Context: an optimization exercise on an open-source flow, tuned for a short achievable clock period and few clock cycles. The choices shown serve that exercise and are no tape-out recipe. Function was checked by simulation only, so behaviour that the tests miss may differ from the original. Some runs may be left out. An edit can pass the tests and still lose a function that they never use. Power figures rest on the tool's default switching activity, not on a simulated workload.

<file path="flow/run.sh">
#!/bin/bash
# synth_recipe.tcl (not shown) runs the flow's synth.tcl, then flattens the netlist and writes it again
# the make line also repeats each setting of config.mk as NAME=value (left out here)
make -C /OpenROAD-flow-scripts/flow DESIGN_CONFIG=/design/flow/config.mk WORK_HOME=/design/flow/orfs CLKGATE_MAP_FILE= SYNTH_SCRIPT=/design/flow/synth_recipe.tcl finish
</file>
<file path="flow/config.mk">
export PLATFORM = sky130hd
export DESIGN_NAME = SCCPU
export DESIGN_NICKNAME = SCCPU
export VERILOG_FILES = /design/flow/design.v
export SDC_FILE = /design/flow/constraint.sdc
export NUM_CORES = 4
export LEC_CHECK = 0
export CAP_MARGIN = 30
export CORE_MARGIN = 2
export CORE_UTILIZATION = 40
export SLEW_MARGIN = 20
</file>
<file path="flow/constraint.sdc">
create_clock -name core_clock -period 9.0 [get_ports {Clock}]
set_input_delay 1.8000 -clock core_clock [delete_from_list [all_inputs] [get_ports {Clock}]]
set_output_delay 1.8000 -clock core_clock [all_outputs]
set_load 0.01 [all_outputs]
</file>
<file path="flow/design.v">
`timescale 1ns / 1ps
module add32(a, b, c
    );
	 input [31:0] a, b;
	 output [31:0] c;
	 assign c=a+b;
endmodule
`timescale 1ns / 1ps
module mux32_2_1(a0,a1,s,y
    );
	 input [31:0] a0,a1;
	 input s;
	 output [31:0] y;
	 reg [31:0] y;
	 always @ (*)
		begin
			case(s)
				1'b0: y=a0;
				1'b1: y=a1;
				default: y=32'h00000000;
			endcase
		end
endmodule
`timescale 1ns / 1ps
module mux32_4_1(a0,a1,a2,a3,s,y
    );
	 input [31:0] a0,a1,a2,a3;
	 input [1:0] s;
	 output [31:0] y;
	 reg [31:0] y;
	 always @ (*)
		begin
			case(s)
				2'b00: y=a0;
				2'b01: y=a1;
				2'b10: y=a2;
				2'b11: y=a3;
				default: y=32'h00000000;
			endcase
		end
endmodule
`timescale 1ns / 1ps
module mux5_2_1(a0,a1,s,y
    );
	 input [4:0] a0,a1;
	 input s;
	 output [4:0] y;
	 reg [4:0] y;
	 always @ (*)
		begin
			case(s)
				1'b0: y=a0;
				1'b1: y=a1;
				default: y=5'b00000;
			endcase
		end
endmodule
`timescale 1ns / 1ps
module dff32(d,clk,clrn,q,stall
    );
	 input [31:0] d;
	 input clk,clrn,stall;
	 output [31:0] q;
    reg [31:0] q;
    always @ (negedge clrn or posedge clk)
	 if(clrn==0)
	     begin
		      q<=0;
		  end
    else
        begin
		      if(stall==0) q<=d;
		  end
endmodule
`timescale 1ns / 1ps
module alu(alua,alub,ealuc,ealu,z
    );
	 input [31:0] alua,alub;
	 input [2:0] ealuc;
	 output [31:0] ealu;
	 output z;
    assign ealu = (ealuc == 3'b000) ? alua + alub :
	               (ealuc == 3'b001) ? alua & alub :
	               (ealuc == 3'b010) ? alua | alub :
	               (ealuc == 3'b011) ? alua ^ alub :
	               (ealuc == 3'b100) ? alub >> alua :
	               (ealuc == 3'b101) ? alub << alua :
	               (ealuc == 3'b110) ? alua - alub :
	    				32'h00000000;
	 assign z = ~|ealu;
endmodule
`timescale 1ns / 1ps
module Regfile(rna,rnb,d,wn,we,clk,clrn,qa,qb
    );
	 input [4:0] rna,rnb,wn;
    input [31:0] d;
	 input we,clk,clrn;
	 output [31:0] qa,qb;
	 reg [31:0] register [1:31];
	 assign qa=(rna==0)?0:((we&&(wn==rna))?d:register[rna]);
	 assign qb=(rnb==0)?0:((we&&(wn==rnb))?d:register[rnb]);
	 integer i;
	 always @(posedge clk or negedge clrn)
	     if(clrn==0)
		  begin 
		  for(i=1;i<32;i=i+1)
		      register[i]<=0;
		  register[5'h01]<=32'h00000001;
		  register[5'h02]<=32'h00000002;
		  register[5'h03]<=32'h00000003;
		  register[5'h04]<=32'h00000004;
		  register[5'h05]<=32'h00000005;
		  register[5'h06]<=32'h00000006;
		  register[5'h07]<=32'h00000007;
		  register[5'h08]<=32'h00000008;
		  end
		  else if((wn!=0)&&we)
		     register[wn]<=d;
endmodule
`timescale 1ns / 1ps
module Control_Unit(rsrtequ,func,
	             op,wreg,m2reg,wmem,aluc,regrt,aluimm,
					 sext,shift
    );
	 input rsrtequ;
	 input [5:0] func,op;
	 output wreg,m2reg,wmem,regrt,aluimm,sext,shift;
	 output [2:0] aluc;
	 reg [2:0] aluc;
	 reg [1:0] pcsource;
	 wire i_add,i_and,i_or,i_xor,i_sll,i_srl;
	 wire i_addi,i_andi,i_ori,i_xori;
	 wire i_lw,i_sw;
	 wire i_beq,i_bne;
	 wire i_j;
	 and(i_add,~op[5],~op[4],~op[3],~op[2],~op[1],~op[0],~func[2],~func[1],func[0]);
	 and(i_and,~op[5],~op[4],~op[3],~op[2],~op[1],op[0],~func[2],~func[1],func[0]);
	 and(i_or,~op[5],~op[4],~op[3],~op[2],~op[1],op[0],~func[2],func[1],~func[0]);
	 and(i_xor,~op[5],~op[4],~op[3],~op[2],~op[1],op[0],func[2],~func[1],~func[0]);
	 and(i_srl,~op[5],~op[4],~op[3],~op[2],op[1],~op[0],~func[2],func[1],~func[0]);
	 and(i_sll,~op[5],~op[4],~op[3],~op[2],op[1],~op[0],~func[2],func[1],func[0]);
	 and(i_addi,~op[5],~op[4],~op[3],op[2],~op[1],op[0]);
	 and(i_andi,~op[5],~op[4],op[3],~op[2],~op[1],op[0]);
	 and(i_ori,~op[5],~op[4],op[3],~op[2],op[1],~op[0]);
	 and(i_xori,~op[5],~op[4],op[3],op[2],~op[1],~op[0]);
	 and(i_lw,~op[5],~op[4],op[3],op[2],~op[1],op[0]);
	 and(i_sw,~op[5],~op[4],op[3],op[2],op[1],~op[0]);
	 and(i_beq,~op[5],~op[4],op[3],op[2],op[1],op[0]);
	 and(i_bne,~op[5],op[4],~op[3],~op[2],~op[1],~op[0]);
	 and(i_j,~op[5],op[4],~op[3],~op[2],op[1],~op[0]);
    assign wreg=i_add|i_and|i_or|i_xor|i_sll|i_srl|i_addi|i_andi|i_ori|i_xori|i_lw;
	 assign regrt=i_addi|i_andi|i_ori|i_xori|i_lw;
	 assign m2reg=i_lw;
	 assign shift=i_sll|i_srl;
	 assign aluimm=i_addi|i_andi|i_ori|i_xori|i_lw|i_sw;
 	 assign sext=i_addi|i_lw|i_sw|i_beq|i_bne;
 	 assign wmem=i_sw;
	always @(rsrtequ or op or func)
		case (op)
			6'b000000: begin aluc<=3'b000; pcsource<=2'b00; end		 
			6'b000001:
				case (func[5:0])
					3'b000001: begin aluc<=3'b001; pcsource<=2'b00; end		 
					3'b000010: begin aluc<=3'b010; pcsource<=2'b00; end		 
					3'b000100: begin aluc<=3'b011; pcsource<=2'b00; end		 
					default: begin aluc<=3'b111; pcsource<=2'b11; end
				endcase
			6'b000010:
				case (func[5:0])
					3'b000010: begin aluc<=3'b100; pcsource<=2'b00; end		 
					3'b000011: begin aluc<=3'b101; pcsource<=2'b00; end		 
					default: begin aluc<=3'b111; pcsource<=2'b11; end
				endcase
			6'b000101: begin aluc<=3'b000; pcsource<=2'b00; end		 
			6'b001001: begin aluc<=3'b001; pcsource<=2'b00; end		 
			6'b001010: begin aluc<=3'b010; pcsource<=2'b00; end		 
			6'b001100: begin aluc<=3'b011; pcsource<=2'b00; end		 
			6'b001101: begin aluc<=3'b000; pcsource<=2'b00; end		 
			6'b001110: begin aluc<=3'b000; pcsource<=2'b00; end		 
			6'b001111: begin aluc<=3'b110; if(rsrtequ) pcsource<=2'b01; else pcsource<=2'b00; end		 
			6'b010000: begin aluc<=3'b110; if(!rsrtequ) pcsource<=2'b01; else pcsource<=2'b00; end		 
			6'b010010: begin aluc<=3'b111; pcsource<=2'b10; end		 
			default: begin aluc<=3'b111; pcsource<=2'b11; end
		endcase
endmodule
`timescale 1ns / 1ps
module IF_STAGE(clk,clrn,pcsource,bpc,jpc,pc4,inst, PC,stall,inst_org
    );
	 input clk, clrn;
	 input [31:0] bpc,jpc;
	 input [1:0] pcsource;
	 input stall;
	 input [31:0] inst_org;    
	 output [31:0] pc4,inst;
	 output [31:0] PC;
	 wire [31:0] pc;
	 wire [31:0] npc;
 	 dff32 program_counter(npc,clk,clrn,pc,stall);    
	 add32 pc_plus4(pc,32'h4,pc4);                    
	 mux32_4_1 next_pc(pc4,bpc,jpc,32'b0,pcsource,npc);  
	 assign PC=pc;
	 assign inst = (pcsource ==2'b01 || pcsource ==2'b10) ? 32'h0 : inst_org;
endmodule
`timescale 1ns / 1ps
module instruction_register(if_pc4,if_inst,clk,clrn,id_pc4,id_inst,stall
    );
	 input [31:0] if_pc4,if_inst;
	 input clk,clrn;
	 input stall;
	 output [31:0] id_pc4,id_inst;
	 reg [31:0] id_pc4,id_inst;
	 always @(posedge clk or negedge clrn)
		 if(clrn == 0)
			 begin
				 id_pc4<=0;
				 id_inst<=0;
			 end
		 else
			 begin
				if(stall==0)
					begin
						id_pc4<=if_pc4;
						id_inst<=if_inst;
					end
			 end
endmodule
`timescale 1ns / 1ps
module ID_STAGE(pc4,inst,
              wdi,clk,clrn,bpc,jpc,pcsource,id_wreg,
				  m2reg,wmem,aluc,aluimm,a,b,imm,
				  shift,id_rn,wb_rn,wb_wreg,
				  exe_result,mem_result,mem_mo,
				  exe_wreg,exe_rn,exe_m2reg,
				  mem_wreg,mem_rn,mem_m2reg,
				  stall,adep,bdep
    );
	 input [31:0] pc4,inst,wdi;
	 input clk,clrn;
	 input [4:0] wb_rn;
	 input  wb_wreg;
	 input [31:0] exe_result,mem_result,mem_mo;
	 input [4:0] exe_rn,mem_rn;
	 input exe_wreg,exe_m2reg,mem_wreg,mem_m2reg;
	 output [31:0] bpc,jpc,a,b,imm;
	 output [2:0] aluc;
	 output [1:0] pcsource;
	 output m2reg,wmem,aluimm,shift,id_wreg;
	 output [4:0] id_rn;
	 output stall;
	 output [1:0] adep,bdep;
	 wire wreg;
	 wire rsrtequ;
	 wire [5:0] op,func;
	 wire [4:0] rs,rt,rd,rn;
	 wire [31:0] qa,qb,br_offset;
	 wire [15:0] ext16;
	 wire regrt,sext,e,wmem_org;
	 assign func=inst[25:20];
	 assign op=inst[31:26];
	 assign rs=inst[9:5];
	 assign rt=inst[4:0];
	 assign rd=inst[14:10];
    assign adep = ((exe_rn != 5'b0) & exe_wreg & (exe_rn == rs) &  ~exe_m2reg) ? 2'b01 :
               ((mem_rn != 5'b0) & mem_wreg & (mem_rn == rs) & ~mem_m2reg) ? 2'b10 :
               ((mem_rn != 5'b0) & mem_wreg & (mem_rn == rs) &  mem_m2reg) ? 2'b11 : 2'b00;
	 assign bdep = ((exe_rn != 5'b0) & exe_wreg & (exe_rn == rt) &  ~exe_m2reg) ? 2'b01 :
               ((mem_rn != 5'b0) & mem_wreg & (mem_rn == rt) & ~mem_m2reg) ? 2'b10 :
               ((mem_rn != 5'b0) & mem_wreg & (mem_rn == rt) &  mem_m2reg) ? 2'b11 : 2'b00;
	 assign stall = (exe_rn !=0)&((rs == exe_rn) | (rt == exe_rn)& ~regrt) & (exe_wreg&exe_m2reg);
	 mux32_4_1 fwa_mux(qa,exe_result,mem_result,mem_mo,adep,a);
	 mux32_4_1 fwb_mux(qb,exe_result,mem_result,mem_mo,bdep,b);
	 Control_Unit cu(rsrtequ,func,
	             op,wreg,m2reg,wmem_org,aluc,regrt,aluimm,
					 sext,shift);
	 assign id_wreg = ~stall & wreg;
	 assign wmem = ~stall & wmem_org;
    Regfile rf (rs,rt,wdi,wb_rn,wb_wreg,clk,clrn,qa,qb);
	 assign rsrtequ = ( ~|( a ^ b ) )&&( (inst[31:26] == 6'b001111) || (inst[31:26] == 6'b010000));
	 assign pcsource = (inst[31:26] == 6'b001111 && rsrtequ) || (inst[31:26] == 6'b010000 && ~rsrtequ) ? 2'b01:
							 (inst[31:26] == 6'b010010) ? 2'b10 : 2'b00;
	 mux5_2_1 des_reg_num (rd,rt,regrt,rn);
	 assign e=sext&inst[25];
	 assign ext16={16{e}};
	 assign imm={ext16,inst[25:10]};
	 assign br_offset={imm[29:0],2'b00};
	 add32 br_addr (pc4,br_offset,bpc);
	 assign jpc={pc4[31:28],inst[25:0],2'b00};
	 assign id_rn = rn;
endmodule
`timescale 1ns / 1ps
module id_exe_register(id_m2reg,id_wmem,id_aluc,id_aluimm,id_ra,id_rb,
id_imm,id_shift,id_wreg,id_rn,clk,clrn,exe_m2reg,exe_wmem,exe_aluc,
exe_aluimm,exe_ra,exe_rb,exe_imm,exe_shift,exe_wreg,exe_rn
    );
input [2:0] id_aluc;
input [4:0] id_rn;
input id_m2reg,id_wmem,id_aluimm,id_shift,id_wreg;
input [31:0] id_ra,id_rb,id_imm;
input clk,clrn;
output [2:0] exe_aluc;
output exe_m2reg,exe_wmem,exe_aluimm,exe_shift,exe_wreg;
output [4:0] exe_rn;
output [31:0] exe_ra,exe_rb,exe_imm;
reg [2:0]exe_aluc;
reg [4:0] exe_rn;
reg exe_m2reg,exe_wmem,exe_aluimm,exe_shift,exe_wreg;
reg [31:0] exe_ra,exe_rb,exe_imm;
always @(posedge clk or negedge clrn)
		 if(clrn == 0)
			 begin
				 exe_aluc<=0;
				 exe_rn<=0;
				 exe_m2reg<=0;
				 exe_wmem<=0;
				 exe_aluimm<=0;
				 exe_shift<=0;
				 exe_wreg<=0;
				 exe_ra<=0;
				 exe_rb<=0;
				 exe_imm<=0;
			 end
		 else
			begin
			    exe_aluc<=id_aluc;
				 exe_rn<=id_rn;
				 exe_m2reg<=id_m2reg;
				 exe_wmem<=id_wmem;
				 exe_aluimm<=id_aluimm;
				 exe_shift<=id_shift;
				 exe_wreg<=id_wreg;
				 exe_ra<=id_ra;
				 exe_rb<=id_rb;
				 exe_imm<=id_imm;
			end
endmodule
`timescale 1ns / 1ps
module EXE_STAGE(ealuc,ealuimm,ea,eb,eimm,eshift,ealu,z
    );
	 input [31:0] ea,eb,eimm;
	 input [2:0] ealuc;
	 input ealuimm,eshift;
	 output [31:0] ealu;
	 output z;
	 wire [31:0] alua,alub,sa;
	 assign sa={27'b0,eimm[9:5]};
	 mux32_2_1 alu_ina (ea,sa,eshift,alua);
	 mux32_2_1 alu_inb (eb,eimm,ealuimm,alub);
 	 alu al_unit (alua,alub,ealuc,ealu,z); 
endmodule
`timescale 1ns / 1ps
module exe_mem_register(exe_Alu_Result,exe_rb,exe_wmem,exe_m2reg,exe_wreg
,exe_rn,clk,clrn,mem_Alu_Result,mem_rb,mem_wmem,mem_m2reg,mem_wreg,mem_rn
    );
input [31:0] exe_Alu_Result,exe_rb;
input [4:0] exe_rn;
input exe_wmem,exe_m2reg,exe_wreg;
input clrn,clk;
output [31:0] mem_Alu_Result,mem_rb;
output [4:0] mem_rn;
output mem_wmem,mem_m2reg,mem_wreg;
reg [31:0] mem_Alu_Result,mem_rb;
reg [4:0]mem_rn;
reg mem_wmem,mem_m2reg,mem_wreg;
always @(posedge clk or negedge clrn)
		 if(clrn == 0)
			 begin
				 mem_Alu_Result<=0;
				 mem_rb<=0;
				 mem_rn<=0;
				 mem_wmem<=0;
				 mem_m2reg<=0;
				 mem_wreg<=0;
			 end
		 else
			begin
			    mem_Alu_Result<=exe_Alu_Result;
				 mem_rb<=exe_rb;
				 mem_rn<=exe_rn;
				 mem_wmem<=exe_wmem;
				 mem_m2reg<=exe_m2reg;
				 mem_wreg<=exe_wreg;
			end
endmodule
`timescale 1ns / 1ps
module MEM_STAGE(we,addr,datain,clk,clrn,dataout
    );
	 input [31:0] datain;
	 input [4:0] addr;
	 input clk,clrn,we;
	 output [31:0] dataout;
	 reg [31:0] ram [0:31];
	 assign dataout=ram[addr];
	 integer i;
	 always @(posedge clk or negedge clrn)
	 if(clrn==0)
	 begin
	 for(i=0;i<32;i=i+1)
	    ram[i]<=0;
	 ram[5'h01]<=32'h00000001;
	 ram[5'h02]<=32'h00000002;
	 ram[5'h03]<=32'h00000003;
	 ram[5'h04]<=32'h00000004;
	 ram[5'h05]<=32'h00000005;
	 ram[5'h06]<=32'h00000006;
	 ram[5'h07]<=32'h00000007;
	 ram[5'h08]<=32'h00000008;
	 end
	 else if(we)
	    ram[addr]<=datain;
endmodule
`timescale 1ns / 1ps
module mem_wb_register(mem_Alu_Result,mem_m2reg,mem_wreg,mem_rn,mem_mo
    ,clk,clrn,wb_Alu_Result,wb_m2reg,wb_wreg,wb_rn,wb_mo);
input [31:0] mem_Alu_Result,mem_mo;
input mem_m2reg,mem_wreg;
input [4:0] mem_rn;
input clrn,clk;
output [31:0] wb_Alu_Result,wb_mo;
output [4:0]wb_rn;
output wb_m2reg,wb_wreg;
reg [31:0] wb_Alu_Result,wb_mo;
reg [4:0]wb_rn;
reg wb_m2reg,wb_wreg;
always @(posedge clk or negedge clrn)
		 if(clrn == 0)
			 begin
				 wb_Alu_Result<=0;
				 wb_mo<=0;
				 wb_rn<=0;
				 wb_m2reg<=0;
				 wb_wreg<=0;
			 end
		 else
			begin
			    wb_Alu_Result<=mem_Alu_Result;
				 wb_mo<=mem_mo;
				 wb_rn<=mem_rn;
				 wb_m2reg<=mem_m2reg;
				 wb_wreg<=mem_wreg;
			end
endmodule
`timescale 1ns / 1ps
module WB_STAGE(r_alu,m_o,m2reg,wdi
    );
	 input [31:0] r_alu;
	 input [31:0] m_o;
	 input m2reg;
	 output [31:0] wdi;
	 mux32_2_1 wb_stage (r_alu, m_o, m2reg, wdi);
endmodule
`timescale 1ns / 1ps
module SCCPU(Clock, Resetn, if_PC, imem_data,
             wb_we, wb_rn, wb_data, dm_we, dm_addr, dm_wdata
    );
	 input Clock, Resetn;
	 input [31:0] imem_data;      
	 output [31:0] if_PC;         
	 output wb_we;                
	 output [4:0] wb_rn;
	 output [31:0] wb_data;
	 output dm_we;                
	 output [4:0] dm_addr;
	 output [31:0] dm_wdata;
	 wire [1:0] pcsource;
	 wire [31:0] bpc, jpc, pc4;
	 wire [31:0] wdi;
	 wire stall;
	 wire [1:0] adep,bdep;
	 wire [31:0] if_pc4, if_Inst, exe_Alu_Result;
	 wire [31:0] id_pc4,id_Inst;
	 wire[4:0] id_rn;
	 wire[2:0] id_aluc;
	 wire[31:0] id_ra,id_rb,id_imm;
	 wire id_m2reg,id_wmem,id_aluimm,id_shift,id_wreg;
	 wire[4:0] exe_rn;
	 wire[2:0] exe_aluc;
	 wire[31:0] exe_ra,exe_rb,exe_imm;
	 wire exe_m2reg,exe_wmem,exe_aluimm,exe_shift,exe_wreg,z;
	 wire [31:0] mem_Alu_Result,mem_rb;
	 wire mem_wmem,mem_m2reg,mem_wreg;
	 wire [4:0] mem_rn;
	 wire [31:0] mem_mo;
	 wire [31:0] wb_Alu_Result,wb_mo;
	 wire wb_m2reg,wb_wreg;
	 IF_STAGE stage1 (Clock, Resetn, pcsource, bpc, jpc, if_pc4, if_Inst, if_PC, stall, imem_data);
	 instruction_register IF_ID_register(if_pc4,if_Inst,Clock, Resetn,id_pc4,id_Inst,stall);
	 ID_STAGE stage2 (id_pc4,id_Inst, wdi, Clock, Resetn, bpc, jpc, pcsource,
				   id_wreg,id_m2reg, id_wmem, id_aluc, id_aluimm, id_ra, id_rb, id_imm, id_shift,
					id_rn,wb_rn,wb_wreg,exe_Alu_Result,mem_Alu_Result,mem_mo,exe_wreg,exe_rn,exe_m2reg,
					 mem_wreg,mem_rn,mem_m2reg,stall,adep,bdep );
	 id_exe_register  ID_EXE_register(id_m2reg,id_wmem,id_aluc,id_aluimm,id_ra,id_rb,
    id_imm,id_shift,id_wreg,id_rn,Clock, Resetn,exe_m2reg,exe_wmem,exe_aluc,
    exe_aluimm,exe_ra,exe_rb,exe_imm,exe_shift,exe_wreg,exe_rn);
	 EXE_STAGE stage3 (exe_aluc, exe_aluimm, exe_ra, exe_rb, exe_imm, exe_shift, exe_Alu_Result, z);
	 exe_mem_register 	EXE_MEM_register(exe_Alu_Result,exe_rb,exe_wmem,exe_m2reg,exe_wreg
      ,exe_rn,Clock, Resetn,mem_Alu_Result,mem_rb,mem_wmem,mem_m2reg,mem_wreg,mem_rn);
	 MEM_STAGE stage4 (mem_wmem, mem_Alu_Result[4:0], mem_rb, Clock, Resetn, mem_mo);
	 mem_wb_register MEM_WB_register(mem_Alu_Result,mem_m2reg,mem_wreg,mem_rn,mem_mo
    ,Clock, Resetn,wb_Alu_Result,wb_m2reg,wb_wreg,wb_rn,wb_mo);
	 WB_STAGE stage5 (wb_Alu_Result, wb_mo, wb_m2reg, wdi);
	 assign wb_we    = wb_wreg & (wb_rn != 5'b0);
	 assign wb_data  = wdi;
	 assign dm_we    = mem_wmem;
	 assign dm_addr  = mem_Alu_Result[4:0];
	 assign dm_wdata = mem_rb;
endmodule
</file>
Figure 1. IR drop map (run 1).
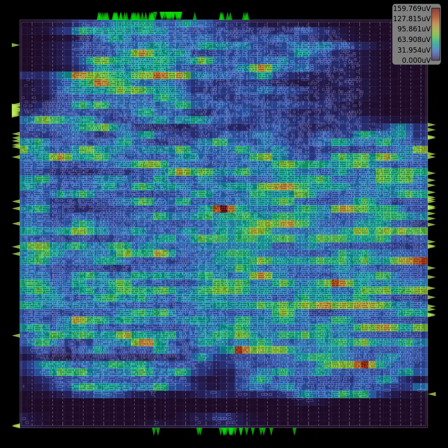
Pwr Total: 30,000 uW
P per Cell Area: 219 mW/mm2
Net Sw Power: 10,100 uW

Figure 2. Flops by top-level scope (run 1).
Drawn at 1 px/um.
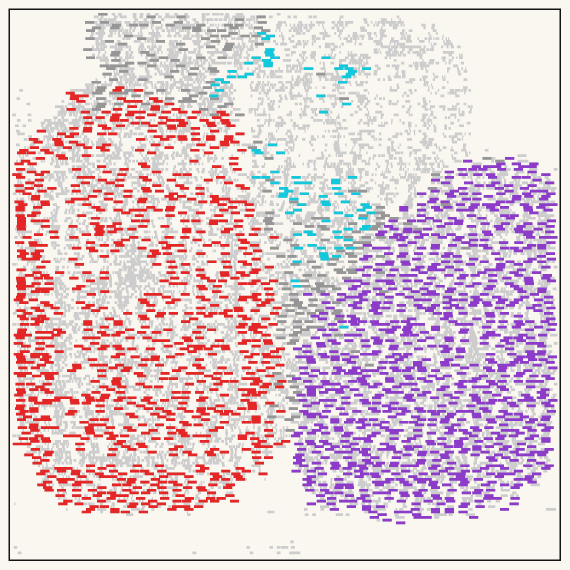
scope	colour	sequential cells
stage2	red	992
ID_EXE_register	cyan	94
stage4	purple	1,024

Figure 3. Sequential cells grouped by signal name (run 1).
Drawn at 1 px/um.
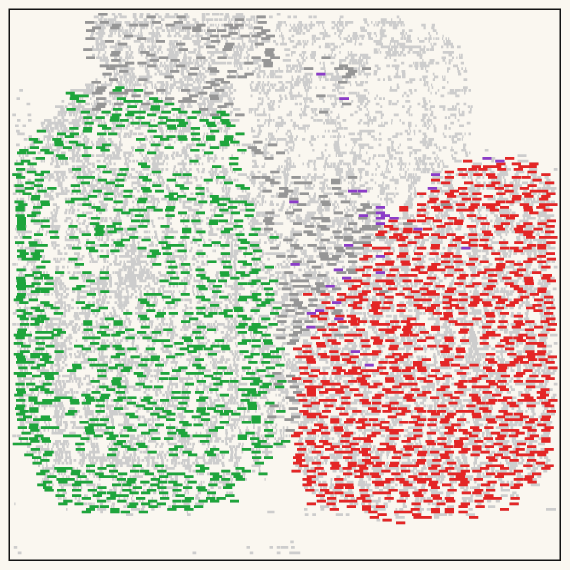
name in the netlist	colour	sequential cells
stage4.ram	red	1,024
stage2.rf.register	green	992
EXE_MEM_register.mem_rb	purple	32

run 1: final cells by class:
class / count / area, um2
fill: 27508 / 160000
sequential: 2349 / 58800
multi-input combinational: 8302 / 56900
clock buffer: 399 / 8050
timing repair buffer: 692 / 6530
tap: 3939 / 4930
clock inverter: 71 / 840
inverter: 176 / 661
antenna: 48 / 120
run 1: layer usage:
layer | up-vias | share of wire (%) | GRT usage [%]
met2 | 9347 | 41 | 56.9
met4 | 32 | 9.2 | 29.3
met1 | 55604 | 36 | 49.5
met3 | 3025 | 13 | 14.5
met5 | - | 0.085 | 0.918
li1 | 43583 | - | -
run 1: final timing paths:
path                                                     from                          endpoint  slack [ns]  cells past startpoint
max                                 ID_EXE_register.exe_shift      stage1.program_counter.q[19]        0.45                     22
max in group asynchronous                              Resetn         stage2.rf.register[3][21]        5.68                      3
max reg2reg                         ID_EXE_register.exe_shift      stage1.program_counter.q[19]        0.45                     22
min                        EXE_MEM_register.mem_Alu_Result[9]  MEM_WB_register.wb_Alu_Result[9]        0.37                      0
min reg2reg                EXE_MEM_register.mem_Alu_Result[9]  MEM_WB_register.wb_Alu_Result[9]        0.37                      0
min in group asynchronous                              Resetn                stage4.ram[30][24]        0.84                      1
==> results by group, run 1 <==
Place
  • Placed Area: 0.127 mm2
  • GP Congestion: 1.05

Hold path
  • HP Class: register to register

Synthesis
  • Yosys warning count: 13
  • Top cells by count, synth: 2,323 x dfrtp_1, 1,066 x nor2_1, 1,064 x mux2_2
  • Share of the synthesized area in the top cell type: 48.8%
  • Post-synthesis xor/xnor area fraction: 1.01%
  • Main synth FF type: dfrtp_1
  • Register area share after synthesis: 49.4%
  • Synth Area in Simple Gates: 13.3%
  • Mux contribution to synthesized area: 12.0%
  • Most common cell in the synthesized netlist: dfrtp_1
  • Compound-Gate Fraction of Synth Area: 18.8%
  • Ranking of synthesized cells by area: dfrtp_1 49%, mux2_2 10%, a22oi_1 5.7%
  • Ys async rst share: 100%
  • Cells after synthesis: 11,904
  • Post-synthesis adder-cell area fraction: 1.37%
  • Synth Register Bits: 2,349

GRT
  • Vias in the first global route: 106,427
  • Initial antenna violation count: 69
  • Largest net degree at the start of global routing: 175

Final layout
  • Most frequent cells in the layout: 2,303 x dfrtp_1, 1,064 x mux2_2, 956 x nor2_1
  • Largest regs: stage4.ram (1024), stage2.rf.register (992)
  • Util after Layout: 46.2%
  • Biggest register: stage4.ram
  • Post-route design area: 0.137 mm2

STA
  • Fin. max-slew vios: 0
  • Setup WS post-layout: 0.452 ns
  • Sum Neg Setup Slack: 0 ns
  • Period Utilization, post-route: 95.0%
  • Final setup fails: 0
  • Worst Skew: 0.0735 ns
  • Final count of hold timing violations: 0

Power and ir drop
  • Logic pwr share: 20.7%
  • Clock power share: 37.6%
  • Seq. pwr: 12,500 uW
  • Switching share of power: 33.6%
  • Internal power: 19,900 uW
  • Clk. pwr: 11,300 uW

Setup path
  • Critical path peak fanout: 48
  • Worst Path Arrival: 9.33 ns
  • Buf+Inv Stages, Crit Path: 3
  • Most frequent CP cell: buf_4
  • Worst-path cell chain: mux2i_4, buf_4, fa_1, o21bai_1, a2111oi_2, nor4b_1, nor3_1, nor3_1, a221oi_1, o21a_1, nor2_1, o311a_1, o211ai_1, o21ai_0, a221oi_1, xnor2_1, o31ai_1, buf_4, nand2_2, buf_4, o221a_2, a21oi_1
  • CP max stage delay: 0.92 ns
  • Crit. End Element: register

Floorplan
  • Initial Util: 40.2%
  • Die area: 0.302 mm2

Clocking
  • Cts bufs inserted: 269
  • Maximum clock path buffer count: 4
  • CTS tree: yes
  • Post-cts repair resize count: 0
  • Hold buffers post-CTS: 0

Detailed routing
  • First-pass detailed-route iteration total: 13
  • DRC viols: 0
  • Vias per cell: 6.98
  • Total wire length: 620,000 um

Status
  • Status: no timing/DRC/antenna violations
Testbench counts for the RTL of run 1, summed over its fixed seeds: cycles 35,570.
Figure 4. Placement density heat map (run 1).
27 x 27 tiles, from black (low) to pale yellow (high), 0 to 100% covered.
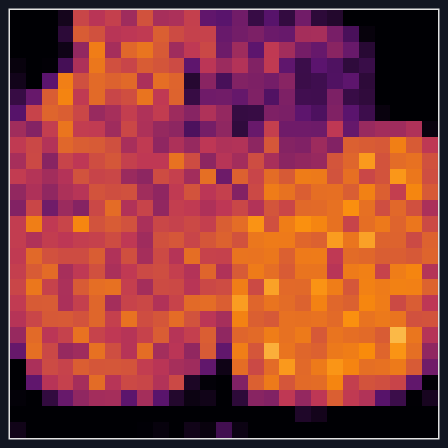

--- run 2 (changed files replaced; the others as in run 1) ---
==> flow/design.v <==
`timescale 1ns / 1ps
module SCCPU(Clock, Resetn, if_PC, imem_data,
             wb_we, wb_rn, wb_data, dm_we, dm_addr, dm_wdata
    );
	input Clock, Resetn;
	input [31:0] imem_data;      
	output [31:0] if_PC;         
	output wb_we;                
	output [4:0] wb_rn;
	output [31:0] wb_data;
	output dm_we;                
	output [4:0] dm_addr;
	output [31:0] dm_wdata;
	reg [31:0] pc;
	reg [31:0] rf [1:31];
	reg [31:0] dmem [0:31];
	reg        e_valid;
	reg        e_wreg, e_load, e_store, e_br, e_bne, e_pred;
	reg        e_add, e_and, e_or, e_xor, e_srl, e_sll;
	reg        e_useimm;
	reg        e_fma, e_fmb, e_fwa, e_fwb, e_nfa, e_nfb;
	reg [4:0]  e_rd, e_sa;
	reg [31:0] e_a, e_b, e_imm, e_alt;
	reg        m_wr, m_load, m_st;
	reg [4:0]  m_rd;
	reg [31:0] m_res;            
	reg [31:0] m_sel;            
	reg [4:0]  m_addr;
	reg [31:0] m_data;
	reg [31:0] w_res;
	reg        o_we;
	reg [4:0]  o_rd;
	reg [31:0] o_data;
	wire [31:0] inst = imem_data;
	wire [5:0] op = inst[31:26];
	wire [5:0] fn = inst[25:20];
	wire [4:0] rs = inst[9:5];
	wire [4:0] rt = inst[4:0];
	wire [4:0] rdf = inst[14:10];
	wire d_rtype0 = (op == 6'b000000);
	wire d_rtype1 = (op == 6'b000001);
	wire d_rtype2 = (op == 6'b000010);
	wire d_add  = d_rtype0 & (fn == 6'b000001);
	wire d_and  = d_rtype1 & (fn == 6'b000001);
	wire d_or   = d_rtype1 & (fn == 6'b000010);
	wire d_xor  = d_rtype1 & (fn == 6'b000100);
	wire d_srl  = d_rtype2 & (fn == 6'b000010);
	wire d_sll  = d_rtype2 & (fn == 6'b000011);
	wire d_addi = (op == 6'b000101);
	wire d_andi = (op == 6'b001001);
	wire d_ori  = (op == 6'b001010);
	wire d_xori = (op == 6'b001100);
	wire d_lw   = (op == 6'b001101);
	wire d_sw   = (op == 6'b001110);
	wire d_beq  = (op == 6'b001111);
	wire d_bne  = (op == 6'b010000);
	wire d_j    = (op == 6'b010010);
	wire d_br   = d_beq | d_bne;
	wire d_iform = d_addi | d_andi | d_ori | d_xori | d_lw;
	wire d_wreg  = d_add | d_and | d_or | d_xor | d_srl | d_sll | d_iform;
	wire [4:0] d_rd = d_iform ? rt : rdf;
	wire d_sext  = d_addi | d_lw | d_sw | d_br;
	wire [31:0] d_imm = {{16{d_sext & inst[25]}}, inst[25:10]};
	wire d_usea  = d_add | d_and | d_or | d_xor | d_iform | d_sw | d_br;
	wire d_useb  = d_add | d_and | d_or | d_xor | d_srl | d_sll | d_sw | d_br;
	wire [31:0] rf_a = (rs == 5'd0) ? 32'd0 : rf[rs];
	wire [31:0] rf_b = (rt == 5'd0) ? 32'd0 : rf[rt];
	wire e_wr  = e_valid & e_wreg & (e_rd != 5'd0);
	wire d_fma = e_wr & (e_rd == rs);
	wire d_fmb = e_wr & (e_rd == rt);
	wire d_fwa = ~d_fma & m_wr & (m_rd == rs);
	wire d_fwb = ~d_fmb & m_wr & (m_rd == rt);
	wire stall = e_load & ((d_fma & d_usea) | (d_fmb & d_useb));
	wire [31:0] pc4 = pc + 32'd4;
	wire [31:0] btarget = pc4 + {{14{inst[25]}}, inst[25:10], 2'b00};
	wire [31:0] jtarget = {pc4[31:28], inst[25:0], 2'b00};
	wire d_pred = d_br & inst[25];    
	wire [31:0] a = ({32{e_fma}} & m_res) | ({32{e_fwa}} & w_res) | ({32{e_nfa}} & e_a);
	wire [31:0] b = ({32{e_fmb}} & m_res) | ({32{e_fwb}} & w_res) | ({32{e_nfb}} & e_b);
	wire [31:0] src2 = e_useimm ? e_imm : b;
	wire [31:0] sum = a + src2;
	wire [31:0] res = ({32{e_add}} & sum)
	                | ({32{e_and}} & (a & src2))
	                | ({32{e_or}}  & (a | src2))
	                | ({32{e_xor}} & (a ^ src2))
	                | ({32{e_srl}} & (b >> e_sa))
	                | ({32{e_sll}} & (b << e_sa));
	wire [4:0] maddr = a[4:0] + e_imm[4:0];
	wire eq = (a == b);
	wire taken = e_bne ? ~eq : eq;
	wire mispredict = e_valid & e_br & (taken != e_pred);
	reg [31:0] mrd;
	integer k;
	always @(*) begin
		mrd = 32'd0;
		for (k = 0; k < 32; k = k + 1)
			mrd = mrd | ({32{m_sel[k]}} & dmem[k]);
	end
	wire [31:0] mres = m_load ? mrd : m_res;
	always @(posedge Clock or negedge Resetn)
		if (!Resetn) pc <= 32'd0;
		else if (mispredict) pc <= e_alt;
		else if (stall) pc <= pc;
		else if (d_j) pc <= jtarget;
		else if (d_pred) pc <= btarget;
		else pc <= pc4;
	always @(posedge Clock or negedge Resetn)
		if (!Resetn) begin
			e_valid <= 1'b0;
			e_wreg <= 1'b0; e_store <= 1'b0; e_br <= 1'b0; e_load <= 1'b0;
		end else begin
			e_valid <= ~mispredict & ~stall;
			e_wreg <= d_wreg; e_store <= d_sw; e_br <= d_br; e_load <= d_lw & ~mispredict & ~stall;
		end
	always @(posedge Clock) begin
		e_bne <= d_bne; e_pred <= d_pred;
		e_add <= d_add | d_addi; e_and <= d_and | d_andi; e_or <= d_or | d_ori;
		e_xor <= d_xor | d_xori; e_srl <= d_srl; e_sll <= d_sll;
		e_useimm <= d_iform | d_sw;
		e_fma <= d_fma; e_fmb <= d_fmb; e_fwa <= d_fwa; e_fwb <= d_fwb;
		e_nfa <= ~d_fma & ~d_fwa; e_nfb <= ~d_fmb & ~d_fwb;
		e_rd <= d_rd; e_sa <= inst[19:15];
		e_a <= rf_a; e_b <= rf_b; e_imm <= d_imm;
		e_alt <= d_pred ? pc4 : btarget;
	end
	always @(posedge Clock or negedge Resetn)
		if (!Resetn) begin
			m_wr <= 1'b0; m_st <= 1'b0; o_we <= 1'b0;
		end else begin
			m_wr <= e_wr; m_st <= e_valid & e_store; o_we <= m_wr;
		end
	always @(posedge Clock) begin
		m_load <= e_load;
		m_rd <= e_rd;
		m_res <= res;
		m_sel <= 32'd1 << maddr;
		m_addr <= maddr;
		m_data <= b;
		w_res <= mres;
	end
	always @(posedge Clock)
		if (m_wr) begin
			o_rd <= m_rd;
			o_data <= mres;
		end
	integer i;
	always @(posedge Clock or negedge Resetn)
		if (!Resetn) begin
			for (i = 1; i < 32; i = i + 1)
				rf[i] <= (i <= 8) ? i : 32'd0;
		end else if (m_wr)
			rf[m_rd] <= mres;
	always @(posedge Clock or negedge Resetn)
		if (!Resetn) begin
			for (i = 0; i < 32; i = i + 1)
				dmem[i] <= (i >= 1 && i <= 8) ? i : 32'd0;
		end else begin
			for (i = 0; i < 32; i = i + 1)
				if (m_st & m_sel[i]) dmem[i] <= m_data;
		end
	assign if_PC    = pc;
	assign wb_we    = o_we;
	assign wb_rn    = o_rd;
	assign wb_data  = o_data;
	assign dm_we    = m_st;
	assign dm_addr  = m_addr;
	assign dm_wdata = m_data;
endmodule
==> flow/config.mk <==
export PLATFORM = sky130hd
export DESIGN_NAME = SCCPU
export DESIGN_NICKNAME = SCCPU
export VERILOG_FILES = /design/flow/design.v
export SDC_FILE = /design/flow/constraint.sdc
export NUM_CORES = 4
export LEC_CHECK = 0
export ABC_CLOCK_PERIOD_IN_PS = 3000
export CAP_MARGIN = 30
export CORE_MARGIN = 2
export CORE_UTILIZATION = 40
export SETUP_SLACK_MARGIN = 5
export SLEW_MARGIN = 20
Figure 5. Placement density heat map (run 2).
27 x 27 tiles, from black (low) to pale yellow (high), 0 to 100% covered.
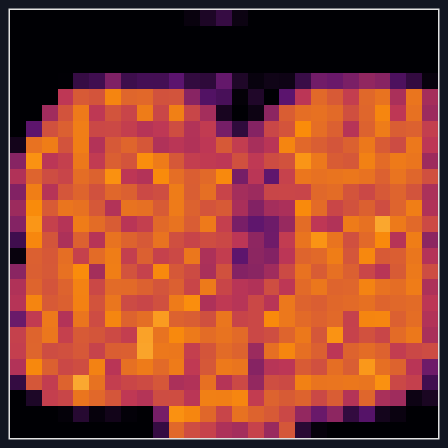
emptiest ninth of the die	top middle
fullest tile	81%
tiles over 75% full	2.5%
mean over tiles	44%

Figure 6. Routed metal, one colour a layer (run 2).
Drawn at 1 px/um. Only two layers are drawn.
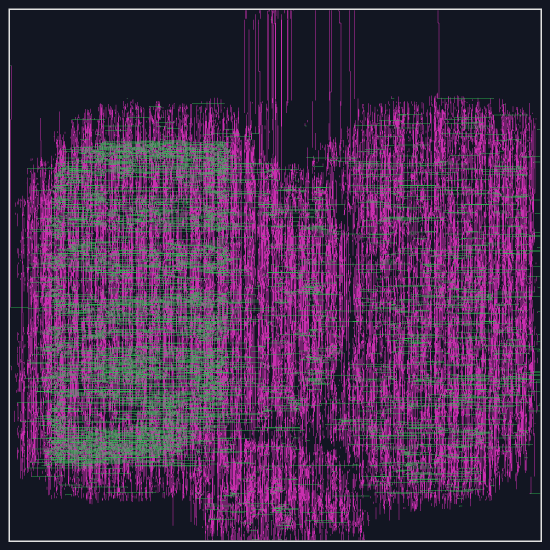
layer	colour	wire length
metal 2	magenta	213 mm
metal 3	green	56.6 mm

Figure 7. CTS result over the die (run 2).
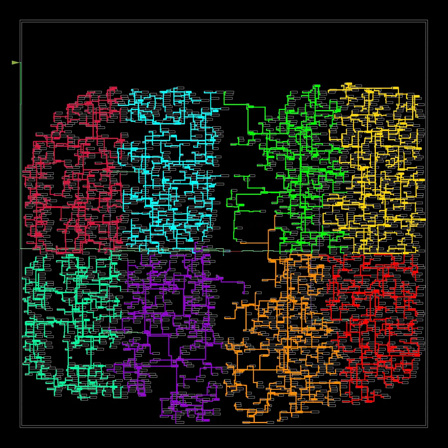
CTS root buf: clkbuf_16
CTS H-tree lvls: 4
cts bufs inserted: 243
Seq cells: 2,365

==> run 2 against run 1 <==
Still clean. Worst setup slack better by 4.4 ns. Cell area is 6.1% lower. Via count is 19% lower. Synthesized cell count is 23% lower. Cell count is 18% lower. Routed wire length is 21% lower.
==> results by group, run 2 <==
Hold path
  • Worst hold path endpoint: e_alt[1]
  • Hold path startpoint: pc[1]

Setup path
  • Critical path origin: imem_data[7]
  • CP endpoint: e_a[16]
  • Crit. End Element: register
  • Critical path depth in cells: 9 (-59%)
  • CP max stage delay: 0.59 ns (-0.33 ns)
  • Buf+Inv Stages, Crit Path: 2 (-1)

Final layout
  • Most frequent cells in the layout: 2,051 x mux2_2, 2,017 x dfrtp_1, 563 x a22oi_1
  • Largest regs: dmem (1024), rf (992)

Clocking
  • Post-cts repair resize count: 147 (+147)
  • Maximum clock path buffer count: 4 (unchanged)
  • CTS tree: yes

Detailed routing
  • First-pass detailed-route iteration total: 14 (+1)
  • Vias per cell: 6.88 (-1.6%)
  • DRC viols: 0 (unchanged)

Status
  • Status: no timing/DRC/antenna violations

STA
  • Sum Neg Setup Slack: 0 ns (unchanged)
  • Final count of hold timing violations: 0 (unchanged)
  • Final setup fails: 0 (unchanged)

Floorplan
  • Initial Util: 40.2% (about the same)

Synthesis
  • Share of the synthesized area in the top cell type: 45.8% (-3.0 points)
  • Ys async rst share: 86.9% (-13 points)
  • Post-synthesis adder-cell area fraction: 1.17% (-0.21 points)
  • Mux contribution to synthesized area: 21.6% (+9.6 points)
  • Register area share after synthesis: 52.4% (+3.0 points)
  • Post-synthesis xor/xnor area fraction: 1.07% (+0.067 points)
  • Most common cell in the synthesized netlist: mux2_2
  • Synth Area in Simple Gates: 5.55% (-7.8 points)

Power and ir drop
  • P per Cell Area: 192 mW/mm2 (-13%)

GRT
  • Initial antenna violation count: 17 (-75%)
Testbench counts for the RTL of run 2, summed over its fixed seeds: cycles 34,270.
run 2: where the power goes:
group | total [uW] | internal (uW) | leakage [uW] | switching, uW
clock network | 10700 | 6200 | 0.00410 | 4500
registers | 11100 | 10900 | 0.0311 | 258
logic | 2820 | 1070 | 0.0240 | 1760
run 2: per-stage QoR:
| stage | instance area, um2 | setup slack [ns] | instances | hold slack (ns) |
|---|---|---|---|---|
| finish | 129000 | 4.88 | 13125 | 0.413 |
| global placement | 117000 | 3.22 | 12484 | 0.383 |
| global route | 128000 | 4.78 | 13118 | 0.417 |
| floorplan | 111000 | 4.89 | 9176 | 0.361 |
| detailed placement | 118000 | 3.24 | 12509 | 0.393 |
| CTS | 127000 | 4.82 | 13045 | 0.411 |
run 2: layout make-up:
cell class / count / area, um2
fill: 24649 / 148000
sequential: 2365 / 58100
multi-input combinational: 5826 / 50900
clock buffer: 341 / 6990
timing repair buffer: 620 / 5900
tap: 3705 / 4640
clock inverter: 106 / 1320
inverter: 154 / 587
antenna: 8 / 20.0
run 2: routing by layer:
layer | track usage [%] | routed length (um)
met5 | 0.462 | 319
met4 | 22.1 | 40600
met3 | 10.6 | 56600
met2 | 51.0 | 213000
met1 | 41.2 | 177000
Figure 8. Sequential cells grouped by signal name (run 2).
Drawn at 1 px/um.
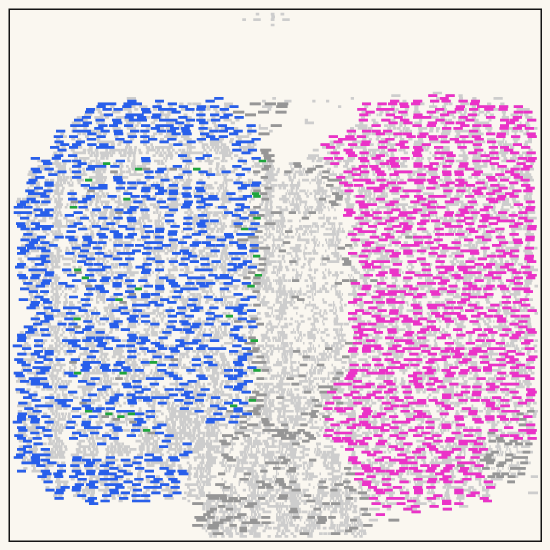

==> run 3: changes to the inputs <==
--- a/flow/design.v
+++ b/flow/design.v
@@ -1 +1,29 @@
+`timescale 1ns / 1ps
+module add32(a, b, ci, c);
+	parameter N = 32;
+	input [N-1:0] a, b;
+	input ci;
+	output [N-1:0] c;
+	wire [N-1:0] p0 = a ^ b;
+	wire [N-1:0] g0 = {a[N-1:1] & b[N-1:1], (a[0] & b[0]) | (p0[0] & ci)};
+	wire [N-1:0] g [0:5];
+	wire [N-1:0] p [0:5];
+	assign g[0] = g0;
+	assign p[0] = p0;
+	genvar l, i;
+	generate
+		for (l = 0; l < 5; l = l + 1) begin : lvl
+			for (i = 0; i < N; i = i + 1) begin : bit_
+				if (i >= (1 << l)) begin : comb
+					assign g[l+1][i] = g[l][i] | (p[l][i] & g[l][i - (1 << l)]);
+					assign p[l+1][i] = p[l][i] & p[l][i - (1 << l)];
+				end else begin : pass
+					assign g[l+1][i] = g[l][i];
+					assign p[l+1][i] = p[l][i];
+				end
+			end
+		end
+	endgenerate
+	assign c = p0 ^ {g[5][N-2:0], ci};
+endmodule
 `timescale 1ns / 1ps
@@ -13,3 +41,3 @@
 	output [31:0] dm_wdata;
-	reg [31:0] pc;
+	reg [31:2] pc;               
 	reg [31:0] rf [1:31];
@@ -22,3 +50,4 @@
 	reg [4:0]  e_rd, e_sa;
-	reg [31:0] e_a, e_b, e_imm, e_alt;
+	reg [31:0] e_a, e_b, e_imm;
+	reg [31:2] e_alt;
 	reg        m_wr, m_load, m_st;
@@ -73,6 +102,12 @@
 	wire stall = e_load & ((d_fma & d_usea) | (d_fmb & d_useb));
-	wire [31:0] pc4 = pc + 32'd4;
-	wire [31:0] btarget = pc4 + {{14{inst[25]}}, inst[25:10], 2'b00};
-	wire [31:0] jtarget = {pc4[31:28], inst[25:0], 2'b00};
-	wire d_pred = d_br & inst[25];    
+	wire [31:2] pc4 = pc + 30'd1;
+	wire [31:2] btarget;             
+	add32 #(.N(30)) btadd (.a(pc), .b({{14{inst[25]}}, inst[25:10]}), .ci(1'b1), .c(btarget));
+	wire [31:2] jtarget = {pc4[31:28], inst[25:0]};
+	wire e_addw = e_wr & e_add;
+	wire d_zres = d_br & e_addw & (((e_rd == rs) & (rt == 5'd0)) | ((e_rd == rt) & (rs == 5'd0)));
+	wire d_same = d_br & (rs == rt);
+	wire d_fres = d_zres | d_same;
+	wire d_ftaken = d_same ? d_beq : (d_bne ^ sum_zero);
+	wire d_pred = d_br & ~d_fres & inst[25];    
 	wire [31:0] a = ({32{e_fma}} & m_res) | ({32{e_fwa}} & w_res) | ({32{e_nfa}} & e_a);
@@ -80,3 +115,4 @@
 	wire [31:0] src2 = e_useimm ? e_imm : b;
-	wire [31:0] sum = a + src2;
+	wire [31:0] sum;
+	add32 alu_add (.a(a), .b(src2), .ci(1'b0), .c(sum));
 	wire [31:0] res = ({32{e_add}} & sum)
@@ -88,2 +124,5 @@
 	wire [4:0] maddr = a[4:0] + e_imm[4:0];
+	wire [31:0] zx = a ^ src2;
+	wire [31:0] zc = {a[30:0] | src2[30:0], 1'b0};
+	wire sum_zero = &(~(zx ^ zc));
 	wire eq = (a == b);
@@ -100,3 +139,3 @@
 	always @(posedge Clock or negedge Resetn)
-		if (!Resetn) pc <= 32'd0;
+		if (!Resetn) pc <= 30'd0;
 		else if (mispredict) pc <= e_alt;
@@ -104,3 +143,3 @@
 		else if (d_j) pc <= jtarget;
-		else if (d_pred) pc <= btarget;
+		else if (d_pred | (d_fres & d_ftaken)) pc <= btarget;
 		else pc <= pc4;
@@ -112,3 +151,3 @@
 			e_valid <= ~mispredict & ~stall;
-			e_wreg <= d_wreg; e_store <= d_sw; e_br <= d_br; e_load <= d_lw & ~mispredict & ~stall;
+			e_wreg <= d_wreg; e_store <= d_sw; e_br <= d_br & ~d_fres; e_load <= d_lw & ~mispredict & ~stall;
 		end
@@ -160,3 +199,3 @@
 		end
-	assign if_PC    = pc;
+	assign if_PC    = {pc, 2'b00};
 	assign wb_we    = o_we;
==> flow/flow/run.sh (new file) <==
#!/bin/bash
set -euo pipefail
export SETUP_SLACK_MARGIN=5.6
bash standard.sh > standard_flow.log 2>&1
==> flow/standard.sh (new file) <==
#!/bin/bash
# synth_recipe.tcl (not shown) runs the flow's synth.tcl, then flattens the netlist and writes it again
# the make line also repeats each setting of config.mk as NAME=value (left out here)
make -C /OpenROAD-flow-scripts/flow DESIGN_CONFIG=/design/flow/config.mk WORK_HOME=/design/flow/orfs CLKGATE_MAP_FILE= SYNTH_SCRIPT=/design/flow/synth_recipe.tcl "${@:-finish}"
--- a/flow/config.mk
+++ b/flow/config.mk
@@ -11,3 +11,2 @@
 export CORE_UTILIZATION = 40
-export SETUP_SLACK_MARGIN = 5
 export SLEW_MARGIN = 20
removed: flow/run.sh
Figure 9. Sequential cells grouped by signal name (run 3).
Drawn at 1 px/um.
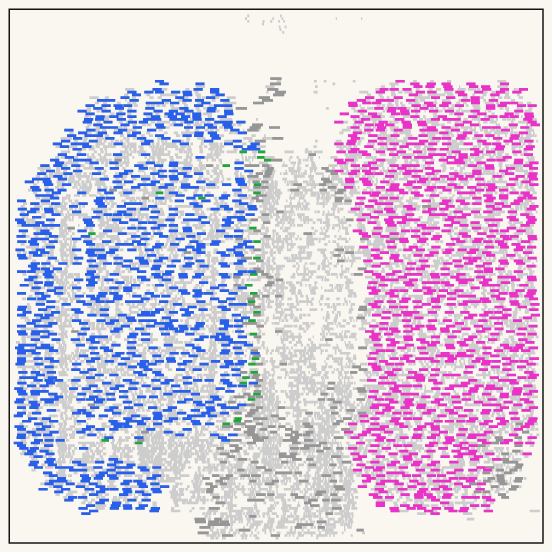
name in the netlist	colour	sequential cells
dmem	magenta	1,024
rf	blue	992
e_a	green	32
not coloured	313

Figure 10. Wiring heat map (run 3).
27 x 27 tiles, from black (low) to pale yellow (high), scaled to the fullest tile. Values are wire area over tile area, all layers added.
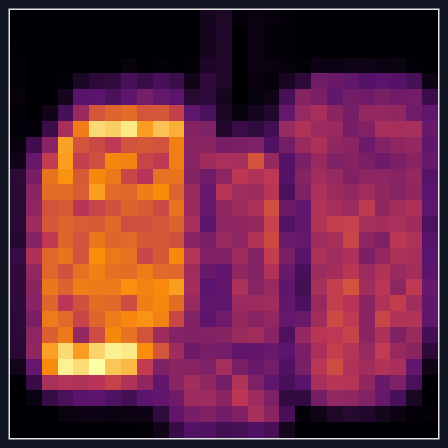
emptiest ninth of the die	top middle
nearly empty tiles	18%
tiles over half the peak	22%
fullest tile	1.0
densest ninth of the die	left middle
mean over tiles	0.33

Figure 11. Placement density heat map (run 3).
27 x 27 tiles, from black (low) to pale yellow (high), 0 to 100% covered.
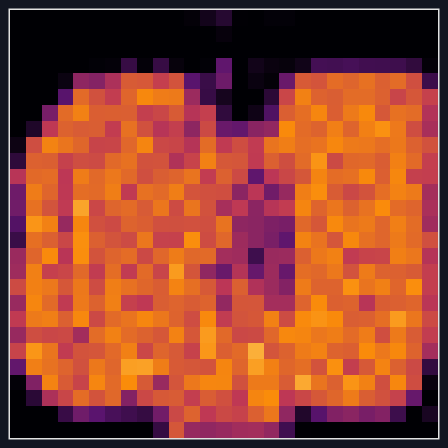
nearly empty tiles	18%
tiles over 75% full	3.3%
mean over tiles	46%
fullest tile	83%

==> run 3 against run 2 <==
Routed wire length up 6.9%. Cell count is 3.3% higher. Non-clock buffer count up 323. Area after synthesis increased by 0.70%. Critical path depth up 8. Clock power barely moved. Hold slack gained 0.0030 ns. Clock-buffer cell count up 13. Synthesized cell count grew 1.4%. Sequential power about the same.
==> results by group, run 3 <==
Synthesis
  • Post-synthesis adder-cell area fraction: 1.16% (-0.0082 points)
  • Post-synthesis xor/xnor area fraction: 1.29% (+0.22 points)
  • Most common cell in the synthesized netlist: mux2_2

Final layout
  • Non-CTS inverters: 135 (-12%)
  • CLK BUF: 354 (+3.8%)
  • # diodes: 16 (+8)
  • Post-route insts no fill: 13,558 (+3.3%)
  • Multi-input logic portion of the cell area: 39.7% (+0.077 points)
  • Signal buf overhead: 7.12% (+2.5 points)
  • Post-route design area: 0.135 mm2 (+4.9%)
  • Largest regs: dmem (1024), rf (992)
  • Signal buffers: 943 (+52%)

Clocking
  • Maximum clock path buffer count: 4 (unchanged)
  • CTS root buf: clkbuf_16
  • CTS tree: yes

STA
  • Final count of hold timing violations: 0 (unchanged)

Detailed routing
  • Metal3 WL: 64,300 um (+14%)
  • Met2 wire length: 224,000 um (+5.6%)
  • DRC viols: 0 (unchanged)

Place
  • Placed cell count: 12,623 (+0.91%)
  • Placed Area: 0.119 mm2 (+0.85%)

Power and ir drop
  • Clock power share: 42.9% (-0.5 points)
  • Clk. pwr: 10,600 uW (about the same)
  • Biggest consumer: sequential cells

Setup path
  • Buf+Inv Stages, Crit Path: 4 (+2)
  • CP max stage delay: 0.40 ns (-0.19 ns)

GRT
  • Met3 Usage GRT: 11.9% (+1.3 points)

Status
  • Status: no timing/DRC/antenna violations

Floorplan
  • Initial Util: 40.3% (+0.14 points)
  • Tap cell count: 3,705 (unchanged)
Testbench counts for the RTL of run 3, summed over its fixed seeds: cycles 32,988.
run 3: cell count changes after synthesis, moves of 18 or more:
| cell | change |
|---|---|
| nor4_1 | +24 |
| xor2_1 | +18 |
| clkbuf_1 | +28 |
| a221oi_1 | -34 |
| mux2i_1 | +18 |
| and2_1 | +18 |
| a22o_1 | -22 |
| o21ai_0 | +18 |
| a22oi_1 | +57 |
run 3: logic make-up after synthesis:
kind of cell,Yosys count
AOI/OAI and AO/OA,2196
buffers and inverters,1002
adders and majority gates,102
DFF,2361
other,1
muxes,2147
xor gates and xnor gates,163
and+or+nand+nor,1337
run 3: path summary, 6_finish.rpt:
path | slack (ns) | from | cells past startpoint | to
worst max register to register | 4.97 | e_fwb | 17 | pc[13]
worst min register to register | 0.42 | e_alt[8] | 2 | pc[8]
max in group asynchronous | 5.84 | Resetn | 3 | dmem[12][27]
min in group asynchronous | 0.85 | Resetn | 1 | dmem[27][9]
worst min-delay path | 0.42 | e_alt[8] | 2 | pc[8]
worst max-delay path | 4.97 | e_fwb | 17 | pc[13]
run 3: repair_timing:
item | in CTS | in global routing
setup buffers | 327 | 91
gates cloned | 41 | 3
setup endpoints to repair | 646 | 272
resized for setup | 1021 | 279
pin swaps | 135 | 119
Figure 12. CTS result over the die (run 3).
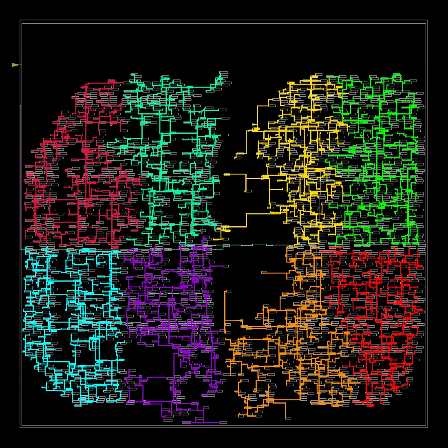

==> run 4: changes to the inputs <==
--- a/flow/design.v
+++ b/flow/design.v
@@ -47,6 +47,6 @@
 	reg        e_add, e_and, e_or, e_xor, e_srl, e_sll;
-	reg        e_useimm;
 	reg        e_fma, e_fmb, e_fwa, e_fwb, e_nfa, e_nfb;
+	reg        e_f2m, e_f2w, e_f2n;    
 	reg [4:0]  e_rd, e_sa;
-	reg [31:0] e_a, e_b, e_imm;
+	reg [31:0] e_a, e_b, e_imm, e_b2;
 	reg [31:2] e_alt;
@@ -92,2 +92,3 @@
 	wire [31:0] d_imm = {{16{d_sext & inst[25]}}, inst[25:10]};
+	wire d_useimm = d_iform | d_sw;
 	wire d_usea  = d_add | d_and | d_or | d_xor | d_iform | d_sw | d_br;
@@ -106,3 +107,3 @@
 	wire [31:2] jtarget = {pc4[31:28], inst[25:0]};
-	wire e_addw = e_wr & e_add;
+	wire e_addw = e_wr & e_add & ~e_fma & e_f2n;
 	wire d_zres = d_br & e_addw & (((e_rd == rs) & (rt == 5'd0)) | ((e_rd == rt) & (rs == 5'd0)));
@@ -114,7 +115,7 @@
 	wire [31:0] b = ({32{e_fmb}} & m_res) | ({32{e_fwb}} & w_res) | ({32{e_nfb}} & e_b);
-	wire [31:0] src2 = e_useimm ? e_imm : b;
+	wire [31:0] src2 = ({32{e_f2m}} & m_res) | ({32{e_f2w}} & w_res) | ({32{e_f2n}} & e_b2);
 	wire [31:0] sum;
 	add32 alu_add (.a(a), .b(src2), .ci(1'b0), .c(sum));
-	wire [31:0] res = ({32{e_add}} & sum)
-	                | ({32{e_and}} & (a & src2))
+	wire [31:0] res = ({32{e_add}} & sum) | res_other;
+	wire [31:0] res_other = ({32{e_and}} & (a & src2))
 	                | ({32{e_or}}  & (a | src2))
@@ -124,4 +125,5 @@
 	wire [4:0] maddr = a[4:0] + e_imm[4:0];
-	wire [31:0] zx = a ^ src2;
-	wire [31:0] zc = {a[30:0] | src2[30:0], 1'b0};
+	wire [31:0] a_nm = e_fwa ? w_res : e_a;
+	wire [31:0] zx = a_nm ^ e_b2;
+	wire [31:0] zc = {a_nm[30:0] | e_b2[30:0], 1'b0};
 	wire sum_zero = &(~(zx ^ zc));
@@ -138,9 +140,14 @@
 	wire [31:0] mres = m_load ? mrd : m_res;
+	reg [31:2] npc_n;
+	always @(*)
+		if (mispredict) npc_n = e_alt;
+		else if (stall) npc_n = pc;
+		else if (d_j) npc_n = jtarget;
+		else if (d_pred) npc_n = btarget;
+		else npc_n = pc4;
+	wire [31:2] npc_t = (mispredict | stall) ? npc_n : btarget;
+	wire take_f = d_fres & d_ftaken;
 	always @(posedge Clock or negedge Resetn)
 		if (!Resetn) pc <= 30'd0;
-		else if (mispredict) pc <= e_alt;
-		else if (stall) pc <= pc;
-		else if (d_j) pc <= jtarget;
-		else if (d_pred | (d_fres & d_ftaken)) pc <= btarget;
-		else pc <= pc4;
+		else pc <= take_f ? npc_t : npc_n;
 	always @(posedge Clock or negedge Resetn)
@@ -157,5 +164,6 @@
 		e_xor <= d_xor | d_xori; e_srl <= d_srl; e_sll <= d_sll;
-		e_useimm <= d_iform | d_sw;
 		e_fma <= d_fma; e_fmb <= d_fmb; e_fwa <= d_fwa; e_fwb <= d_fwb;
 		e_nfa <= ~d_fma & ~d_fwa; e_nfb <= ~d_fmb & ~d_fwb;
+		e_f2m <= d_fmb & ~d_useimm; e_f2w <= d_fwb & ~d_useimm; e_f2n <= d_useimm | (~d_fmb & ~d_fwb);
+		e_b2 <= d_useimm ? d_imm : rf_b;
 		e_rd <= d_rd; e_sa <= inst[19:15];
==> flow/flow/run.sh (replaced) <==
#!/bin/bash
set -euo pipefail
export SETUP_SLACK_MARGIN=5.6
export BUFFER_PORTS_ARGS="-buffer_cell sky130_fd_sc_hd__buf_4"
bash standard.sh MATCH_CELL_FOOTPRINT=0 finish > standard_flow.log 2>&1
Figure 13. CTS result over the die (run 4).
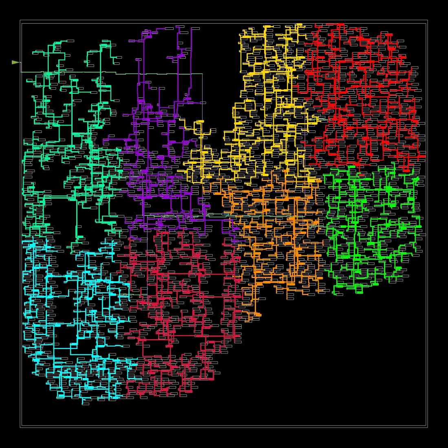
cts bufs inserted: 267
Seq cells: 2,388
clock sinks: 2,388
CTS H-tree lvls: 5

Figure 14. Placement density heat map (run 4).
27 x 27 tiles, from black (low) to pale yellow (high), 0 to 100% covered.
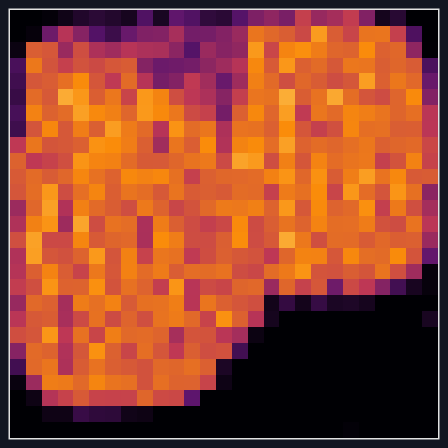
Core Area: 0.283 mm2
Util after Layout: 48.7%
Initial Util: 40.3%

Figure 15. Routed metal, one colour a layer (run 4).
Drawn at 1 px/um. Only two layers are drawn.
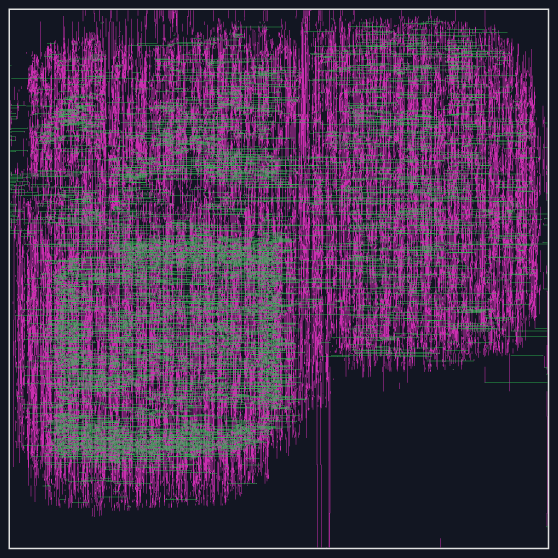
DR WL/cell: 39.1 um
GRT Total Usage: 36.2%

==> run 4 against run 3 <==
Now fails the layout checks on max-slew violations. Worst setup slack better by 0.14 ns. Maximum frequency increased by 3.6%. Cell area grew 2.3%. Global-route usage increased by 0.69 points. Critical path depth down 2. Area after synthesis rose by 2.0%. Via count is 3.9% higher. Critical endpoint is now m_res[31]. Largest power group unchanged.
==> results by group, run 4 <==
Final layout
  • CLK BUF: 398 (+12%)
  • Post-route insts no fill: 13,818 (+1.9%)
  • Non-CTS inverters: 173 (+28%)
  • Fill cells: 24,666
  • Signal buf overhead: 7.13% (about the same)
  • Post-route design area: 0.138 mm2 (+2.3%)
  • Signal buffers: 927 (-1.7%)
  • Multi-input logic portion of the cell area: 39.9% (+0.20 points)
  • Largest regs: dmem (1024), rf (992)
  • Max reg flops: 1,024

GRT
  • Met3 Usage GRT: 13.0% (+1.1 points)
  • First-pass GRT wire length: 744,000 um

Setup path
  • R2r endpoint: m_res[31]
  • Register-to-register setup slack: 5.11 ns (+0.14 ns)
  • Reg2Reg Depth: 15 (-2)
  • Reg-to-Reg Start: e_fwa
  • Worst-path cell chain: buf_8, buf_16, a222oi_1, buf_4, inv_2, ha_4, nand2_1, a211oi_2, o41ai_4, a2111o_1, a211o_4, a21oi_4, a41oi_2, mux2i_1, a211o_1
  • CP endpoint: m_res[31]
  • Critical path origin: e_fwa

Power and ir drop
  • Logic power comb: 2870 uW
  • Biggest consumer: sequential cells
  • Clk. pwr: 11,300 uW (+7%)
  • Clock power share: 44.3% (+1.4 points)

Clocking
  • CTS root buf: clkbuf_16
  • Clock transition at path regs: 0.06 ns
  • Maximum clock path buffer count: 4 (unchanged)
  • Clk Latency, worst-skew pair: 0.89 ns
  • Post-CTS setup buffer count: 290 (-11%)
  • Post-cts repair resize count: 482 (-53%)

Detailed routing
  • Metal3 WL: 72,500 um (+13%)
  • Met2 wire length: 225,000 um (+0.10%)
  • Vias per cell: 7.04
  • DRC viols: 0 (unchanged)

Synthesis
  • Post-synthesis xor/xnor area fraction: 1.30% (+0.0071 points)
  • Post-synthesis adder-cell area fraction: 1.47% (+0.31 points)

STA
  • Worst Skew: 0.0689 ns
  • Fin. max-slew vios: 2
  • Sum Neg Setup Slack: 0 ns
  • RSZ-0062 raised after global routing: yes
  • FMAX: 257 MHz
  • Final count of hold timing violations: 0 (unchanged)
  • Period Utilization, post-route: 43.2%

Status
  • Status: complete, but fails checks
  • Failing Checks: max-slew violations

Place
  • Placed Area: 0.121 mm2 (+1.9%)
  • Placed cell count: 12,891 (+2.1%)
  • I/O Buffers: 139

Floorplan
  • Tap cell count: 3,743 (+1.0%)
Testbench counts for the RTL of run 4, summed over its fixed seeds: cycles 32,988.
[run 4: cell count changes after synthesis, moves of 16 or more]
| cell | delta |
|---|---|
| a222oi_1 | +42 |
| inv_1 | +35 |
| nand4_1 | +16 |
| nand2_1 | +35 |
| dfxtp_1 | +27 |
| a22oi_1 | -38 |
| xnor2_1 | -18 |
| xor2_1 | +25 |
| clkbuf_1 | -23 |
| ha_1 | +31 |
[run 4: worst min path at each step]
| stage | endpoint | from | slack, ns | cells past startpoint |
|---|---|---|---|---|
| after detailed placement | m_rd[1] | e_rd[1] | 0.41 | 0 |
| after global placement | m_rd[4] | e_rd[4] | 0.40 | 0 |
| final | m_rd[1] | e_rd[1] | 0.41 | 0 |
| after CTS | m_rd[1] | e_rd[1] | 0.42 | 0 |
| after global routing | m_rd[1] | e_rd[1] | 0.43 | 0 |
| after floorplan | m_load | e_load | 0.37 | 0 |
[run 4: critical path: cells and delay by family (launching register included)]
family	cells	cell delay [ns]
AO/OA/AOI/OAI	8	2.34
buffers and inverters	4	0.53
flip-flops	1	0.39
adder cells (fa/ha/maj)	1	0.27
multiplexers	1	0.15
AND/OR/NAND/NOR	1	0.08
Figure 16. Sequential cells grouped by signal name (run 4).
Drawn at 1 px/um.
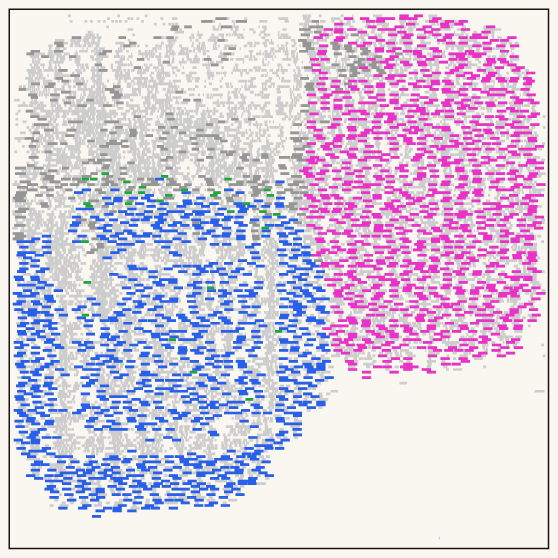

==> run 5: changes to the inputs <==
--- a/flow/design.v
+++ b/flow/design.v
@@ -6,8 +6,9 @@
 	output [N-1:0] c;
-	wire [N-1:0] p0 = a ^ b;
-	wire [N-1:0] g0 = {a[N-1:1] & b[N-1:1], (a[0] & b[0]) | (p0[0] & ci)};
-	wire [N-1:0] g [0:5];
-	wire [N-1:0] p [0:5];
-	assign g[0] = g0;
-	assign p[0] = p0;
+	wire [N-1:0] p = a ^ b;
+	wire [N-1:0] g = a & b;
+	wire [N-1:0] t = a | b;
+	wire [N-1:0] hh [0:5];
+	wire [N-1:0] tt [0:5];
+	assign hh[0] = {g[N-1:1], g[0] | ci};
+	assign tt[0] = {t[N-2:0], 1'b0};
 	genvar l, i;
@@ -17,7 +18,7 @@
 				if (i >= (1 << l)) begin : comb
-					assign g[l+1][i] = g[l][i] | (p[l][i] & g[l][i - (1 << l)]);
-					assign p[l+1][i] = p[l][i] & p[l][i - (1 << l)];
+					assign hh[l+1][i] = hh[l][i] | (tt[l][i] & hh[l][i - (1 << l)]);
+					assign tt[l+1][i] = tt[l][i] & tt[l][i - (1 << l)];
 				end else begin : pass
-					assign g[l+1][i] = g[l][i];
-					assign p[l+1][i] = p[l][i];
+					assign hh[l+1][i] = hh[l][i];
+					assign tt[l+1][i] = tt[l][i];
 				end
@@ -26,3 +27,4 @@
 	endgenerate
-	assign c = p0 ^ {g[5][N-2:0], ci};
+	wire [N-1:0] h = hh[5];
+	assign c = p ^ {t[N-2:0] & h[N-2:0], ci};
 endmodule
@@ -47,4 +49,4 @@
 	reg        e_add, e_and, e_or, e_xor, e_srl, e_sll;
-	reg        e_fma, e_fmb, e_fwa, e_fwb, e_nfa, e_nfb;
-	reg        e_f2m, e_f2w, e_f2n;    
+	reg        e_fsa, e_foa, e_fsb, e_fob, e_fwa, e_fwb, e_nfa, e_nfb;
+	reg        e_f2s, e_f2o, e_f2w, e_f2n;    
 	reg [4:0]  e_rd, e_sa;
@@ -54,3 +56,5 @@
 	reg [4:0]  m_rd;
-	reg [31:0] m_res;            
+	reg [31:0] m_sum;            
+	reg [31:0] m_oth;            
+	reg        m_isadd;
 	reg [31:0] m_sel;            
@@ -107,3 +111,3 @@
 	wire [31:2] jtarget = {pc4[31:28], inst[25:0]};
-	wire e_addw = e_wr & e_add & ~e_fma & e_f2n;
+	wire e_addw = e_wr & e_add & ~e_fsa & ~e_foa & e_f2n;
 	wire d_zres = d_br & e_addw & (((e_rd == rs) & (rt == 5'd0)) | ((e_rd == rt) & (rs == 5'd0)));
@@ -113,8 +117,7 @@
 	wire d_pred = d_br & ~d_fres & inst[25];    
-	wire [31:0] a = ({32{e_fma}} & m_res) | ({32{e_fwa}} & w_res) | ({32{e_nfa}} & e_a);
-	wire [31:0] b = ({32{e_fmb}} & m_res) | ({32{e_fwb}} & w_res) | ({32{e_nfb}} & e_b);
-	wire [31:0] src2 = ({32{e_f2m}} & m_res) | ({32{e_f2w}} & w_res) | ({32{e_f2n}} & e_b2);
+	wire [31:0] a = ({32{e_fsa}} & m_sum) | ({32{e_foa}} & m_oth) | ({32{e_fwa}} & w_res) | ({32{e_nfa}} & e_a);
+	wire [31:0] b = ({32{e_fsb}} & m_sum) | ({32{e_fob}} & m_oth) | ({32{e_fwb}} & w_res) | ({32{e_nfb}} & e_b);
+	wire [31:0] src2 = ({32{e_f2s}} & m_sum) | ({32{e_f2o}} & m_oth) | ({32{e_f2w}} & w_res) | ({32{e_f2n}} & e_b2);
 	wire [31:0] sum;
 	add32 alu_add (.a(a), .b(src2), .ci(1'b0), .c(sum));
-	wire [31:0] res = ({32{e_add}} & sum) | res_other;
 	wire [31:0] res_other = ({32{e_and}} & (a & src2))
@@ -139,2 +142,3 @@
 	end
+	wire [31:0] m_res = m_isadd ? m_sum : m_oth;
 	wire [31:0] mres = m_load ? mrd : m_res;
@@ -164,5 +168,6 @@
 		e_xor <= d_xor | d_xori; e_srl <= d_srl; e_sll <= d_sll;
-		e_fma <= d_fma; e_fmb <= d_fmb; e_fwa <= d_fwa; e_fwb <= d_fwb;
+		e_fsa <= d_fma & e_add; e_foa <= d_fma & ~e_add; e_fsb <= d_fmb & e_add; e_fob <= d_fmb & ~e_add;
+		e_fwa <= d_fwa; e_fwb <= d_fwb;
 		e_nfa <= ~d_fma & ~d_fwa; e_nfb <= ~d_fmb & ~d_fwb;
-		e_f2m <= d_fmb & ~d_useimm; e_f2w <= d_fwb & ~d_useimm; e_f2n <= d_useimm | (~d_fmb & ~d_fwb);
+		e_f2s <= d_fmb & e_add & ~d_useimm; e_f2o <= d_fmb & ~e_add & ~d_useimm; e_f2w <= d_fwb & ~d_useimm; e_f2n <= d_useimm | (~d_fmb & ~d_fwb);
 		e_b2 <= d_useimm ? d_imm : rf_b;
@@ -181,3 +186,5 @@
 		m_rd <= e_rd;
-		m_res <= res;
+		m_sum <= sum;
+		m_oth <= res_other;
+		m_isadd <= e_add;
 		m_sel <= 32'd1 << maddr;
--- a/flow/config.mk
+++ b/flow/config.mk
@@ -7,6 +7,5 @@
 export LEC_CHECK = 0
-export ABC_CLOCK_PERIOD_IN_PS = 3000
 export CAP_MARGIN = 30
 export CORE_MARGIN = 2
-export CORE_UTILIZATION = 40
+export CORE_UTILIZATION = 50
 export SLEW_MARGIN = 20
Figure 17. Sequential cells grouped by signal name (run 5).
Drawn at 1 px/um.
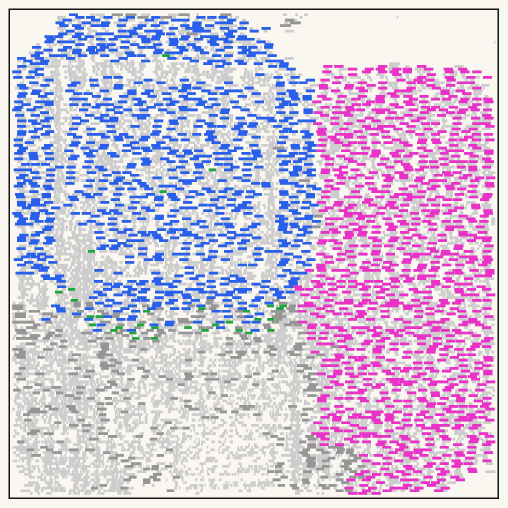
Sequential cell area: 0.0595 mm2
Seq area share: 42.7%
Util after Layout: 59.9%

Figure 18. IR drop map (run 5).
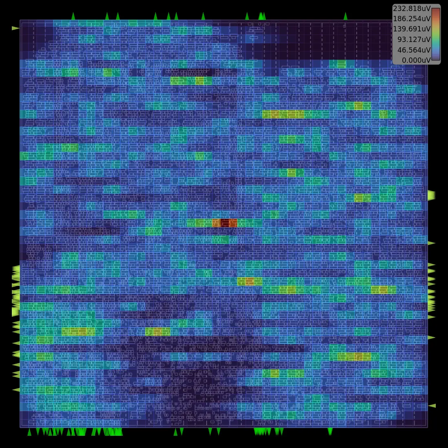
Net Sw Power: 6920 uW
P per Cell Area: 191 mW/mm2
internal power: 19,600 uW

Figure 19. CTS result over the die (run 5).
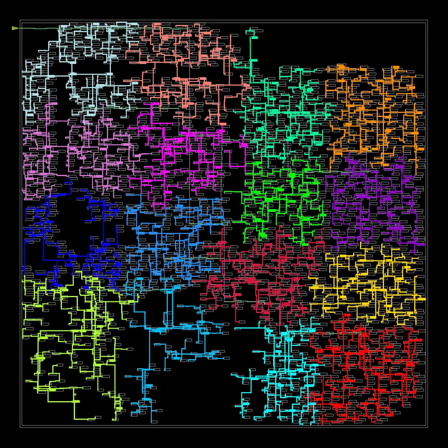
Seq cells: 2,424
clock sinks: 2,424

==> run 5 against run 4 <==
The run now finishes clean. Global-route usage rose by 8.8 points. Combinational power rose by 5%. Worst setup slack gained 0.22 ns. Area after synthesis up 2.6%. Non-clock buffer count shrank 91. Clock-buffer cell count grew 7. Largest cell class unchanged.
==> results by group, run 5 <==
Synthesis
  • Yosys warning count: 5
  • Cells after synthesis: 9,810
  • Post-synthesis xor/xnor area fraction: 1.30% (+0.0041 points)
  • Largest family of logic cells by synthesized area: multiplexers
  • Post-synthesis adder-cell area fraction: 2.31% (+0.84 points)
  • Number of synthesized flops with an enable pin: 37
  • Most common cell in the synthesized netlist: mux2_2
  • Register area share after synthesis: 50.6%
  • Synth Register Bits: 2,424
  • Synth Area in Simple Gates: 5.92%

Clocking
  • CTS root buf: clkbuf_16
  • Post-cts repair resize count: 543 (+13%)
  • Clock transition at path regs: 0.06 ns (about the same)
  • CTS H-tree lvls: 5 (unchanged)
  • Maximum clock path buffer count: 4 (unchanged)
  • Clk Latency, worst-skew pair: 0.96 ns (+0.07 ns)
  • Post-CTS setup buffer count: 179 (-38%)
  • Cts bufs inserted: 283 (+6.0%)

Setup path
  • Reg-to-Reg Start: e_fwa
  • Critical path origin: e_fwa
  • Critical path depth in cells: 13 (-2)
  • Critical path's top delay family: simple AND/OR/NAND/NOR gates
  • Slowest CP cell: dfxtp_4
  • Register-to-register setup slack: 5.33 ns (+0.22 ns)
  • CP endpoint: pc[29]
  • Buf+Inv Stages, Crit Path: 3 (-1)
  • Worst-path cell chain: clkbuf_16, buf_4, mux2i_1, ha_1, xnor2_1, nor4_1, nand4_1, or3_4, mux2_4, o21ai_4, nand4_4, buf_6, o221a_4
  • R2r endpoint: pc[29]

Final layout
  • Fill cells: 18,560 (-25%)
  • Largest regs: dmem (1024), rf (992)
  • Post-route insts no fill: 13,333 (-3.5%)
  • Post-route design area: 0.139 mm2 (+1.0%)
  • Max reg flops: 1,024 (unchanged)
  • Most frequent cells in the layout: 2,051 x mux2_2, 1,998 x dfrtp_1, 679 x a22oi_1
  • Biggest register: dmem

Detailed routing
  • DR WL/cell: 41.1 um (+5.2%)
  • DRC viols: 0 (unchanged)
  • Vias per cell: 7.42 (+5.4%)

STA
  • Final setup fails: 0
  • FMAX: 273 MHz (+6.1%)
  • Final count of hold timing violations: 0 (unchanged)
  • RSZ-0062 raised after global routing: yes
  • Period Utilization, post-route: 40.7% (-2.5 points)
  • Fin. max-slew vios: 0 (-2)
  • Sum Neg Setup Slack: 0 ns (unchanged)

Hold path
  • Hold Path Stages: 0 (unchanged)
  • Worst hold path endpoint: m_rd[4]
  • Hold path startpoint: e_rd[4]

Floorplan
  • Core Area: 0.233 mm2 (-18%)
  • Initial Util: 50.3% (+10 points)

Place
  • Placed Area: 0.123 mm2 (+1.6%)
  • Placed cell count: 12,483 (-3.2%)
  • I/O Buffers: 139 (unchanged)

Status
  • Status: no timing/DRC/antenna violations

GRT
  • First-pass GRT wire length: 755,000 um (+1.6%)
  • GRT Total Usage: 45.0% (+8.8 points)

Power and ir drop
  • Clock power share: 45.7% (+1.4 points)
Testbench counts for the RTL of run 5, summed over its fixed seeds: cycles 32,988.
-- run 5: routing by layer --
metal  up-vias  global-route usage [%]  part of all wire (%)
li1      37769                       -                     -
met1     50197                    56.3                    36
met5         -                   0.184                 0.035
met2      8155                    65.5                    42
met4        20                    30.4                   8.8
met3      2774                    15.6                    13
-- run 5: per-stage QoR --
step                power (uW)  setup slack, ns  util [%]
finish                   26500             5.33      59.9
global route             27200             5.34      59.9
CTS                      26400             5.45      59.0
detailed placement       14000             3.37      52.8
global placement         14000             2.94      52.7
floorplan                12900             4.89         -
-- run 5: final cells by class --
class	instances	area (um2)	share of cell area, %
timing repair buffer	836	8940	6.42
antenna	12	30.0	0.0216
sequential	2424	59500	42.7
clock inverter	91	1340	0.963
multi-input combinational	6342	56600	40.7
tap	3043	3810	2.73
timing repair inverter	1	5.00	0.00359
inverter	179	701	0.503
clock buffer	405	8340	5.99
-- run 5: power by group through the flow --
| stage | clock network (uW) | registers, uW | logic [uW] |
|---|---|---|---|
| global route | 12600 | 11400 | 3180 |
| global placement | 0 | 11700 | 2330 |
| detailed placement | 0 | 11700 | 2380 |
| floorplan | 0 | 11500 | 1360 |
| finish | 12100 | 11400 | 3020 |
| CTS | 12200 | 11400 | 2830 |
Figure 20. Placement density heat map (run 5).
24 x 24 tiles, from black (low) to pale yellow (high), 0 to 100% covered.
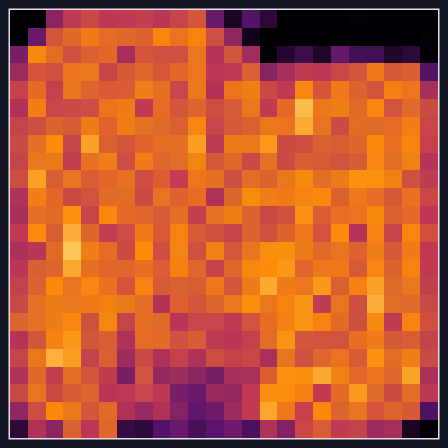

==> run 6: changes to the inputs <==
==> flow/flow/run.sh (replaced) <==
#!/bin/bash
# The standard layout (standard.sh: ORFS from synthesis to the final DEF) with
# changes to how ORFS optimises, none to the constraints:
#  - the port buffers are buf_4 cells (ORFS otherwise picks clkdlybuf4s50_1,
#    which the footprint-matched resizer cannot swap for a faster buffer),
#  - the resizer may change a cell's footprint when sizing,
#  - setup repair does not clone gates (a clone adds load to its driver after
#    the max-slew/max-cap repair has run).
# Synthesis, floorplan, power grid, CTS, routing and the final DEF are ORFS's.
set -euo pipefail
export SETUP_SLACK_MARGIN=5.6
export SKIP_GATE_CLONING=1
export BUFFER_PORTS_ARGS="-buffer_cell sky130_fd_sc_hd__buf_4"
bash standard.sh MATCH_CELL_FOOTPRINT=0 finish > standard_flow.log 2>&1
--- a/flow/config.mk
+++ b/flow/config.mk
@@ -7,5 +7,5 @@
 export LEC_CHECK = 0
-export CAP_MARGIN = 30
+export CAP_MARGIN = 35
 export CORE_MARGIN = 2
-export CORE_UTILIZATION = 50
-export SLEW_MARGIN = 20
+export CORE_UTILIZATION = 40
+export SLEW_MARGIN = 30
Figure 21. Placement density heat map (run 6).
27 x 27 tiles, from black (low) to pale yellow (high), 0 to 100% covered.
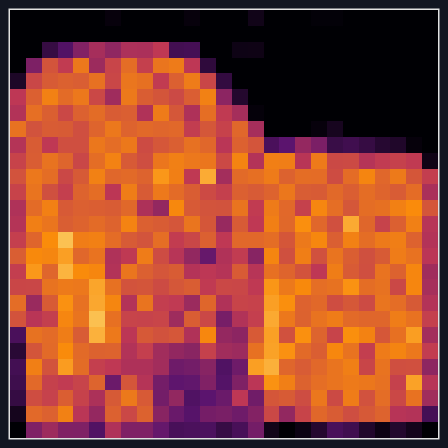
fullest tile	87%
tiles over 75% full	4.0%
mean over tiles	45%
nearly empty tiles	19%

Figure 22. Wiring heat map (run 6).
27 x 27 tiles, from black (low) to pale yellow (high), scaled to the fullest tile. Values are wire area over tile area, all layers added.
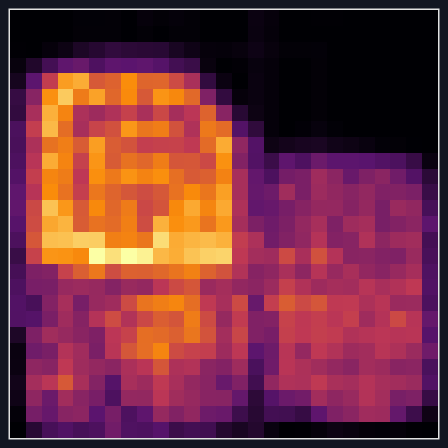
mean over tiles	0.35
fullest tile	1.0
emptiest ninth of the die	top right
tiles over half the peak	28%

==> run 6 against run 5 <==
Clock skew shrank 0.021 ns. Die area grew 25%. Clock-buffer cell count grew 2. Critical path type unchanged. Combinational power shrank 4%. Largest power group unchanged.
==> results by group, run 6 <==
Final layout
  • Most frequent cells in the layout: 2,052 x mux2_2, 1,999 x dfrtp_1, 681 x a22oi_1
  • Post-route insts no fill: 14,119 (+5.9%)
  • CLK BUF: 407 (+0.49%)
  • Sequential cell area: 0.0593 mm2 (-0.20%)
  • Max reg flops: 1,024 (unchanged)
  • # diodes: 26 (+14)
  • Clock buffers and inverters, area share: 6.64% (-0.31 points)
  • Multi-input comb cells: 6,339 (-0.047%)
  • Multi-input gate area: 0.0566 mm2 (about the same)
  • Fill cells: 25,751 (+39%)
  • Biggest register: dmem
  • Multi-input logic portion of the cell area: 40.6% (about the same)

Synthesis
  • Most common cell in the synthesized netlist: mux2_2
  • Register area share after synthesis: 50.6% (unchanged)
  • Synth Register Bits: 2,424 (unchanged)
  • Number of synthesized flops with an enable pin: 37 (unchanged)
  • Yosys warning count: 5 (unchanged)

Setup path
  • Worst-path cell chain: buf_16, buf_12, buf_16, buf_16, buf_6, buf_4, mux2i_1, xnor2_2, nand3_1, or3_4, mux2_2, o21ai_4, nand4_4, buf_4, buf_16, mux2i_2
  • Critical path depth in cells: 16 (+3)
  • Register-to-register setup slack: 5.26 ns (-0.08 ns)
  • Slowest CP cell: or3_4
  • Buf+Inv Stages, Crit Path: 8 (+5)
  • Reg-to-Reg Start: e_fwa
  • Critical path origin: e_fwa
  • Critical path's top delay family: buffers and inverters

STA
  • Final setup fails: 0 (unchanged)
  • Sum Neg Setup Slack: 0 ns (unchanged)
  • FMAX: 267 MHz (-2.0%)

Status
  • Status: no timing/DRC/antenna violations

Detailed routing
  • Top Metal Used: met5
  • Vias per cell: 7.06 (-4.9%)
  • DRC viols: 0 (unchanged)
  • Met2 wire length: 234,000 um (+1.5%)

GRT
  • GRT Total Usage: 37.3% (-7.7 points)
  • Met3 Usage GRT: 14.6% (-1.0 points)

Floorplan
  • Initial Util: 40.2% (-10 points)

Clocking
  • CTS H-tree lvls: 5 (unchanged)
  • Clock sinks: 2,424 (unchanged)
  • Post-CTS setup buffer count: 193 (+7.8%)
  • CTS root buf: clkbuf_16
  • Clock transition at path regs: 0.06 ns (about the same)

Place
  • Placed cell count: 13,341 (+6.9%)
  • I/O Buffers: 139 (unchanged)

Power and ir drop
  • Clk. pwr: 11,700 uW (-3%)
  • Biggest consumer: the clock network
  • Internal power: 19,200 uW (-2.3%)
  • Pwr Total: 26,200 uW (-1.4%)
  • Clock power share: 44.9% (-0.8 points)
  • P per Cell Area: 188 mW/mm2 (-1.5%)
Figure 23. CTS result over the die (run 6).
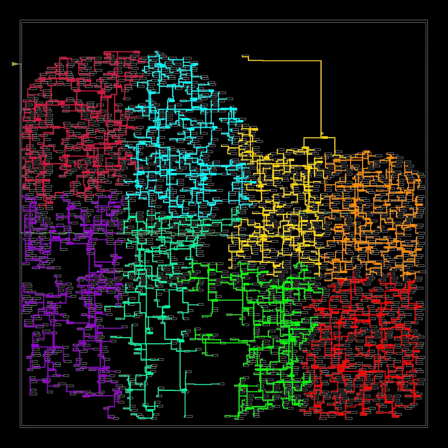
cts bufs inserted: 273

==> run 6: cell counts after synthesis <==
Identical to the previous run, type by type.
==> run 6: stage by stage <==
stage | instance area, um2 | worst slack [ns] | util [%]
detailed placement | 125000 | 3.29 | 42.8
global placement | 123000 | 3.17 | 42.5
finish | 139000 | 5.26 | 47.9
global route | 139000 | 5.26 | 47.9
floorplan | 118000 | 4.89 | -
CTS | 138000 | 5.44 | 47.4
==> run 6: how the worst min path moves through the flow <==
stage | depth (start not counted) | slack (ns) | end
2_1_floorplan | 0 | 0.38 | m_rd[3]
3_3_place_gp | 0 | 0.41 | m_rd[4]
3_5_place_dp | 0 | 0.41 | m_rd[3]
4_1_cts | 0 | 0.43 | m_rd[3]
5_1_grt | 0 | 0.44 | m_rd[3]
6_report | 0 | 0.43 | m_rd[3]
==> run 6: logic make-up (layout without fill, tap and decap cells) <==
group,Yosys count,after routing,share of synthesized area (%)
AOI/OAI and AO/OA,2338,2338,15.4
xor gates and xnor gates,174,174,1.30
adders and majority gates,214,214,2.31
buffers and inverters,1048,1430,3.52
DFF,2424,2424,50.6
muxes,2176,2176,20.9
other,1,28,0.00321
and+or+nand+nor,1435,1435,5.92

==> notes/layouts.md <==
Pictures saved along the way, in no particular order.

Wiring heat map.
picture 1
27 x 27 tiles, from black (low) to pale yellow (high), scaled to the fullest tile. Values are wire area over tile area, all layers added.
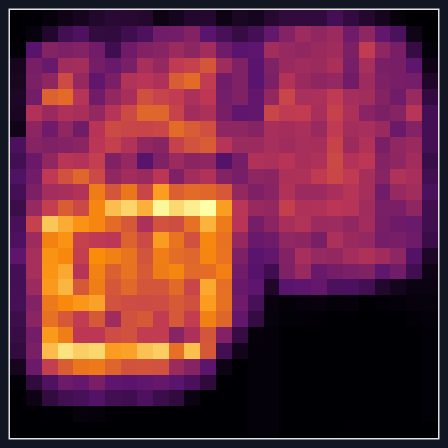
picture 2
27 x 27 tiles, from black (low) to pale yellow (high), scaled to the fullest tile. Values are wire area over tile area, all layers added.
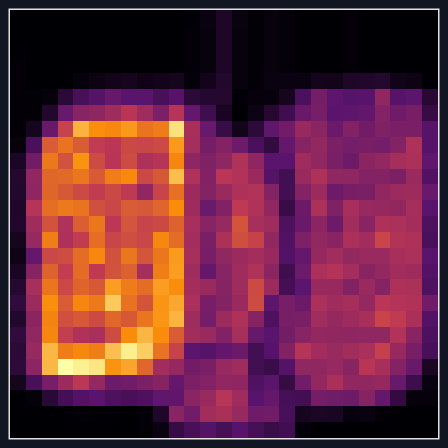
picture 3
27 x 27 tiles, from black (low) to pale yellow (high), scaled to the fullest tile. Values are wire area over tile area, all layers added.
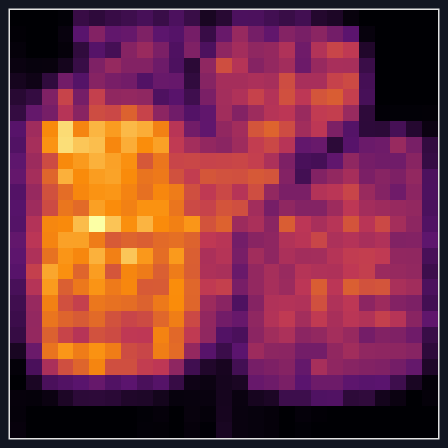
picture 4
24 x 24 tiles, from black (low) to pale yellow (high), scaled to the fullest tile. Values are wire area over tile area, all layers added.
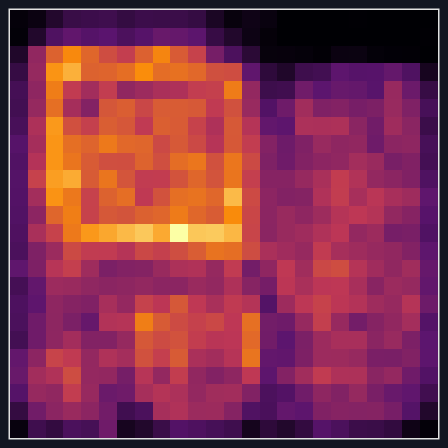
run 1: picture 3
run 2: picture 2
run 5: picture 4
run 4: picture 1


==> screenshots <==
IR drop map.
shot_01.png
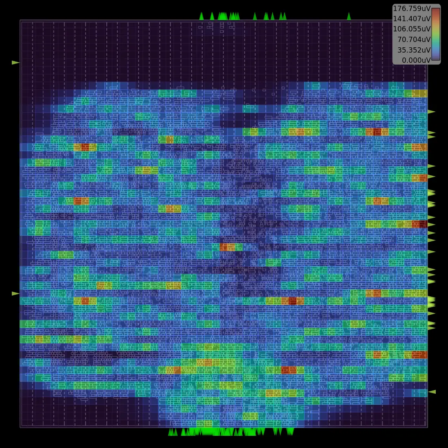
shot_02.png
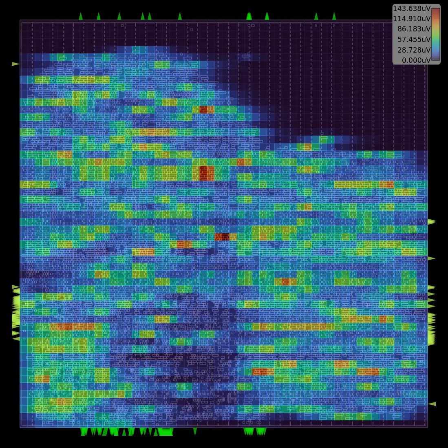
shot_03.png
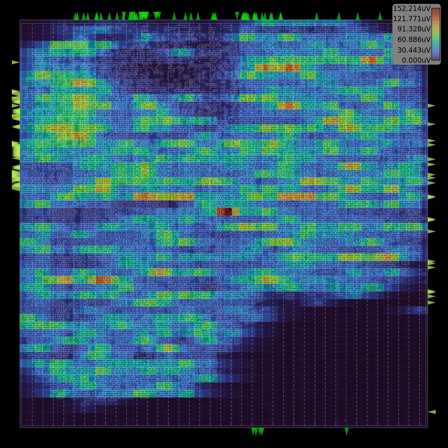
| picture | from |
|---|---|
| shot_01.png | run 2 |
| shot_03.png | run 4 |
| shot_02.png | run 6 |

## re-timing with driven ports
The flow's constraints put no driver on any port. The routed layouts listed below were extracted and timed again, unchanged, in two steps.
Step 1 assumes that a clkbuf_16 drives the clock port and a buf_2 every other input.
Step 2 also shifts input and output timing later by t, the mid clock arrival at the registers, as if the neighbouring blocks saw the same clock.
Three values: ideal, step 1, step 2; two values: the first two.
run | shift t [ns] | setup WS [ns] | hold WS [ns] | worst slew at a driven data input, ns
run 1 | 0.988 | 0.452 / 0.452 / 0.452 | 0.368 / 0.368 / 0.368 | 0.11
run 2 | 1.038 | 4.877 / 4.900 / 3.899 | 0.413 / 0.413 / 0.413 | 0.08
run 3 | 1.050 | 4.971 / 4.971 / 4.130 | 0.416 / 0.416 / 0.416 | 0.08
run 4 | 0.965 | 5.112 / 5.112 / 4.321 | 0.413 / 0.413 / 0.413 | 0.32
run 5 | 1.031 | 5.335 / 5.335 / 4.357 | 0.422 / 0.422 / 0.422 | 0.32
run 6 | 0.960 | 5.259 / 5.259 / 4.464 | 0.431 / 0.431 / 0.431 | 0.12
